This is an optimization exercise on Yosys and OpenROAD, whose aim is small area, a short achievable clock period and few clock cycles per item, not a production implementation. Where RTL was checked, it was by simulation tests only, not by an equivalence proof against the original. Some runs may be left out. An edit can pass the tests and still lose a function that they never use. The RTL of runs 2 to 4 was laid out without a check of its function.

$ cat config.mk
export PLATFORM = sky130hd
export DESIGN_NAME = Milestone1_convert
export DESIGN_NICKNAME = Milestone1_convert
export VERILOG_FILES = /design/flow/design.v
export SDC_FILE = /design/flow/constraint.sdc
export NUM_CORES = 4
export LEC_CHECK = 0
export CAP_MARGIN = 20
export CORE_MARGIN = 2
export CORE_UTILIZATION = 40
export SLEW_MARGIN = 20
$ cat run.sh
#!/bin/bash
# synth_recipe.tcl (not shown) runs the flow's synth.tcl, then flattens the netlist and writes it again
# the make line also repeats each setting of config.mk as NAME=value (left out here)
make -C /OpenROAD-flow-scripts/flow DESIGN_CONFIG=/design/flow/config.mk WORK_HOME=/design/flow/orfs CLKGATE_MAP_FILE= SYNTH_SCRIPT=/design/flow/synth_recipe.tcl finish
$ cat constraint.sdc
create_clock -name core_clock -period 14.0 [get_ports {Clock}]
set_input_delay 2.8000 -clock core_clock [delete_from_list [all_inputs] [get_ports {Clock}]]
set_output_delay 2.8000 -clock core_clock [all_outputs]
set_load 0.01 [all_outputs]
$ cat design.v
typedef enum logic [3:0] {
	S_TOP_IDLE,
	S_TOP_ENABLE_UART_RX,
	S_TOP_WAIT_UART_RX,
	S_burst_read,
	S_M3_TOP_converting,
	S_M2_TOP_converting,
	S_M1_TOP_converting,
	S_VGA
} TOP_state_type;
typedef enum logic [1:0] {
	S_RXC_IDLE,
	S_RXC_SYNC,
	S_RXC_ASSEMBLE_DATA,
	S_RXC_STOP_BIT
} RX_Controller_state_type;
typedef enum logic [2:0] {
	S_US_IDLE,
	S_US_STRIP_FILE_HEADER_1,
	S_US_STRIP_FILE_HEADER_2,
	S_US_START_FIRST_BYTE_RECEIVE,
	S_US_WRITE_FIRST_BYTE,
	S_US_START_SECOND_BYTE_RECEIVE,
	S_US_WRITE_SECOND_BYTE
} UART_SRAM_state_type;
typedef enum logic [3:0] {
	S_VS_WAIT_NEW_PIXEL_ROW,
	S_VS_NEW_PIXEL_ROW_DELAY_1,
	S_VS_NEW_PIXEL_ROW_DELAY_2,
	S_VS_NEW_PIXEL_ROW_DELAY_3,
	S_VS_NEW_PIXEL_ROW_DELAY_4,
	S_VS_NEW_PIXEL_ROW_DELAY_5,
	S_VS_FETCH_PIXEL_DATA_0,
	S_VS_FETCH_PIXEL_DATA_1,
	S_VS_FETCH_PIXEL_DATA_2,
	S_VS_FETCH_PIXEL_DATA_3
} VGA_SRAM_state_type;
typedef enum logic [5:0] {
	S_M1_convert_IDLE,
	S_M1_convert_Leadin_0,
	S_M1_convert_Leadin_1,
	S_M1_convert_Leadin_2,
	S_M1_convert_Leadin_3,
	S_M1_convert_Leadin_4,
	S_M1_convert_Leadin_5,
	S_M1_convert_Leadin_6,
	S_M1_convert_Leadin_7,
	S_M1_convert_Leadin_8,
	S_M1_convert_Leadin_9,
	S_M1_convert_Leadin_10,
	S_M1_convert_CommonCase_0,
	S_M1_convert_CommonCase_1,
	S_M1_convert_CommonCase_2,
	S_M1_convert_CommonCase_3,
	S_M1_convert_CommonCase_4,
	S_M1_convert_CommonCase_5,
	S_M1_convert_CommonCase_6,
	S_M1_convert_CommonCase_7,
	S_M1_convert_CommonCase_8,
	S_M1_convert_CommonCase_9,
	S_M1_convert_CommonCase_10
} S_M1_convert_state_type;
typedef enum logic [3:0] {
	S_M2_Leadin_CQ,
	S_M2_Leadin_CT,
	S_M2_load_T1,
	S_M2_CommonCase_1,
	S_M2_load_S_prime1,
	S_M2_CommonCase_2,
	S_M2_Leadout_CS,
	S_M2_Leadout_WS,
	S_M2_convert_IDLE
} S_M2_state_type;
typedef enum logic [3:0] {
	S_M3_Leadin,
	S_M3_read_2_leadin,
	S_M3_00_R3W1,
	S_M3_00_R3W1_delay,
	S_M3_10_10_ZeroRun,
	S_M3_wait_Qb_update,
	S_M3_11_fillZero,
	S_M3_wait,
	S_M3_read,
	S_M3_convert_IDLE
} S_M3_state_type;
`timescale 1ns/100ps
`default_nettype none
module Milestone1_convert (
	input  logic          Clock,
    input  logic           Resetn,  
	input logic           Enable,
	input logic   [15:0]  SRAM_read_data,
	input logic           redo,
	output logic          SRAM_we_n,
	output logic  [17:0]  SRAM_address,
	output logic  [15:0]  SRAM_write_data,
	output logic          Finish
);
S_M1_convert_state_type S_M1_convert_state;
enum logic [2:0] {
	mode_normal_R,
	mode_normal_GB,
	mode_R_R_extra,
	mode_R_Y_extra,
	mode_extra_GB
} RGB_mode;
logic [17:0] SRAM_address_Y;
logic [17:0] SRAM_address_U;
logic [17:0] SRAM_address_V;
logic [17:0] SRAM_address_RGB;
logic[15:0] VGA_sram_data_Y;
logic[7:0] red_buffer,red_buffer_extra;
logic[7:0] blue_buffer;
logic signed [31:0] U_upsampled[3:0];
logic signed [31:0] V_upsampled[3:0];
logic signed [31:0] Y_upsampled[3:0];
logic [31:0] Y_temp,Y_temp_extra;
logic [7:0] Y_shift_reg[3:0];
logic [7:0] U_shift_reg[7:0];
logic [7:0] V_shift_reg[7:0];
logic multiplier_mode;
logic UV_mode;
logic quick_v_mode;
logic [17:0]end_of_row;
logic [8:0] row_nbr;
logic [17:0] pixel_nbr;
logic [7:0] R,R_extra;
logic [7:0] G;
logic [7:0] B;
logic [31:0] result;
logic [31:0] result_intermediate;
logic signed [63:0] M1_long,M2_long,M3_long;
logic signed [31:0] M1,M2,M3;
logic signed [31:0] oprand1,oprand2,oprand3,oprand4,oprand5,oprand6;
logic signed [31:0] Y_to_use,Y_extra_to_use;
logic signed [31:0] R_intermediate,R_extra_intermediate,G_intermediate,B_intermediate;
logic signed [31:0] R_signed,R_extra_signed,B_signed,G_signed;
assign
	M1_long = oprand1*oprand2,
	M2_long = oprand3*oprand4,
	M3_long = oprand5*oprand6,
	M1 = M1_long[31:0],
	M2 = M2_long[31:0],
	M3 = M3_long[31:0];
always_comb begin
	oprand1 = 32'd0;
	oprand2 = 32'd0;
	oprand3 = 32'd0;
	oprand4 = 32'd0;
	oprand5 = 32'd0;
	oprand6 = 32'd0;
	if (multiplier_mode == 1'b0) begin 
		case (RGB_mode)
		mode_normal_R: begin
			oprand1 = 32'd76284;
			oprand2 = Y_upsampled[0]-32'd16; 
			oprand3 = 32'd104595;
			oprand4 = V_upsampled[0]-32'd128;
			oprand5 = 32'd1; 
			oprand6 = 32'd1; 
		end
		mode_normal_GB: begin
			oprand1 = -32'd25624;
			oprand2 = U_upsampled[0]-32'd128;
			oprand3 = -32'd53281;
			oprand4 = V_upsampled[0]-32'd128;
			oprand5 = 32'd132251;
			oprand6 = U_upsampled[0]-32'd128;
		end
		mode_R_R_extra: begin
			oprand1 = 32'd76284;
			oprand2 = Y_upsampled[0]-32'd16; 
			oprand3 = 32'd104595;
			oprand4 = V_upsampled[0]-32'd128;
			oprand5 = 32'd104595; 
			oprand6 = V_upsampled[1]-32'd128; 
		end
		mode_R_Y_extra: begin
			oprand1 = 32'd76284;
			oprand2 = Y_upsampled[0]-32'd16; 
			oprand3 = 32'd104595;
			oprand4 = V_upsampled[0]-32'd128;
			oprand5 = 32'd76284; 
			oprand6 = Y_upsampled[2]-32'd16; 
		end
		mode_extra_GB: begin
			oprand1 = -32'd25624;
			oprand2 = U_upsampled[0]-32'd128;
			oprand3 = -32'd53281;
			oprand4 = V_upsampled[0]-32'd128;
			oprand5 = 32'd132251;
			oprand6 = U_upsampled[0]-32'd128;
		end
		endcase
	end else begin
		if (UV_mode == 1'b0) begin
			oprand1 = 32'd21;
			oprand2 = {24'd0,{U_shift_reg[0]}}+{24'd0,{U_shift_reg[5]}};
			oprand3 = -32'd52;
			oprand4 = {24'd0,{U_shift_reg[1]}}+{24'd0,{U_shift_reg[4]}};
			oprand5 = 32'd159;
			oprand6 = {24'd0,{U_shift_reg[2]}}+{24'd0,{U_shift_reg[3]}};
		end else begin
			oprand1 = 32'd21;
			oprand2 = {24'd0,{V_shift_reg[0]}}+{24'd0,{V_shift_reg[5]}};
			oprand3 = -32'd52;
			oprand4 = {24'd0,{V_shift_reg[1]}}+{24'd0,{V_shift_reg[4]}};
			oprand5 = 32'd159;
			oprand6 = {24'd0,{V_shift_reg[2]}}+{24'd0,{V_shift_reg[3]}};
		end
	end
	R_intermediate = 32'd0;
	R_extra_intermediate = 32'd0;
	G_intermediate = 32'd0;
	B_intermediate = 32'd0;
	result = 32'd0;
	result_intermediate = 32'd0;
	R = 8'd0;
	R_extra = 8'd0;
	G =  8'd0;
	B =  8'd0;
	R_signed = 32'd0;
	R_extra_signed = 32'd0;
	G_signed = 32'd0;
	B_signed = 32'd0;
	Y_to_use = 32'd0;
	Y_extra_to_use = 32'd0;
	if (multiplier_mode == 1'b0) begin
		case (RGB_mode)
		mode_normal_R: begin
			R_signed = M1 + M2;
			R_intermediate = {{16{R_signed[31]}},{R_signed[31:16]}};
			Y_to_use = M1; 
			R = ($signed(R_intermediate) < $signed('d0)) ? 8'd0 : (($signed(R_intermediate) > $signed('d255)) ? 8'd255 : R_intermediate[7:0]);
		end
		mode_normal_GB: begin
			G_signed = (Y_temp + M1 + M2);
			G_intermediate = {{16{G_signed[31]}},{G_signed[31:16]}};
			G = ($signed(G_intermediate) < $signed('d0)) ? 8'd0 : (($signed(G_intermediate) > $signed('d255)) ? 8'd255 : G_intermediate[7:0]);
			B_signed = (Y_temp + M3);
			B_intermediate = {{16{B_signed[31]}},{B_signed[31:16]}};
			B = ($signed(B_intermediate) < $signed('d0)) ? 8'd0 : (($signed(B_intermediate) > $signed('d255)) ? 8'd255 : B_intermediate[7:0]);
		end
		mode_R_R_extra: begin
			R_signed = M1 + M2;
			R_intermediate = {{16{R_signed[31]}},{R_signed[31:16]}};
			Y_to_use = M1; 
			R = ($signed(R_intermediate) < $signed('d0)) ? 8'd0 : (($signed(R_intermediate) > $signed('d255)) ? 8'd255 : R_intermediate[7:0]);
			R_extra_signed = Y_temp_extra + M3; 
			R_extra_intermediate = {{16{R_extra_signed[31]}},{R_extra_signed[31:16]}};
			R_extra = ($signed(R_extra_intermediate) < $signed('d0)) ? 8'd0 : (($signed(R_extra_intermediate) > $signed('d255)) ? 8'd255 : R_extra_intermediate[7:0]);
		end
		mode_R_Y_extra: begin
			R_signed = M1 + M2;
			R_intermediate = {{16{R_signed[31]}},{R_signed[31:16]}};
			Y_to_use = M1; 
			Y_extra_to_use = M3; 
			R = ($signed(R_intermediate) < $signed('d0)) ? 8'd0 : (($signed(R_intermediate) > $signed('d255)) ? 8'd255 : R_intermediate[7:0]);
		end
		mode_extra_GB: begin
			G_signed = (Y_temp_extra + M1 + M2);
			G_intermediate = {{16{G_signed[31]}},{G_signed[31:16]}};
			G = ($signed(G_intermediate) < $signed('d0)) ? 8'd0 : (($signed(G_intermediate) > $signed('d255)) ? 8'd255 : G_intermediate[7:0]);
			B_signed = (Y_temp_extra + M3);
			B_intermediate = {{16{B_signed[31]}},{B_signed[31:16]}};
			B = ($signed(B_intermediate) < $signed('d0)) ? 8'd0 : (($signed(B_intermediate) > $signed('d255)) ? 8'd255 : B_intermediate[7:0]);
		end
		endcase
	end else begin
		result_intermediate = M1+M2+M3+32'd128;
		result = {{8{result_intermediate[31]}},{result_intermediate[31:8]}};
	end
end	
always_ff @ (posedge Clock or negedge Resetn) begin
	if (Resetn == 1'b0) begin
		S_M1_convert_state <= S_M1_convert_IDLE;
		SRAM_we_n <= 1'b1;
		SRAM_address <= 18'd0;
		SRAM_address_Y <= 18'd0;
		SRAM_address_U <= 18'd38400;
		SRAM_address_V <= 18'd57600;
		SRAM_address_RGB <= 18'd146944;
		Y_upsampled[0] <= 32'd0;
		Y_upsampled[1] <= 32'd0;
		Y_upsampled[2] <= 32'd0;
		Y_upsampled[3] <= 32'd0;
		U_upsampled[0] <= 32'd0;
		U_upsampled[1] <= 32'd0;
		U_upsampled[2] <= 32'd0;
		U_upsampled[3] <= 32'd0;
		V_upsampled[0] <= 32'd0;
		V_upsampled[1] <= 32'd0;
		V_upsampled[2] <= 32'd0;
		V_upsampled[3] <= 32'd0;
		Y_shift_reg[0] <= 8'd0;
		Y_shift_reg[1] <= 8'd0;
		Y_shift_reg[2] <= 8'd0;
		Y_shift_reg[3] <= 8'd0;
		U_shift_reg[0] <= 8'd0;
		U_shift_reg[1] <= 8'd0;
		U_shift_reg[2] <= 8'd0;
		U_shift_reg[3] <= 8'd0;
		U_shift_reg[4] <= 8'd0;
		U_shift_reg[5] <= 8'd0;
		U_shift_reg[6] <= 8'd0;
		U_shift_reg[7] <= 8'd0;
		V_shift_reg[0] <= 8'd0;
		V_shift_reg[1] <= 8'd0;
		V_shift_reg[2] <= 8'd0;
		V_shift_reg[3] <= 8'd0;
		V_shift_reg[4] <= 8'd0;
		V_shift_reg[5] <= 8'd0;
		V_shift_reg[6] <= 8'd0;
		V_shift_reg[7] <= 8'd0;
		multiplier_mode <= 1'b0;
		RGB_mode <= mode_normal_R;
		UV_mode <= 1'b0;
		Finish <= 1'b0;
		red_buffer <= 8'd0;
		red_buffer_extra <= 8'd0;
		blue_buffer <= 8'd0;
		end_of_row <= 18'd318; 
		SRAM_write_data <= 16'd0;
		row_nbr <= 9'd0;
		pixel_nbr <= 18'd0;
	end else begin
		case (S_M1_convert_state)
		S_M1_convert_IDLE: begin
			SRAM_we_n <= 1'b1;
			if (Finish == 1'b1) begin
				SRAM_we_n <= 1'b1; 
				if (redo == 1'b1) begin
					Finish <= 1'b0;
					SRAM_we_n <= 1'b1;
					SRAM_address <= 18'd0;
					SRAM_address_Y <= 18'd0;
					SRAM_address_U <= 18'd38400;
					SRAM_address_V <= 18'd57600;
					SRAM_address_RGB <= 18'd146944;
					multiplier_mode <= 1'b0;
					RGB_mode <= mode_normal_R;
					UV_mode <= 1'b0;
					red_buffer <= 8'd0;
					red_buffer_extra <= 8'd0;
					blue_buffer <= 8'd0;
					end_of_row <= 18'd318; 
					SRAM_write_data <= 16'd0;
					row_nbr <= 9'd0;
					pixel_nbr <= 18'd0;
				end
			end else begin
				if (Enable == 1'b1) begin
					S_M1_convert_state <= S_M1_convert_Leadin_0;
				end
			end
		end
		S_M1_convert_Leadin_0: begin
			SRAM_address <= SRAM_address_Y;
			SRAM_address_Y <= 18'd1 + SRAM_address_Y;
			SRAM_we_n <= 1'b1; 
			S_M1_convert_state <= S_M1_convert_Leadin_1;
		end
		S_M1_convert_Leadin_1: begin
			SRAM_address <= SRAM_address_U;
			SRAM_address_U <= 18'd1 + SRAM_address_U;
			SRAM_we_n <= 1'b1; 
			S_M1_convert_state <= S_M1_convert_Leadin_2;
		end
		S_M1_convert_Leadin_2: begin
			SRAM_address <= SRAM_address_V;
			SRAM_address_V <= 18'd1 + SRAM_address_V;
			SRAM_we_n <= 1'b1; 
			S_M1_convert_state <= S_M1_convert_Leadin_3;
		end
		S_M1_convert_Leadin_3: begin
			SRAM_address <= SRAM_address_U;
			SRAM_address_U <= 18'd1 + SRAM_address_U;
			SRAM_we_n <= 1'b1; 
			Y_shift_reg[0] <= SRAM_read_data[15:8];
			Y_shift_reg[1] <= SRAM_read_data[7:0];
			S_M1_convert_state <= S_M1_convert_Leadin_4;
		end
		S_M1_convert_Leadin_4: begin
			SRAM_address <= SRAM_address_V;
			SRAM_address_V <= 18'd1 + SRAM_address_V;
			SRAM_we_n <= 1'b1; 
			U_shift_reg[3] <= SRAM_read_data[7:0]; 
			U_shift_reg[2] <= SRAM_read_data[15:8];
			U_shift_reg[1] <= SRAM_read_data[15:8];
			U_shift_reg[0] <= SRAM_read_data[15:8];
			S_M1_convert_state <= S_M1_convert_Leadin_5;
		end
		S_M1_convert_Leadin_5: begin
			SRAM_address <= SRAM_address_Y;
			SRAM_address_Y <= 18'd1 + SRAM_address_Y;
			SRAM_we_n <= 1'b1; 
			V_shift_reg[3] <= SRAM_read_data[7:0]; 
			V_shift_reg[2] <= SRAM_read_data[15:8];
			V_shift_reg[1] <= SRAM_read_data[15:8];
			V_shift_reg[0] <= SRAM_read_data[15:8];
			S_M1_convert_state <= S_M1_convert_Leadin_6;
		end
		S_M1_convert_Leadin_6: begin
			SRAM_address <= SRAM_address_U;
			SRAM_address_U <= 18'd1 + SRAM_address_U;
			SRAM_we_n <= 1'b1; 
			U_shift_reg[4] <= SRAM_read_data[15:8]; 
			U_shift_reg[5] <= SRAM_read_data[7:0];
			S_M1_convert_state <= S_M1_convert_Leadin_7;
		end
		S_M1_convert_Leadin_7: begin
			SRAM_address <= SRAM_address_V;
			SRAM_address_V <= 18'd1 + SRAM_address_V;
			SRAM_we_n <= 1'b1; 
			V_shift_reg[5] <= SRAM_read_data[7:0];
			V_shift_reg[4] <= SRAM_read_data[15:8]; 
			S_M1_convert_state <= S_M1_convert_Leadin_8;
		end
		S_M1_convert_Leadin_8: begin
			Y_shift_reg[2] <= SRAM_read_data[15:8];
			Y_shift_reg[3] <= SRAM_read_data[7:0];
			S_M1_convert_state <= S_M1_convert_Leadin_9;
		end
		S_M1_convert_Leadin_9: begin
			U_shift_reg[6] <= SRAM_read_data[15:8];
			U_shift_reg[7] <= SRAM_read_data[7:0];
			S_M1_convert_state <= S_M1_convert_Leadin_10;
		end
		S_M1_convert_Leadin_10: begin
			Y_upsampled[0] <= {24'd0,Y_shift_reg[0]};
			Y_upsampled[1] <= {24'd0,Y_shift_reg[1]};
			Y_upsampled[2] <= {24'd0,Y_shift_reg[2]};
			Y_upsampled[3] <= {24'd0,Y_shift_reg[3]};
			V_shift_reg[6] <= SRAM_read_data[15:8];
			V_shift_reg[7] <= SRAM_read_data[7:0];
			S_M1_convert_state <= S_M1_convert_CommonCase_0;
			multiplier_mode <= 1'b1;
			UV_mode <= 1'b0;
		end
		S_M1_convert_CommonCase_0: begin
			SRAM_address <= SRAM_address_U;
			SRAM_address_U <= 18'd1 + SRAM_address_U;
			SRAM_we_n <= 1'b1; 
			U_shift_reg[0] <= U_shift_reg[1];
			U_shift_reg[1] <= U_shift_reg[2];
			U_shift_reg[2] <= U_shift_reg[3];
			U_shift_reg[3] <= U_shift_reg[4];
			U_shift_reg[4] <= U_shift_reg[5];
			U_shift_reg[5] <= U_shift_reg[6];
			U_shift_reg[6] <= U_shift_reg[7];
			U_upsampled[1] <= result;
			U_upsampled[0] <= U_shift_reg[2];
			S_M1_convert_state <= S_M1_convert_CommonCase_1;
			UV_mode <= 1'b1;
		end
		S_M1_convert_CommonCase_1: begin
			SRAM_address <= SRAM_address_V;
			SRAM_address_V <= 18'd1 + SRAM_address_V;
			SRAM_we_n <= 1'b1; 
			V_shift_reg[0] <= V_shift_reg[1];
			V_shift_reg[1] <= V_shift_reg[2];
			V_shift_reg[2] <= V_shift_reg[3];
			V_shift_reg[3] <= V_shift_reg[4];
			V_shift_reg[4] <= V_shift_reg[5];
			V_shift_reg[5] <= V_shift_reg[6];
			V_shift_reg[6] <= V_shift_reg[7];
			V_upsampled[1] <= result;
			V_upsampled[0] <= V_shift_reg[2];
			S_M1_convert_state <= S_M1_convert_CommonCase_2;
			UV_mode <= 1'b0;
		end
		S_M1_convert_CommonCase_2: begin
			SRAM_address <= SRAM_address_Y;
			SRAM_address_Y <= 18'd1 + SRAM_address_Y;
			SRAM_we_n <= 1'b1; 
			U_shift_reg[0] <= U_shift_reg[1];
			U_shift_reg[1] <= U_shift_reg[2];
			U_shift_reg[2] <= U_shift_reg[3];
			U_shift_reg[3] <= U_shift_reg[4];
			U_shift_reg[4] <= U_shift_reg[5];
			U_shift_reg[5] <= U_shift_reg[6];
			U_upsampled[3] <= result;
			U_upsampled[2] <= U_shift_reg[2];
			S_M1_convert_state <= S_M1_convert_CommonCase_3;
			UV_mode <= 1'b1;
		end
		S_M1_convert_CommonCase_3: begin
			SRAM_address <= SRAM_address_Y;
			SRAM_address_Y <= 18'd1 + SRAM_address_Y;
			SRAM_we_n <= 1'b1; 
			U_shift_reg[6] <= SRAM_read_data[15:8];
			U_shift_reg[7] <= SRAM_read_data[7:0];
			V_shift_reg[0] <= V_shift_reg[1];
			V_shift_reg[1] <= V_shift_reg[2];
			V_shift_reg[2] <= V_shift_reg[3];
			V_shift_reg[3] <= V_shift_reg[4];
			V_shift_reg[4] <= V_shift_reg[5];
			V_shift_reg[5] <= V_shift_reg[6];
			V_upsampled[3] <= result;
			V_upsampled[2] <= V_shift_reg[2];
			S_M1_convert_state <= S_M1_convert_CommonCase_4;
			multiplier_mode <= 1'b0;
			RGB_mode <= mode_R_Y_extra;
		end
		S_M1_convert_CommonCase_4: begin	
			V_shift_reg[6] <= SRAM_read_data[15:8];
			V_shift_reg[7] <= SRAM_read_data[7:0];
			red_buffer <= R;
			Y_temp <= Y_to_use;
			Y_temp_extra <= Y_extra_to_use;
			S_M1_convert_state <= S_M1_convert_CommonCase_5;
			RGB_mode <= mode_normal_GB;
		end
		S_M1_convert_CommonCase_5: begin
			SRAM_address <= SRAM_address_RGB;
			SRAM_address_RGB <= 18'd1 + SRAM_address_RGB;
			SRAM_we_n <= 1'b0; 
			SRAM_write_data <= {red_buffer,G};
			blue_buffer <= B;
			Y_shift_reg[0] <= SRAM_read_data[15:8];
			Y_shift_reg[1] <= SRAM_read_data[7:0];
			Y_upsampled[0] <= Y_upsampled[1];
			Y_upsampled[1] <= Y_upsampled[2];
			Y_upsampled[2] <= Y_upsampled[3];
			U_upsampled[0] <= U_upsampled[1];
			U_upsampled[1] <= U_upsampled[2];
			U_upsampled[2] <= U_upsampled[3];
			V_upsampled[0] <= V_upsampled[1];
			V_upsampled[1] <= V_upsampled[2];
			V_upsampled[2] <= V_upsampled[3];
			S_M1_convert_state <= S_M1_convert_CommonCase_6;
			RGB_mode <= mode_R_R_extra;
		end
		S_M1_convert_CommonCase_6: begin
			SRAM_address <= SRAM_address_RGB;
			SRAM_address_RGB <= 18'd1 + SRAM_address_RGB;
			SRAM_we_n <= 1'b0; 
			SRAM_write_data <= {blue_buffer,R};
			Y_shift_reg[2] <= SRAM_read_data[15:8];
			Y_shift_reg[3] <= SRAM_read_data[7:0];
			pixel_nbr <= pixel_nbr + 18'd1;
			Y_temp <= Y_to_use;
			red_buffer_extra <= R_extra;
			S_M1_convert_state <= S_M1_convert_CommonCase_7;
			RGB_mode <= mode_normal_GB;
		end
		S_M1_convert_CommonCase_7: begin
			SRAM_address <= SRAM_address_RGB;
			SRAM_address_RGB <= 18'd1 + SRAM_address_RGB;
			SRAM_we_n <= 1'b0; 
			SRAM_write_data <= {G,B};
			pixel_nbr <= pixel_nbr + 18'd1;
			Y_upsampled[0] <= Y_upsampled[1];
			Y_upsampled[1] <= Y_upsampled[2];
			U_upsampled[0] <= U_upsampled[1];
			U_upsampled[1] <= U_upsampled[2];
			V_upsampled[0] <= V_upsampled[1];
			V_upsampled[1] <= V_upsampled[2];
			S_M1_convert_state <= S_M1_convert_CommonCase_8;
			RGB_mode <= mode_extra_GB;
		end
		S_M1_convert_CommonCase_8: begin
			SRAM_address <= SRAM_address_RGB;
			SRAM_address_RGB <= 18'd1 + SRAM_address_RGB;
			SRAM_we_n <= 1'b0; 
			SRAM_write_data <= {red_buffer_extra,G};
			blue_buffer <= B;
			Y_upsampled[0] <= Y_upsampled[1];
			U_upsampled[0] <= U_upsampled[1];
			V_upsampled[0] <= V_upsampled[1];
			S_M1_convert_state <= S_M1_convert_CommonCase_9;
			RGB_mode <= mode_normal_R;
		end
		S_M1_convert_CommonCase_9: begin
			SRAM_address <= SRAM_address_RGB;
			SRAM_address_RGB <= 18'd1 + SRAM_address_RGB;
			SRAM_we_n <= 1'b0; 
			SRAM_write_data <= {blue_buffer,R};
			Y_temp <= Y_to_use;
			pixel_nbr <= pixel_nbr + 18'd1;
			S_M1_convert_state <= S_M1_convert_CommonCase_10;
			RGB_mode <= mode_normal_GB;
		end
		S_M1_convert_CommonCase_10: begin
			if (pixel_nbr < end_of_row) begin
				if (pixel_nbr < end_of_row - 18'd8) begin
					SRAM_address <= SRAM_address_RGB;
					SRAM_address_RGB <= 18'd1 + SRAM_address_RGB;
					SRAM_we_n <= 1'b0; 
					SRAM_write_data <= {G,B};
					pixel_nbr <= pixel_nbr + 18'd1;
					Y_upsampled[0] <= {24'd0,Y_shift_reg[0]};
					Y_upsampled[1] <= {24'd0,Y_shift_reg[1]};
					Y_upsampled[2] <= {24'd0,Y_shift_reg[2]};
					Y_upsampled[3] <= {24'd0,Y_shift_reg[3]};
					S_M1_convert_state <= S_M1_convert_CommonCase_0;
					multiplier_mode <= 1'b1;
					UV_mode <= 1'b0;	
				end else begin
					SRAM_address <= SRAM_address_RGB;
					SRAM_address_RGB <= 18'd1 + SRAM_address_RGB;
					SRAM_we_n <= 1'b0; 
					SRAM_write_data <= {G,B};
					pixel_nbr <= pixel_nbr + 18'd1;
					Y_upsampled[0] <= {24'd0,Y_shift_reg[0]};
					Y_upsampled[1] <= {24'd0,Y_shift_reg[1]};
					Y_upsampled[2] <= {24'd0,Y_shift_reg[2]};
					Y_upsampled[3] <= {24'd0,Y_shift_reg[3]};
					U_shift_reg[6] <= U_shift_reg[5];
					U_shift_reg[7] <= U_shift_reg[5];
					V_shift_reg[6] <= V_shift_reg[5];
					V_shift_reg[7] <= V_shift_reg[5];
					S_M1_convert_state <= S_M1_convert_CommonCase_0;
					multiplier_mode <= 1'b1;
					UV_mode <= 1'b0;
				end
			end else begin
				SRAM_address_Y <= SRAM_address_Y - 18'd2;
				SRAM_address_U <= SRAM_address_U - 18'd3;
				SRAM_address_V <= SRAM_address_V - 18'd3;
				row_nbr <= row_nbr + 9'd1;
				SRAM_address <= SRAM_address_RGB;
				SRAM_address_RGB <= 18'd1 + SRAM_address_RGB;
				SRAM_we_n <= 1'b0; 
				SRAM_write_data <= {G,B};
				pixel_nbr <= pixel_nbr + 18'd1;
				if (SRAM_address_Y < 17'd38399) begin
					S_M1_convert_state <= S_M1_convert_Leadin_0;
					end_of_row <= end_of_row + 18'd320;
				end else begin
					SRAM_address <= SRAM_address_RGB;
					SRAM_we_n <= 1'b0; 
					SRAM_write_data <= {G,B};
					Finish <= 1'b1;
					S_M1_convert_state <= S_M1_convert_IDLE;
				end
			end
		end
		default: S_M1_convert_state <= S_M1_convert_IDLE;
		endcase
	end
end
endmodule
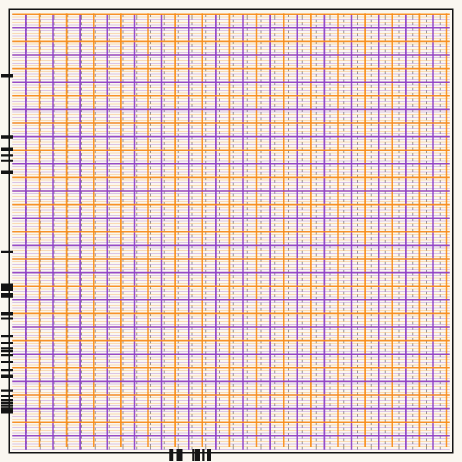
*PDN straps and rails, run 1*
Drawn at 1 px/um. Pins as bars on the die edge. Tap cells in gray.
purple -> VSS
orange -> VDD
rows = 160
tap cells = 2,511
signal pins = 56
met1 rails = 161

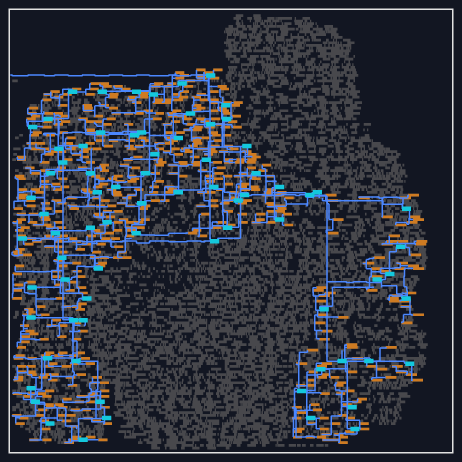
*Clock network drawn from the DEF, run 1*
Drawn at 1 px/um.
blue -> clock wires  # length 10,200 um
orange -> flip-flops  # count 621
cyan -> cells driving clock nets  # count 76
routed clock nets = 77
flops lie = all over the die
Fin Clk Skew: 0.07912 ns
Worst-Skew Late Latency: 0.73 ns

==> run_results.csv, run 1 <==
group,metric,value,unit
outcome,status,"timing/DRC/antenna clean",
setup_path,worstSetupStartpoint,"U_shift_reg[1][1]$_DFFE_PN0P_",
global_routing,grt_most_used_layer,"met2",
clock_tree,cts_setup_buffers,0,
timing,setup_viol,0,
timing,final.setup.tns,0,ns
worst_hold_path,hold_end,"U_upsampled[0][18]$_DFFE_PN0P_",
detailed_routing,dr.first_iter.drc_count,5706,
global_routing,grt_pass1_vias,61790,
setup_path,r2r_cells,50,
synth,synth-edff-count,64,
timing,fmax,74.43,MHz
floorplanning,die_width,442.1,um
timing,worst_slack,0.5645,ns
worst_hold_path,hold_depth,2,
floorplanning,start_util,0.4033,
synth,synth_top_family_by_area,"adder cells",
clock_tree,cts_resized,0,
detailed_routing,vias_per_cell,5.486,
synth,yosysUniqueCellTypes,93,
floorplanning,die_h,442.1,um
clock_tree,clkSinkCount,621,
global_routing,grt_pass1_wl,398200,um
clock_tree,clk_path_buf_depth,3,
setup_path,arrival,14.04,ns
synth,synth_mux_area_frac,0.01934,
floorplanning,ios,56,
cells_and_area,mostFrequentLayoutCells,"inv_1, fa_1, nand2_1",
synth,ys_warn_count,7,
global_routing,met2_usage,0.4231,
setup_path,critPathSlowestCell,"o21ai_0",
global_routing,antenna_found_initial,16,
timing,period_share,0.9597,
placed_design,place_ws,0.5748,ns
clock_tree,htreeDepth,3,
setup_path,crit_required,14.60,ns
global_routing,grt_usage,0.2711,
synth,mappedNetlistArea,0.07678,mm2
synth,ys_seq_area_frac,0.2068,
placed_design,gp_congestion,1.017,
timing,worstMarginPinSlew,1.236,ns
cells_and_area,fin_util,0.4409,
synth,synth-xor-area-share,0.04312,
synth,synth_largest_area_cell,"fa_1",
setup_path,r2r-start,"U_shift_reg[1][1]$_DFFE_PN0P_",
floorplanning,die_area,0.1955,mm2
synth,synth_fa_ha_area_frac,0.3969,
synth,syn_area_per_cell,9.194,um2
Testbench counts for the RTL of run 1, summed over its fixed seeds: cycles 1,710,736, frames 8.
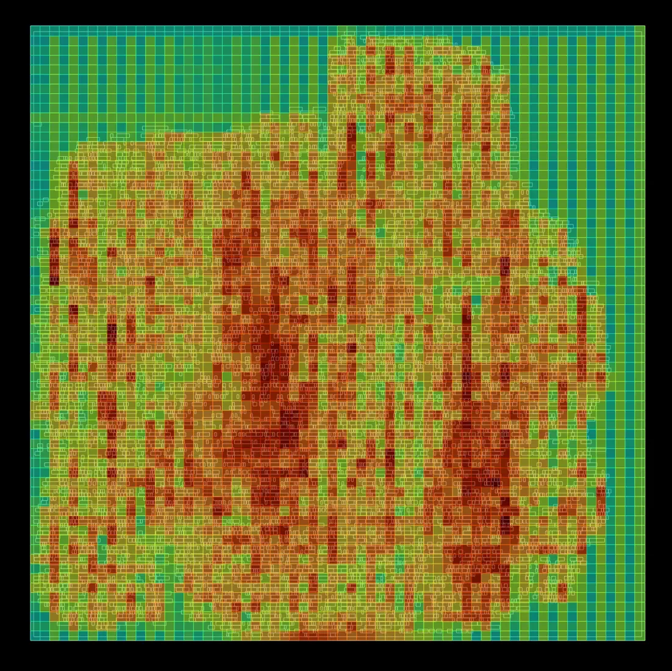
*Congestion heat map, run 1*
Avg WL per Cell: 24.17 um
met3 Use GR: 0.04584

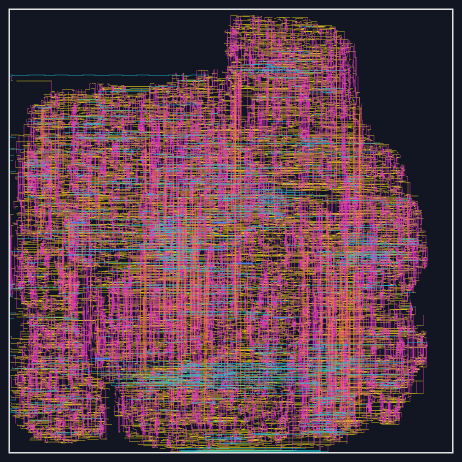
*Metal layers overlaid, run 1*
Drawn at 1 px/um.
cyan -> met3  # wire length 20,000 um
magenta -> met2  # wire length 119 mm
yellow -> met1  # wire length 116 mm
blue -> met5  # wire length 93.8 um
orange -> met4  # wire length 11,900 um

[run 1: cell type report]
cell class                      count  area (um2)  share of cell area
Antenna cell                        6       15.01           0.0001789
Clock buffer                      113        2171             0.02586
Clock inverter                     27       426.7            0.005083
Inverter                         1600        6006             0.07156
Multi-Input combinational cell   5908       54210              0.6458
Sequential cell                   621       15880              0.1892
Tap cell                         2511        3142             0.03743
Timing Repair Buffer              255        2082             0.02481
[run 1: per-layer routing]
| layer | share of wire | vias up |
|---|---|---|
| met4 | 0.045 | 14 |
| li1 | - | 27400 |
| met1 | 0.43 | 30370 |
| met5 | 0.00035 | - |
| met3 | 0.075 | 454 |
| met2 | 0.45 | 2335 |
[run 1: critical path, delay by kind of cell, from the launching register on]
family                     cells  cell delay [ns]
xor gates and xnor gates       3             1.07
and+or+nand+nor                5             1.25
adders and majority gates     12             5.53
AOI/OAI and AO/OA             23             4.65
DFF                            1             0.41
buffers and inverters          7             0.38
### Cell classes on the final placement, run 1

Drawn at 1.5 px/um. Fill, decap, tap and diode cells in gray.
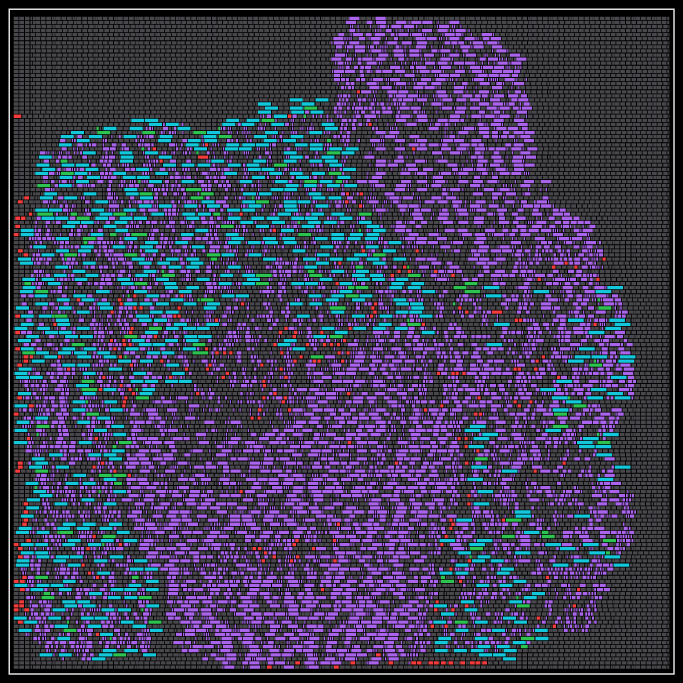

## Run 2: large edit since run 1, in outline
design.v: 643 -> 907 lines; modules unchanged: 0
  Milestone1_convert: edited, 556 -> 267 lines
  fir_sum: new, 144 lines
  pix_sum: new, 409 lines
==> module fir_sum as of run 2 <==
module fir_sum(input wire [8:0] p1, input wire [8:0] np2, input wire [8:0] p3, input wire [8:0] np3, output wire [8:0] w);
wire fi_1 = p1[8] ^ p1[6];
wire fi_2 = p1[8] & p1[6];
wire fi_3 = p1[5] ^ p1[3] ^ p1[1];
wire fi_4 = (p1[5] & p1[3]) | (p1[5] & p1[1]) | (p1[3] & p1[1]);
wire fi_5 = np2[3] ^ np2[1];
wire fi_6 = np2[3] & np2[1];
wire fi_7 = p1[6] ^ p1[4] ^ p1[2];
wire fi_8 = (p1[6] & p1[4]) | (p1[6] & p1[2]) | (p1[4] & p1[2]);
wire fi_9 = np2[4] ^ np2[2] ^ np2[1];
wire fi_10 = (np2[4] & np2[2]) | (np2[4] & np2[1]) | (np2[2] & np2[1]);
wire fi_11 = p3[1] ^ np3[6];
wire fi_12 = p3[1] & np3[6];
wire fi_13 = p1[7] ^ p1[5] ^ p1[3];
wire fi_14 = (p1[7] & p1[5]) | (p1[7] & p1[3]) | (p1[5] & p1[3]);
wire fi_15 = np2[5] ^ np2[3] ^ np2[2];
wire fi_16 = (np2[5] & np2[3]) | (np2[5] & np2[2]) | (np2[3] & np2[2]);
wire fi_17 = np3[0] ^ p3[2] ^ np3[7];
wire fi_18 = (np3[0] & p3[2]) | (np3[0] & np3[7]) | (p3[2] & np3[7]);
wire fi_19 = p1[4] ^ np2[6] ^ np2[4];
wire fi_20 = (p1[4] & np2[6]) | (p1[4] & np2[4]) | (np2[6] & np2[4]);
wire fi_21 = np2[3] ^ p3[1] ^ p3[3];
wire fi_22 = (np2[3] & p3[1]) | (np2[3] & p3[3]) | (p3[1] & p3[3]);
wire fi_23 = np3[8] ^ p3[0] ^ fi_1;
wire fi_24 = (np3[8] & p3[0]) | (np3[8] & fi_1) | (p3[0] & fi_1);
wire fi_25 = p1[7] ^ p1[5] ^ np2[7];
wire fi_26 = (p1[7] & p1[5]) | (p1[7] & np2[7]) | (p1[5] & np2[7]);
wire fi_27 = np2[5] ^ np2[4] ^ np3[2];
wire fi_28 = (np2[5] & np2[4]) | (np2[5] & np3[2]) | (np2[4] & np3[2]);
wire fi_29 = p3[4] ^ fi_2;
wire fi_30 = p3[4] & fi_2;
wire fi_31 = p1[8] ^ p1[6] ^ np2[8];
wire fi_32 = (p1[8] & p1[6]) | (p1[8] & np2[8]) | (p1[6] & np2[8]);
wire fi_33 = np2[6] ^ np2[5] ^ np3[3];
wire fi_34 = (np2[6] & np2[5]) | (np2[6] & np3[3]) | (np2[5] & np3[3]);
wire fi_35 = p3[5] ^ p3[2];
wire fi_36 = p3[5] & p3[2];
wire fi_37 = p1[7] ^ np2[7] ^ np2[6];
wire fi_38 = (p1[7] & np2[7]) | (p1[7] & np2[6]) | (np2[7] & np2[6]);
wire fi_39 = p3[4] ^ p3[6];
wire fi_40 = p3[4] & p3[6];
wire fi_41 = p1[8] ^ np2[8];
wire fi_42 = p1[8] & np2[8];
wire fi_43 = p1[3] ^ p1[1];
wire fi_44 = p1[3] & p1[1];
wire fi_45 = p1[4] ^ p1[2] ^ p1[0];
wire fi_46 = (p1[4] & p1[2]) | (p1[4] & p1[0]) | (p1[2] & p1[0]);
wire fi_47 = np2[2] ^ np2[0];
wire fi_48 = np2[2] & np2[0];
wire fi_49 = np2[0] ^ np3[0] ^ np3[5];
wire fi_50 = (np2[0] & np3[0]) | (np2[0] & np3[5]) | (np3[0] & np3[5]);
wire fi_51 = np3[4] ^ fi_3 ^ fi_5;
wire fi_52 = (np3[4] & fi_3) | (np3[4] & fi_5) | (fi_3 & fi_5);
wire fi_53 = p3[0] ^ fi_7 ^ fi_9;
wire fi_54 = (p3[0] & fi_7) | (p3[0] & fi_9) | (fi_7 & fi_9);
wire fi_55 = fi_11 ^ fi_4 ^ fi_6;
wire fi_56 = (fi_11 & fi_4) | (fi_11 & fi_6) | (fi_4 & fi_6);
wire fi_57 = fi_13 ^ fi_15 ^ fi_17;
wire fi_58 = (fi_13 & fi_15) | (fi_13 & fi_17) | (fi_15 & fi_17);
wire fi_59 = fi_8 ^ fi_10 ^ fi_12;
wire fi_60 = (fi_8 & fi_10) | (fi_8 & fi_12) | (fi_10 & fi_12);
wire fi_61 = fi_19 ^ fi_21 ^ fi_23;
wire fi_62 = (fi_19 & fi_21) | (fi_19 & fi_23) | (fi_21 & fi_23);
wire fi_63 = fi_14 ^ fi_16 ^ fi_18;
wire fi_64 = (fi_14 & fi_16) | (fi_14 & fi_18) | (fi_16 & fi_18);
wire fi_65 = fi_25 ^ fi_27 ^ fi_29;
wire fi_66 = (fi_25 & fi_27) | (fi_25 & fi_29) | (fi_27 & fi_29);
wire fi_67 = fi_20 ^ fi_22 ^ fi_24;
wire fi_68 = (fi_20 & fi_22) | (fi_20 & fi_24) | (fi_22 & fi_24);
wire fi_69 = fi_31 ^ fi_33 ^ fi_35;
wire fi_70 = (fi_31 & fi_33) | (fi_31 & fi_35) | (fi_33 & fi_35);
wire fi_71 = fi_26 ^ fi_28 ^ fi_30;
wire fi_72 = (fi_26 & fi_28) | (fi_26 & fi_30) | (fi_28 & fi_30);
wire fi_73 = p3[3] ^ fi_37 ^ fi_39;
wire fi_74 = (p3[3] & fi_37) | (p3[3] & fi_39) | (fi_37 & fi_39);
wire fi_75 = fi_32 ^ fi_34 ^ fi_36;
wire fi_76 = (fi_32 & fi_34) | (fi_32 & fi_36) | (fi_34 & fi_36);
wire fi_77 = np2[7] ^ np3[5] ^ p3[7];
wire fi_78 = (np2[7] & np3[5]) | (np2[7] & p3[7]) | (np3[5] & p3[7]);
wire fi_79 = fi_41 ^ fi_38 ^ fi_40;
wire fi_80 = (fi_41 & fi_38) | (fi_41 & fi_40) | (fi_38 & fi_40);
wire fi_81 = np2[8] ^ p3[6] ^ p3[8];
wire fi_82 = (np2[8] & p3[6]) | (np2[8] & p3[8]) | (p3[6] & p3[8]);
wire fi_83 = p3[5] ^ fi_42;
wire fi_84 = p3[5] & fi_42;
wire fi_85 = p1[2] ^ p1[0];
wire fi_86 = p1[2] & p1[0];
wire fi_87 = np2[1] ^ np3[3] ^ np3[2];
wire fi_88 = (np2[1] & np3[3]) | (np2[1] & np3[2]) | (np3[3] & np3[2]);
wire fi_89 = p3[4] ^ fi_45 ^ fi_47;
wire fi_90 = (p3[4] & fi_45) | (p3[4] & fi_47) | (fi_45 & fi_47);
wire fi_91 = fi_49 ^ fi_51 ^ fi_46;
wire fi_92 = (fi_49 & fi_51) | (fi_49 & fi_46) | (fi_51 & fi_46);
wire fi_93 = fi_53 ^ fi_55 ^ fi_50;
wire fi_94 = (fi_53 & fi_55) | (fi_53 & fi_50) | (fi_55 & fi_50);
wire fi_95 = fi_57 ^ fi_59 ^ fi_54;
wire fi_96 = (fi_57 & fi_59) | (fi_57 & fi_54) | (fi_59 & fi_54);
wire fi_97 = fi_61 ^ fi_63 ^ fi_58;
wire fi_98 = (fi_61 & fi_63) | (fi_61 & fi_58) | (fi_63 & fi_58);
wire fi_99 = fi_65 ^ fi_67 ^ fi_62;
wire fi_100 = (fi_65 & fi_67) | (fi_65 & fi_62) | (fi_67 & fi_62);
wire fi_101 = fi_69 ^ fi_71 ^ fi_66;
wire fi_102 = (fi_69 & fi_71) | (fi_69 & fi_66) | (fi_71 & fi_66);
wire fi_103 = fi_73 ^ fi_75 ^ fi_70;
wire fi_104 = (fi_73 & fi_75) | (fi_73 & fi_70) | (fi_75 & fi_70);
wire fi_105 = fi_77 ^ fi_79 ^ fi_74;
wire fi_106 = (fi_77 & fi_79) | (fi_77 & fi_74) | (fi_79 & fi_74);
wire fi_107 = fi_81 ^ fi_83 ^ fi_78;
wire fi_108 = (fi_81 & fi_83) | (fi_81 & fi_78) | (fi_83 & fi_78);
wire fi_109 = p3[7] ^ fi_82;
wire fi_110 = p3[7] & fi_82;
wire fi_111 = p1[1] ^ np3[1];
wire fi_112 = p1[1] & np3[1];
wire fi_113 = np2[0] ^ p3[2] ^ fi_85;
wire fi_114 = (np2[0] & p3[2]) | (np2[0] & fi_85) | (p3[2] & fi_85);
wire fi_115 = fi_43 ^ fi_87 ^ fi_86;
wire fi_116 = (fi_43 & fi_87) | (fi_43 & fi_86) | (fi_87 & fi_86);
wire fi_117 = fi_44 ^ fi_89 ^ fi_88;
wire fi_118 = (fi_44 & fi_89) | (fi_44 & fi_88) | (fi_89 & fi_88);
wire fi_119 = fi_48 ^ fi_91 ^ fi_90;
wire fi_120 = (fi_48 & fi_91) | (fi_48 & fi_90) | (fi_91 & fi_90);
wire fi_121 = fi_52 ^ fi_93 ^ fi_92;
wire fi_122 = (fi_52 & fi_93) | (fi_52 & fi_92) | (fi_93 & fi_92);
wire fi_123 = fi_56 ^ fi_95 ^ fi_94;
wire fi_124 = (fi_56 & fi_95) | (fi_56 & fi_94) | (fi_95 & fi_94);
wire fi_125 = fi_60 ^ fi_97 ^ fi_96;
wire fi_126 = (fi_60 & fi_97) | (fi_60 & fi_96) | (fi_97 & fi_96);
wire fi_127 = fi_64 ^ fi_99 ^ fi_98;
wire fi_128 = (fi_64 & fi_99) | (fi_64 & fi_98) | (fi_99 & fi_98);
wire fi_129 = fi_68 ^ fi_101 ^ fi_100;
wire fi_130 = (fi_68 & fi_101) | (fi_68 & fi_100) | (fi_101 & fi_100);
wire fi_131 = fi_72 ^ fi_103 ^ fi_102;
wire fi_132 = (fi_72 & fi_103) | (fi_72 & fi_102) | (fi_103 & fi_102);
wire fi_133 = fi_76 ^ fi_105 ^ fi_104;
wire fi_134 = (fi_76 & fi_105) | (fi_76 & fi_104) | (fi_105 & fi_104);
wire fi_135 = fi_80 ^ fi_107 ^ fi_106;
wire fi_136 = (fi_80 & fi_107) | (fi_80 & fi_106) | (fi_107 & fi_106);
wire fi_137 = fi_84 ^ fi_109 ^ fi_108;
wire fi_138 = (fi_84 & fi_109) | (fi_84 & fi_108) | (fi_109 & fi_108);
wire fi_139 = p3[8] ^ fi_110;
wire fi_140 = p3[8] & fi_110;
wire [16:0] fs = {fi_140, fi_139, fi_137, fi_135, fi_133, fi_131, fi_129, fi_127, fi_125, fi_123, fi_121, fi_119, fi_117, fi_115, fi_113, np3[0], p1[0]} + {1'b0, fi_138, fi_136, fi_134, fi_132, fi_130, fi_128, fi_126, fi_124, fi_122, fi_120, fi_118, fi_116, fi_114, fi_112, fi_111, p3[0]};
assign w = fs[16:8];
endmodule
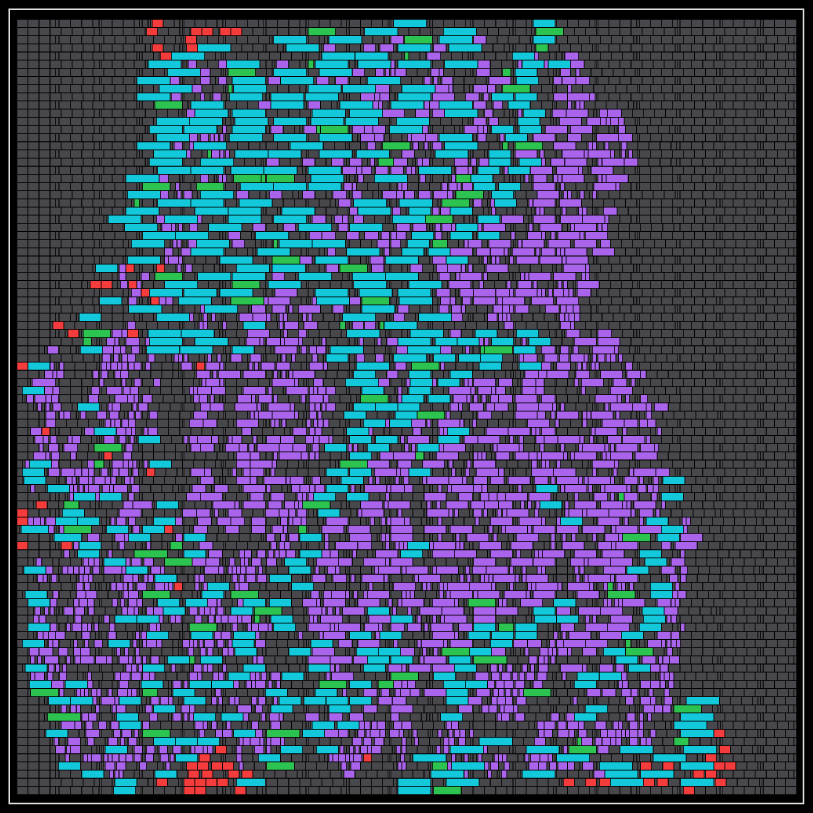
*Cell classes on the final placement, run 2*
Drawn at 3 px/um. Fill, decap, tap and diode cells in gray.
green -> clock drivers and dummy loads  # cells 88, share of their area 5.6%
purple -> all other logic  # cells 1,959, share of their area 55%
red -> other buffers and delay cells  # cells 67, share of their area 2.2%
cyan -> flip-flops  # cells 440, share of their area 37%
fin util: 0.4501
Finished Cell Area: 0.03023 mm2

==> run 2 against run 1 <==
Net effect:
- fmax is 70% higher
- flip-flop and latch count is 181 lower
- synthesized cell count decreased by 71%
- cell count decreased by 69%
- die area is 64% lower
- sequential share of layout area rose by 16 points
- synthesized area is 65% lower
==> run_results.csv, run 2 <==
group,metric,value,unit
outcome,status,"timing/DRC/antenna clean",
detailed_routing,dr.first_iter.drc_count,1020,
setup_path,crit_required,14.44,ns
setup_path,r2r-start,"ph[0]$_SDFF_PN1_",
synth,ys_seq_area_frac,0.3945,
clock_tree,cts_resized,0,
cells_and_area,multiInputGateArea,0.01442,mm2
cells_and_area,n_antenna_cell,0,
synth,synth_largest_area_cell,"edfxtp_1",
floorplanning,die_area,0.06982,mm2
detailed_routing,wl_met2,30150,um
setup_path,critical_path.top_delay_family,"simple AND/OR/NAND/NOR gates",
global_routing,use_met3,0.02862,
synth,yosysUniqueCellTypes,88,
detailed_routing,topRoutingLayerUsed,"met4",
setup_path,worstPathBufferInverterCount,3,
clock_tree,clkSinkCount,440,
synth,ys_warn_count,3,
cells_and_area,mostFrequentLayoutCells,"inv_1, fa_1, dfxtp_1",
global_routing,grt_pass1_wl,97450,um
timing,worst_slack,6.120,ns
detailed_routing,wl_met1,26630,um
synth,synth-edff-count,186,
clock_tree,htreeDepth,2,
floorplanning,ios,56,
clock_tree,clk_latency,0.58,ns
timing,period_share,0.5629,
global_routing,met2_usage,0.3057,
floorplanning,die_h,264.2,um
clock_tree,clk_path_buf_depth,3,
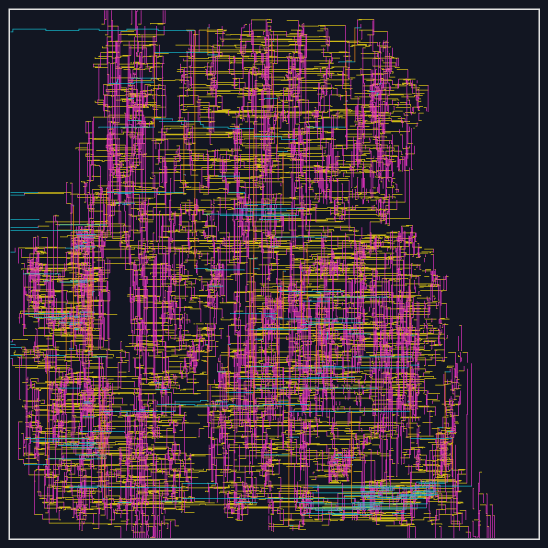
*Metal layers overlaid, run 2*
Drawn at 2 px/um.
routed vias: 17,180
Avg WL per Cell: 17.85 um
drt total wl: 61,180 um
Total Routing Usage GR: 0.1775

-- run 2: cell families after synthesis --
logic type      Yosys count  synth area share
simple gates            450           0.08203
fa+ha+maj               476            0.2905
mux                      73           0.02914
flops                   440            0.3945
buf+inv                 520           0.07376
compound gates          385           0.09515
xor+xnor                108           0.03492
-- run 2: worst max path at each step --
stage,startpoint,endpoint,slack (ns),cells past startpoint
global placement,ph[0]$_SDFF_PN1_,p_yt[22]$_DFF_P_,6.41,25
floorplan,ph[0]$_SDFF_PN1_,p_yt[22]$_DFF_P_,7.25,25
finish,ph[0]$_SDFF_PN1_,p_yt[22]$_DFF_P_,6.12,25
CTS,ph[0]$_SDFF_PN1_,p_yt[22]$_DFF_P_,6.06,25
detailed placement,ph[0]$_SDFF_PN1_,p_yt[22]$_DFF_P_,6.13,25
global route,ph[0]$_SDFF_PN1_,p_yt[22]$_DFF_P_,5.52,25
-- run 2: area by class of cell --
cell class              instances  area share
multi-input cells            1492      0.4769
clock buffers                  64     0.04541
well taps                     873     0.03613
repair buffers                 67     0.02119
clock inverters                24    0.008858
inverters                     467     0.05799
flip-flops and latches        440      0.3535
### Clock network drawn from the DEF, run 2

Drawn at 2 px/um.
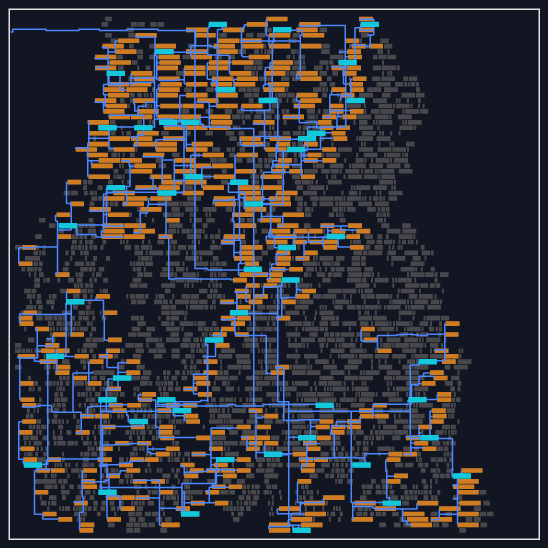

==> inputs of run 3 (changes only) <==
==> flow/run.sh (new file) <==
#!/bin/bash
# Standard ORFS layout (standard.sh), with timing repair aimed at a setup
# margin below the design's clock period.  The SDC and clock are unchanged.
set -euo pipefail
bash standard.sh SETUP_SLACK_MARGIN=9.5 finish > orfs_make.log 2>&1
==> standard.sh (new file) <==
#!/bin/bash
# synth_recipe.tcl (not shown) runs the flow's synth.tcl, then flattens the netlist and writes it again
# the make line also repeats each setting of config.mk as NAME=value (left out here)
make -C /OpenROAD-flow-scripts/flow DESIGN_CONFIG=/design/flow/config.mk WORK_HOME=/design/flow/orfs CLKGATE_MAP_FILE= SYNTH_SCRIPT=/design/flow/synth_recipe.tcl "${@:-finish}"
removed: run.sh
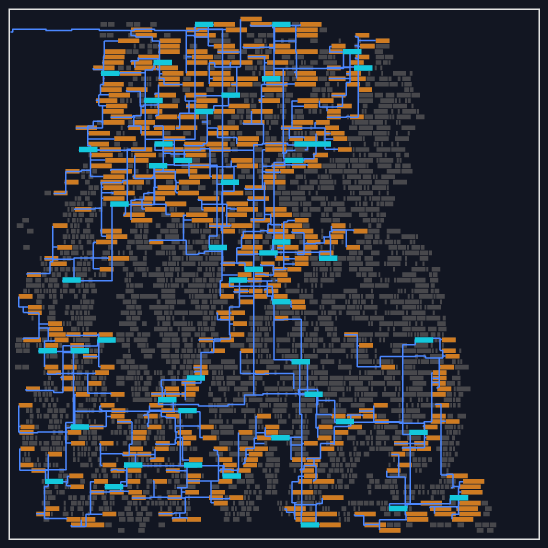
*Clock network drawn from the DEF, run 3*
Drawn at 2 px/um.
orange -> flip-flops  # count 440
blue -> clock wires  # length 5,760 um
cyan -> cells driving clock nets  # count 48
routed clock nets = 49
Fin Clk Skew: 0.03356 ns
Worst-Skew Late Latency: 0.60 ns

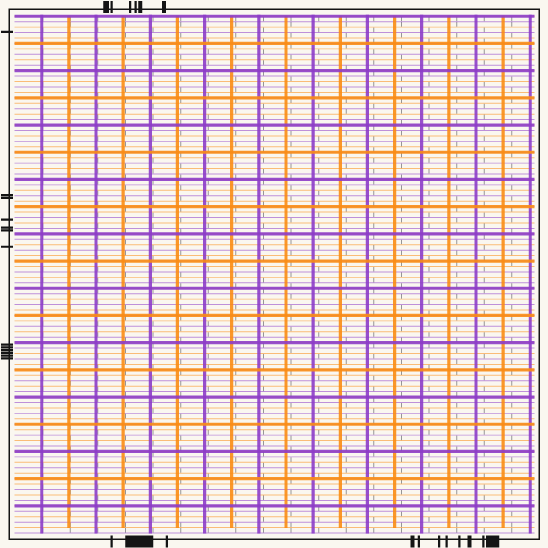
*PDN straps and rails, run 3*
Drawn at 2 px/um. Pins as bars on the die edge. Tap cells in gray.
orange -> VDD
purple -> VSS
rows = 95
met5 straps = 19
die outline width: 264.2 um
Core Footprint: 0.06716 mm2
Die Y: 264.2 um

==> run 3 against run 2 <==
Net effect:
- cell count increased by 1.7%
- flip-flop and latch count unchanged
- clock skew increased by 0.0090 ns
- synthesized area unchanged
- critical path depth decreased by 3
- fmax increased by 34%
==> run_results.csv, run 3 <==
group,metric,value,unit
outcome,status,"timing/DRC/antenna clean",
synth,synth-edff-count,186,
timing,setup_viol,0,
detailed_routing,vias,17520,
detailed_routing,drtAntennaViolNets,0,
synth,syn_area_per_cell,11.05,um2
detailed_routing,wl_met2,30940,um
clock_tree,htreeDepth,2,
detailed_routing,detail_route.wl_per_cell,18.05,um
global_routing,use_met3,0.02759,
synth,synth_compound_area_frac,0.09515,
timing,maxSlewViolCount,0,
detailed_routing,wl_met1,27760,um
cells_and_area,multiInputGateArea,0.01488,mm2
synth,ys_warn_count,3,
synth,yosys.area_share.simple,0.08203,
global_routing,grt_pass1_wl,99620,um
global_routing,grt_usage,0.1811,
synth,yosysUniqueCellTypes,88,
synth,synth_top_family_by_area,"adder cells",
synth,synth_largest_area_cell,"edfxtp_1",
detailed_routing,routed_wirelength,62880,um
synth,synth-xor-area-share,0.03492,
timing,post-route-min-period,5.870,ns
synth,synth_mux_area_frac,0.02914,
clock_tree,cts_resized,61,
detailed_routing,dr.first_iter.drc_count,945,
global_routing,met2_usage,0.3078,
setup_path,crit_required,14.45,ns
run,maxCapViolCount,0,
cells_and_area,n_antenna_cell,0,
timing,period_share,0.4193,
synth,synth_fa_ha_area_frac,0.2905,
setup_path,critPathSlowestCell,"fa_1",
floorplanning,die_area,0.06982,mm2
cells_and_area,post-route-cell-area,0.03113,mm2
setup_path,cp_num_cells,22,
setup_path,critical_path.top_delay_family,"adder cells",
setup_path,worstPathBufferInverterCount,3,
detailed_routing,topRoutingLayerUsed,"met4",
placed_design,dp_hpwl,47650,um
cells_and_area,mostFrequentLayoutCells,"inv_1, fa_1, dfxtp_1",
synth,mappedNetlistArea,0.02709,mm2
global_routing,grt_most_used_layer,"met2",
timing,worst_slack,8.130,ns
clock_tree,clkSinkCount,440,
synth,ys_seq_area_frac,0.3945,
## run 3: cell count changes in the layout (fill, tap and decap cells not counted), moves of 7 or more
cell	before	now
a21oi_1	92	83
a21oi_2	1	9
buf_4	12	56
buf_6	0	7
dfxtp_1	251	241
dfxtp_2	0	7
inv_1	464	453
inv_2	2	9
nand2_1	115	106
o21ai_0	72	64
## run 3: cell type report
cell class | count | share of cell area
Clock buffer | 71 | 0.04590
Timing Repair inverter | 1 | 0.0002814
Timing Repair Buffer | 120 | 0.03453
Inverter | 467 | 0.05699
Multi-Input combinational cell | 1494 | 0.4780
Clock inverter | 18 | 0.005265
Sequential cell | 440 | 0.3439
Tap cell | 873 | 0.03509
## run 3: worst paths after layout
kind	slack, ns	endpoint	startpoint
setup / recovery	8.13	p_yt[22]$_DFF_P_	ph[1]$_SDFF_PN1_
hold / removal	0.33	tag_b[1]$_DFF_P_	tag_a[1]$_DFF_P_
setup reg to reg	8.13	p_yt[22]$_DFF_P_	ph[1]$_SDFF_PN1_
hold reg to reg	0.33	tag_b[1]$_DFF_P_	tag_a[1]$_DFF_P_
max in group asynchronous	11.25	SRAM_we_n$_DFF_PN1_	Resetn
min in group asynchronous	2.47	Finish$_DFFE_PN0P_	Resetn
### Metal layers overlaid, run 3

Drawn at 2 px/um.
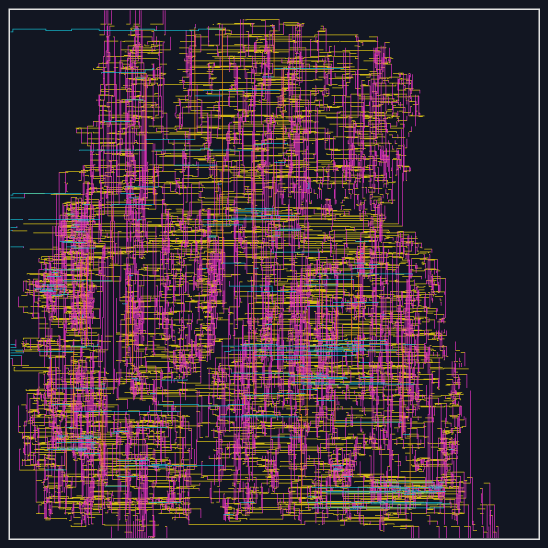

## Run 4: large edit since run 3, in outline
design.v: 907 -> 987 lines; modules unchanged: 0
  Milestone1_convert: edited, 267 -> 286 lines
  yt_part: new, 55 lines
  pix_sum: edited, 409 -> 413 lines
  fir_sum: edited, 144 -> 146 lines
==> module Milestone1_convert as of run 4 <==
module Milestone1_convert (
	input  logic          Clock,
	input  logic          Resetn,
	input  logic          Enable,
	input  logic   [15:0] SRAM_read_data,
	input  logic          redo,
	output logic          SRAM_we_n,
	output logic   [17:0] SRAM_address,
	output logic   [15:0] SRAM_write_data,
	output logic          Finish
);
localparam logic [1:0] T_NONE = 2'd0, T_Y = 2'd1, T_U = 2'd2, T_V = 2'd3;
localparam logic [1:0] K_NONE = 2'd0, K_EVEN = 2'd1, K_ODD = 2'd2, K_HOLD = 2'd3;
localparam logic [2:0] I_NONE = 3'd0, I_HI = 3'd1, I_LO = 3'd2, I_REP = 3'd3, I_PORT = 3'd4;
logic        run;           
logic [3:0]  nph;           
logic [7:0]  nk;            
logic        nlead;         
logic [15:0] y_addr;        
logic [17:0] u_addr;        
logic [17:0] rgb_addr;      
logic [1:0]  tag_a, tag_b, tag_c;    
logic [1:0]  kind_a, kind_b;         
logic        c_even, c_odd, c_hold, c_firv, c_ldv, c_ldu, c_ph2;
logic [2:0]  c_ins_u, c_ins_v;
logic [7:0]  y_lo;                  
logic [7:0]  y_sel;                 
logic [15:0] hu, hv;
logic [7:0]  su [0:5];
logic [7:0]  sv [0:5];
logic [8:0]  up_reg, vp_reg;        
logic [7:0]  b0_save;
function automatic logic [11:0] succ(input logic [3:0] p, input logic [7:0] kk);
	logic [3:0] p2;
	logic [7:0] k2;
	p2 = p + 4'd1;
	k2 = kk;
	if (p == 4'd4) begin
		if (kk == 8'd159) p2 = 4'd5;
		else begin p2 = 4'd0; k2 = kk + 8'd1; end
	end else if (p == 4'd9) begin
		p2 = 4'd0; k2 = 8'd0;
	end
	succ = {p2, k2};
endfunction
function automatic logic [5:0] ins_of(input logic [3:0] p, input logic [7:0] kk);
	logic [2:0] iu, iv;
	iu = I_NONE;
	iv = I_NONE;
	case (p)
	4'd0: begin
		if (kk == 8'd0)        iv = I_PORT;
		else if (kk <= 8'd155) iv = kk[0] ? I_LO : I_HI;
		else if (kk == 8'd159) iv = I_HI;
		else                   iv = I_REP;
	end
	4'd2: begin
		if (kk == 8'd0)        iu = I_PORT;
		else if (kk <= 8'd155) iu = kk[0] ? I_LO : I_HI;
		else if (kk == 8'd159) iu = I_HI;
		else                   iu = I_REP;
		if (kk == 8'd159)      iv = I_REP;
	end
	4'd3: if (kk == 8'd159) begin iu = I_REP; iv = I_REP; end
	4'd4: if (kk == 8'd159) begin iu = I_REP; iv = I_LO; end
	4'd5: iu = I_LO;
	4'd6: iv = I_HI;
	4'd7: begin iu = I_HI; iv = I_LO; end
	4'd8: iu = I_LO;
	default: ;
	endcase
	ins_of = {iu, iv};
endfunction
logic [3:0] nph2;
logic [7:0] nk2;
assign {nph2, nk2} = succ(nph, nk);
logic nlead2;
assign nlead2 = nlead & ~(nph == 4'd9);
logic rd_y, rd_u, rd_v;
always_comb begin
	rd_y = 1'b0; rd_u = 1'b0; rd_v = 1'b0;
	case (nph)
	4'd3: begin
		if (nk <= 8'd153) begin
			if (nk[0]) rd_u = 1'b1;
			else       rd_v = (nk <= 8'd152);
		end else if (nk == 8'd155 || nk == 8'd159) rd_v = 1'b1;
		else if (nk == 8'd156) rd_u = 1'b1;
	end
	4'd4: begin
		if (nk == 8'd159) rd_u = 1'b1;
		else              rd_y = ~nlead;
	end
	4'd8: rd_v = 1'b1;
	4'd9: rd_y = 1'b1;
	4'd0: rd_u = (nk == 8'd0);
	default: ;
	endcase
end
logic wr;    
assign wr = (kind_b != K_NONE);
always_ff @(posedge Clock or negedge Resetn) begin
	if (!Resetn) begin
		run       <= 1'b0;
		Finish    <= 1'b0;
		SRAM_we_n <= 1'b1;
	end else begin
		SRAM_we_n <= 1'b1;
		if (run) begin
			SRAM_we_n <= ~wr;
			if (nph == 4'd7 && y_addr == 16'd38400) begin
				run    <= 1'b0;
				Finish <= 1'b1;
			end
		end else if (Finish) begin
			if (redo) Finish <= 1'b0;
		end else if (Enable) begin
			run <= 1'b1;
		end
	end
end
logic [17:0] v_addr;
assign v_addr = {u_addr[17:8] + 10'd75, u_addr[7:0]};    
always_ff @(posedge Clock) begin
	tag_b  <= tag_a;
	tag_c  <= tag_b;
	kind_b <= kind_a;
	if (!run) begin
		nph      <= 4'd4;
		nk       <= 8'd155;
		nlead    <= 1'b1;
		y_addr   <= 16'd0;
		u_addr   <= 18'd38400;
		rgb_addr <= 18'd146944;
		SRAM_address <= 18'd57600;
		tag_a    <= (Enable && !Finish) ? T_V : T_NONE;
		kind_a   <= K_NONE;
		kind_b   <= K_NONE;
		c_even <= 1'b0; c_odd <= 1'b0; c_hold <= 1'b0; c_firv <= 1'b0;
		c_ldv  <= 1'b0; c_ldu <= 1'b0; c_ph2  <= 1'b0;
		c_ins_u <= I_NONE; c_ins_v <= I_NONE;
	end else begin
		nph   <= nph2;
		nk    <= nk2;
		nlead <= nlead2;
		c_even <= (nph == 4'd2);
		c_odd  <= (nph == 4'd3);
		c_hold <= (nph == 4'd4);
		c_firv <= (nph == 4'd4) || (nph == 4'd9);
		c_ldv  <= (nph == 4'd1);
		c_ldu  <= (nph == 4'd2);
		c_ph2  <= (nph == 4'd2);
		{c_ins_u, c_ins_v} <= ins_of(nph, nk);
		kind_a <= K_NONE;
		if (!nlead) begin
			if (c_even)      kind_a <= K_EVEN;
			else if (c_odd)  kind_a <= K_ODD;
			else if (c_hold) kind_a <= K_HOLD;
		end
		tag_a <= T_NONE;
		if (rd_y) begin
			SRAM_address <= {2'd0, y_addr};
			y_addr <= y_addr + 16'd1;
			tag_a  <= T_Y;
		end
		if (rd_u) begin
			SRAM_address <= u_addr;
			u_addr <= u_addr + 18'd1;
			tag_a  <= T_U;
		end
		if (rd_v) begin
			SRAM_address <= v_addr;
			tag_a  <= T_V;
		end
		if (wr) begin
			SRAM_address <= rgb_addr;
			rgb_addr <= rgb_addr + 18'd1;
		end
	end
end
always_ff @(posedge Clock) begin
	if (tag_c == T_Y) y_lo <= SRAM_read_data[7:0];
	if (tag_c == T_U) hu   <= SRAM_read_data;
	if (tag_c == T_V) hv   <= SRAM_read_data;
	if (tag_c == T_Y)  y_sel <= SRAM_read_data[15:8];
	else if (c_ph2)    y_sel <= y_lo;
end
function automatic logic [7:0] ins_val(input logic [2:0] sel, input logic [15:0] h,
                                       input logic [7:0] last, input logic [7:0] port);
	case (sel)
	I_HI:    ins_val = h[15:8];
	I_LO:    ins_val = h[7:0];
	I_PORT:  ins_val = port;
	default: ins_val = last;
	endcase
endfunction
always_ff @(posedge Clock) begin
	if (c_ins_u != I_NONE) begin
		su[0] <= su[1]; su[1] <= su[2]; su[2] <= su[3];
		su[3] <= su[4]; su[4] <= su[5];
		su[5] <= ins_val(c_ins_u, hu, su[5], SRAM_read_data[15:8]);
	end
	if (c_ins_v != I_NONE) begin
		sv[0] <= sv[1]; sv[1] <= sv[2]; sv[2] <= sv[3];
		sv[3] <= sv[4]; sv[4] <= sv[5];
		sv[5] <= ins_val(c_ins_v, hv, sv[5], SRAM_read_data[15:8]);
	end
end
logic [7:0]  ta, tb, tc, td, te, tf;
assign ta = c_firv ? sv[0] : su[0];
assign tb = c_firv ? sv[1] : su[1];
assign tc = c_firv ? sv[2] : su[2];
assign td = c_firv ? sv[3] : su[3];
assign te = c_firv ? sv[4] : su[4];
assign tf = c_firv ? sv[5] : su[5];
logic [8:0]  t_af, t_be, t_cd;
assign t_af = {1'b0, ta} + {1'b0, tf};
assign t_be = {1'b0, tb} + {1'b0, te};
assign t_cd = {1'b0, tc} + {1'b0, td};
logic [8:0]  f_p1, f_np2, f_p3;
always_ff @(posedge Clock) begin
	f_p1  <= t_af;
	f_np2 <= ~t_be;
	f_p3  <= t_cd;
end
logic [8:0] fm_h, g_h;
logic       fm_c, g_c;
fir_sum u_fir (.p1(f_p1), .np2(f_np2), .p3(f_p3), .np3(~f_p3), .hi(fm_h), .c(fm_c));
always_ff @(posedge Clock) begin
	g_h <= fm_h;
	g_c <= fm_c;
end
logic [8:0] fw;
assign fw = g_h + {8'd0, g_c};
always_ff @(posedge Clock) begin
	if (c_ldv) vp_reg <= fw;
	if (c_ldu) up_reg <= fw;
end
logic [8:0]  su9, sv9;
assign su9 = c_even ? {su[2][7], ~su[2][7], su[2][6:0]} : up_reg;
assign sv9 = c_even ? {sv[1][7], ~sv[1][7], sv[1][6:0]} : vp_reg;
logic [13:0] yl_m;
logic        yc_m;
logic [10:0] yh_m;
yt_part u_yt (.y(y_sel), .lo(yl_m), .c(yc_m), .hi(yh_m));
logic [13:0] p_ytl;
logic        p_ytc;
logic [10:0] p_yth;
logic [8:0]  p_u, p_v;
always_ff @(posedge Clock) begin
	p_ytl <= yl_m;
	p_ytc <= yc_m;
	p_yth <= yh_m;
	p_u   <= su9;
	p_v   <= sv9;
end
logic [10:0] q_r, q_g, q_b, m_r, m_g, m_b;
logic        q_rc, q_gc, q_bc, m_rc, m_gc, m_bc;
pix_sum u_pix (.ytl(p_ytl), .ytc(p_ytc), .yth(p_yth),
	.pu(p_u), .npu(~p_u), .pv(p_v), .npv(~p_v),
	.rh(m_r), .rc(m_rc), .gh(m_g), .gc(m_gc), .bh(m_b), .bc(m_bc));
always_ff @(posedge Clock) begin
	q_r <= m_r; q_rc <= m_rc;
	q_g <= m_g; q_gc <= m_gc;
	q_b <= m_b; q_bc <= m_bc;
end
function automatic logic [7:0] clip(input logic [10:0] s);
	clip = s[10] ? 8'd0 : (|s[9:8]) ? 8'd255 : s[7:0];
endfunction
logic [10:0] s_r, s_g, s_b;
assign s_r = q_r + {10'd0, q_rc} + 11'd1024;
assign s_g = q_g + {10'd0, q_gc} + 11'd1024;
assign s_b = q_b + {10'd0, q_bc} + 11'd1024;
logic [7:0] r8, g8, b8;
assign r8 = clip(s_r);
assign g8 = clip(s_g);
assign b8 = clip(s_b);
always_ff @(posedge Clock) begin
	case (kind_b)
	K_EVEN:  SRAM_write_data <= {r8, g8};
	K_ODD:   SRAM_write_data <= {b0_save, r8};
	default: SRAM_write_data <= {g8, b8};
	endcase
	if (kind_b == K_EVEN) b0_save <= b8;
end
endmodule
==> module yt_part as of run 4 <==
module yt_part(input wire [7:0] y, output wire [13:0] lo, output wire c, output wire [10:0] hi);
wire [7:0] ny = ~y;
wire yp_1 = ny[0] ^ y[3];
wire yp_2 = ny[0] & y[3];
wire yp_3 = ny[1] ^ y[4];
wire yp_4 = ny[1] & y[4];
wire yp_5 = ny[2] ^ y[5];
wire yp_6 = ny[2] & y[5];
wire yp_7 = ny[0] ^ y[2];
wire yp_8 = ny[0] & y[2];
wire yp_9 = ny[1] ^ y[3] ^ y[5];
wire yp_10 = (ny[1] & y[3]) | (ny[1] & y[5]) | (y[3] & y[5]);
wire yp_11 = ny[2] ^ y[4] ^ y[6];
wire yp_12 = (ny[2] & y[4]) | (ny[2] & y[6]) | (y[4] & y[6]);
wire yp_13 = y[5] ^ y[7] ^ y[2];
wire yp_14 = (y[5] & y[7]) | (y[5] & y[2]) | (y[7] & y[2]);
wire yp_15 = y[6] ^ y[0] ^ yp_3;
wire yp_16 = (y[6] & y[0]) | (y[6] & yp_3) | (y[0] & yp_3);
wire yp_17 = y[7] ^ y[1] ^ yp_5;
wire yp_18 = (y[7] & y[1]) | (y[7] & yp_5) | (y[1] & yp_5);
wire yp_19 = ny[3] ^ y[6] ^ y[2];
wire yp_20 = (ny[3] & y[6]) | (ny[3] & y[2]) | (y[6] & y[2]);
wire yp_21 = ny[4] ^ y[7];
wire yp_22 = ny[4] & y[7];
wire yp_23 = ny[0] ^ y[2];
wire yp_24 = ny[0] & y[2];
wire yp_25 = ny[1] ^ y[3] ^ y[0];
wire yp_26 = (ny[1] & y[3]) | (ny[1] & y[0]) | (y[3] & y[0]);
wire yp_27 = y[4] ^ y[1] ^ yp_7;
wire yp_28 = (y[4] & y[1]) | (y[4] & yp_7) | (y[1] & yp_7);
wire yp_29 = y[0] ^ yp_9 ^ yp_8;
wire yp_30 = (y[0] & yp_9) | (y[0] & yp_8) | (yp_9 & yp_8);
wire yp_31 = y[1] ^ yp_11 ^ yp_10;
wire yp_32 = (y[1] & yp_11) | (y[1] & yp_10) | (yp_11 & yp_10);
wire yp_33 = yp_1 ^ yp_13 ^ yp_12;
wire yp_34 = (yp_1 & yp_13) | (yp_1 & yp_12) | (yp_13 & yp_12);
wire yp_35 = yp_2 ^ yp_15 ^ yp_14;
wire yp_36 = (yp_2 & yp_15) | (yp_2 & yp_14) | (yp_15 & yp_14);
wire yp_37 = yp_4 ^ yp_17 ^ yp_16;
wire yp_38 = (yp_4 & yp_17) | (yp_4 & yp_16) | (yp_17 & yp_16);
wire yp_39 = yp_6 ^ yp_19 ^ yp_18;
wire yp_40 = (yp_6 & yp_19) | (yp_6 & yp_18) | (yp_19 & yp_18);
wire yp_41 = y[3] ^ yp_21 ^ yp_20;
wire yp_42 = (y[3] & yp_21) | (y[3] & yp_20) | (yp_21 & yp_20);
wire yp_43 = ny[5] ^ y[4] ^ yp_22;
wire yp_44 = (ny[5] & y[4]) | (ny[5] & yp_22) | (y[4] & yp_22);
wire yp_45 = ny[6] ^ y[5];
wire yp_46 = ny[6] & y[5];
wire yp_47 = ny[7] ^ y[6];
wire yp_48 = ny[7] & y[6];
wire [14:0] yp_lo = {1'b0, {yp_31, yp_29, yp_27, yp_25, y[1], ny[1], y[0], ny[6], ny[5], ny[4], ny[3], ny[2], ny[1], y[0]}} + {1'b0, {yp_30, yp_28, yp_26, yp_24, yp_23, 1'b0, ny[7], 1'b0, 1'b0, 1'b0, 1'b0, 1'b0, ny[0], 1'b0}};
assign lo = yp_lo[13:0];
assign c = yp_lo[14];
assign hi = {ny[7], ny[7], ny[7], yp_47, yp_45, yp_43, yp_41, yp_39, yp_37, yp_35, yp_33} + {1'b0, 1'b0, yp_48, yp_46, yp_44, yp_42, yp_40, yp_38, yp_36, yp_34, yp_32};
endmodule
==> run.sh (new file) <==
#!/bin/bash
# synth_recipe.tcl (not shown) runs the flow's synth.tcl, then flattens the netlist and writes it again
# the make line also repeats each setting of config.mk as NAME=value (left out here)
make -C /OpenROAD-flow-scripts/flow DESIGN_CONFIG=/design/flow/config.mk WORK_HOME=/design/flow/orfs CLKGATE_MAP_FILE= SYNTH_SCRIPT=/design/flow/synth_recipe.tcl finish
removed: flow/run.sh
removed: standard.sh
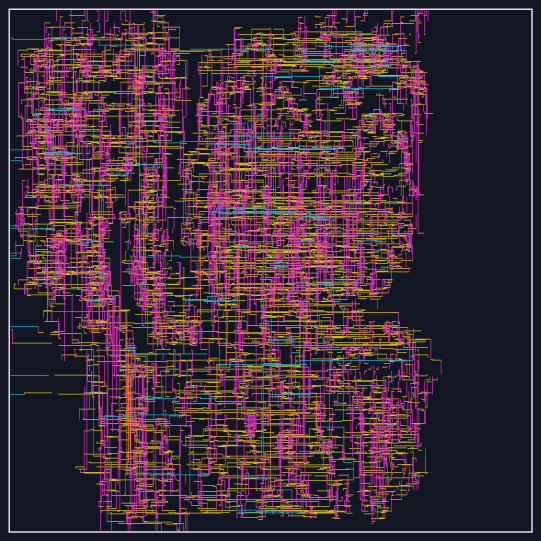
*Metal layers overlaid, run 4*
Drawn at 2 px/um.
magenta -> met2  # wire length 27.8 mm
cyan -> met3  # wire length 1,980 um
yellow -> met1  # wire length 25.4 mm
orange -> met4  # wire length 1,380 um

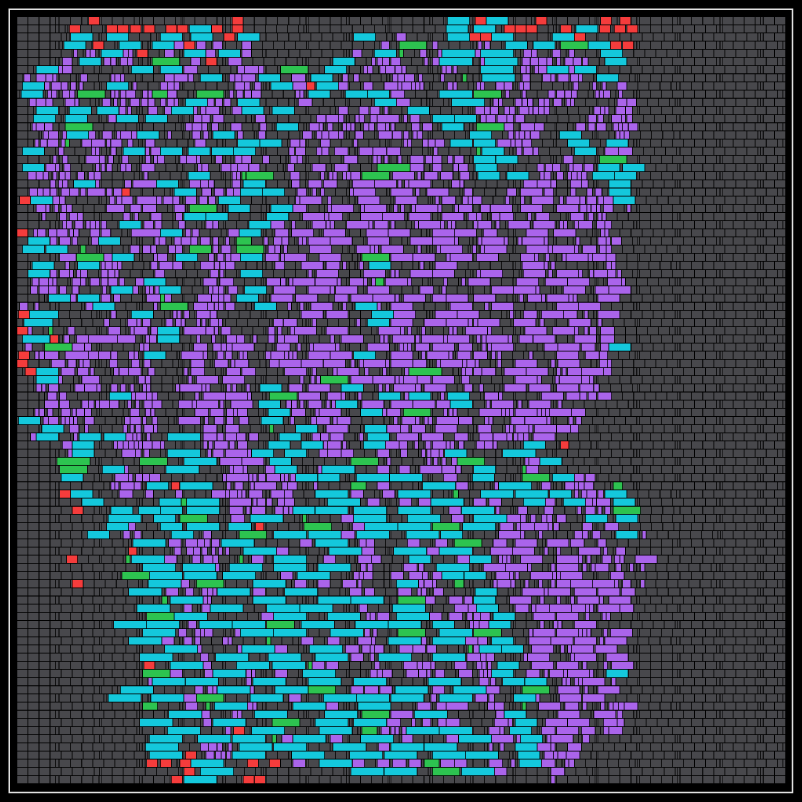
*Cell classes on the final placement, run 4*
Drawn at 3 px/um. Fill, decap, tap and diode cells in gray.
green -> clock drivers and dummy loads  # cells 81, share of their area 5.2%
red -> other buffers and delay cells  # cells 62, share of their area 2.1%
cyan -> flip-flops  # cells 410, share of their area 35%
purple -> all other logic  # cells 1,898, share of their area 57%
Finished Cell Area: 0.02919 mm2
Rows: 94

==> run 4 against run 3 <==
Net effect:
- flip-flop and latch count decreased by 30
- routed wire length fell by 10%
- critical path type unchanged
- hold slack barely moved
- via count shrank 5.1%
- final area fell by 6.2%
- core utilization decreased by 1.8 points
- fmax grew 3.0%
==> run_results.csv, run 4 <==
group,metric,value,unit
setup_path,critPathSlowestCell,"dfxtp_1",
placed_design,dp_hpwl,44250,um
cells_and_area,largest_class,"multi-input combinational cells",
setup_path,worstSetupStartpoint,"p_u[6]$_DFF_P_",
timing,max_slew_margin,0.3577,
timing,skew,0.03437,ns
setup_path,critical_path.top_delay_family,"adder cells",
synth,mappedNetlistArea,0.02634,mm2
setup_path,arrival,6.18,ns
synth,ys_seq_area_frac,0.3768,
global_routing,grt_pass1_wl,93220,um
setup_path,worstPathBufferInverterCount,3,
cells_and_area,fill_cells,5969,
cells_and_area,clockBufferCount,67,
synth,yosysUniqueCellTypes,90,
clock_tree,clk_latency,0.59,ns
timing,period_share,0.4071,
synth,syn_area_per_cell,11.15,um2
setup_path,r2r_slack,8.30,ns
outcome,status,"timing/DRC/antenna clean",
detailed_routing,routed_wirelength,56560,um
cells_and_area,clock_cell_area_share,0.04989,
cells_and_area,n_antenna_cell,0,
worst_hold_path,hold_start,"tag_b[0]$_DFF_P_",
setup_path,crit_required,14.48,ns
floorplanning,die_h,260.6,um
cells_and_area,mostFrequentLayoutCells,"inv_1, fa_1, dfxtp_1",
clock_tree,clkSinkCount,410,
cells_and_area,multiInputGateArea,0.01466,mm2
setup_path,endpoint,"q_g[10]$_DFF_P_",
cells_and_area,inv_count,391,
global_routing,grt_usage,0.1733,
synth,synth_largest_area_cell,"edfxtp_1",
worst_hold_path,hold_end,"tag_c[0]$_DFF_P_",
floorplanning,tap-cell-count,864,
clock_tree,htreeDepth,2,
timing,setup_viol,0,
detailed_routing,vias,16640,
floorplanning,die_area,0.06792,mm2
cells_and_area,seq_cells,410,
timing,maxSlewViolCount,0,
run,maxCapViolCount,0,
setup_path,r2r_cells,16,
setup_path,cp_num_cells,16,
cells_and_area,multi_input_cells,1507,
detailed_routing,dr.first_iter.drc_count,867,
floorplanning,core_area,0.06551,mm2
synth,ys_warn_count,3,
clock_tree,cts_resized,0,
timing,worst_slack,8.300,ns
setup_path,reg2reg_to,"q_g[10]$_DFF_P_",
setup_path,r2r-start,"p_u[6]$_DFF_P_",
cells_and_area,buffers,62,
cells_and_area,seq_share,0.3401,
detailed_routing,drtAntennaViolNets,0,
detailed_routing,detail_route.wl_per_cell,17.06,um
floorplanning,die_width,260.6,um
timing,post-route-min-period,5.700,ns
==> run 4: changes by cell type in the layout (fill, tap and decap cells not counted), sizes merged, moves of 18 or more <==
cell	previous run	this run
buf	65	7
a21o	51	30
o21ai	73	95
nor2	127	93
ha	221	203
and2	8	44
mux2	47	68
inv	470	393
a22oi	9	32
xnor2	57	89
==> run 4: metrics by stage <==
stage | hold WS, ns | utilization
5_1_grt | 0.3352 | 0.4456
3_3_place_gp | 0.3154 | 0.4234
2_1_floorplan | 0.3096 | -
6_report | 0.3259 | 0.4456
4_1_cts | 0.3272 | 0.4456
3_5_place_dp | 0.3154 | 0.4234
==> run 4: layer usage <==
layer	GRT usage	vias to the layer above	share of wire
met5	0	-	0
met4	0.04841	0	0.024
met3	0.02399	95	0.035
met2	0.2997	271	0.49
met1	0.2270	8248	0.45
li1	-	8022	-
==> run 4: logic make-up after synthesis <==
group,Yosys count,synth area share
fa+ha+maj,456,0.2887
simple gates,453,0.09002
buf+inv,446,0.06683
flops,410,0.3768
compound gates,372,0.09505
xor+xnor,138,0.04589
mux,88,0.03667

-- static timing again, ports no longer ideal --
How much do the figures lean on ideal ports? The routed layouts below were timed once more, with nothing changed but the port constraints.
Step 1, drivers: a clkbuf_16 drives Clock and a buf_2 each remaining input, both assumed.
Step 2 adds t to the input delays and takes it off the output delays; t is the mean of the earliest and latest rising clock arrival at the registers after step 1. Input paths then give back, and output paths get back, about the clock's delay inside the block.
Three values: ideal ports, drivers, drivers and shift; two values: the first two.
| run | t, ns | setup WS [ns] | clock arrival spread, ns | slew at the worst register clock pin (ns) | worst slew at a driven data input, ns |
|---|---|---|---|---|---|
| run 1 | 0.772 | 0.564 / 0.564 / 0.564 | 0.079 / 0.080 | 0.07 / 0.07 | 0.08 |
| run 2 | 0.629 | 6.120 / 6.120 / 6.120 | 0.029 / 0.029 | 0.07 / 0.07 | 0.05 |
| run 3 | 0.637 | 8.130 / 8.130 / 8.130 | 0.035 / 0.035 | 0.07 / 0.07 | 0.05 |
| run 4 | 0.633 | 8.300 / 8.300 / 8.300 | 0.035 / 0.035 | 0.07 / 0.07 | 0.05 |
After both steps every run listed still meets setup and hold.
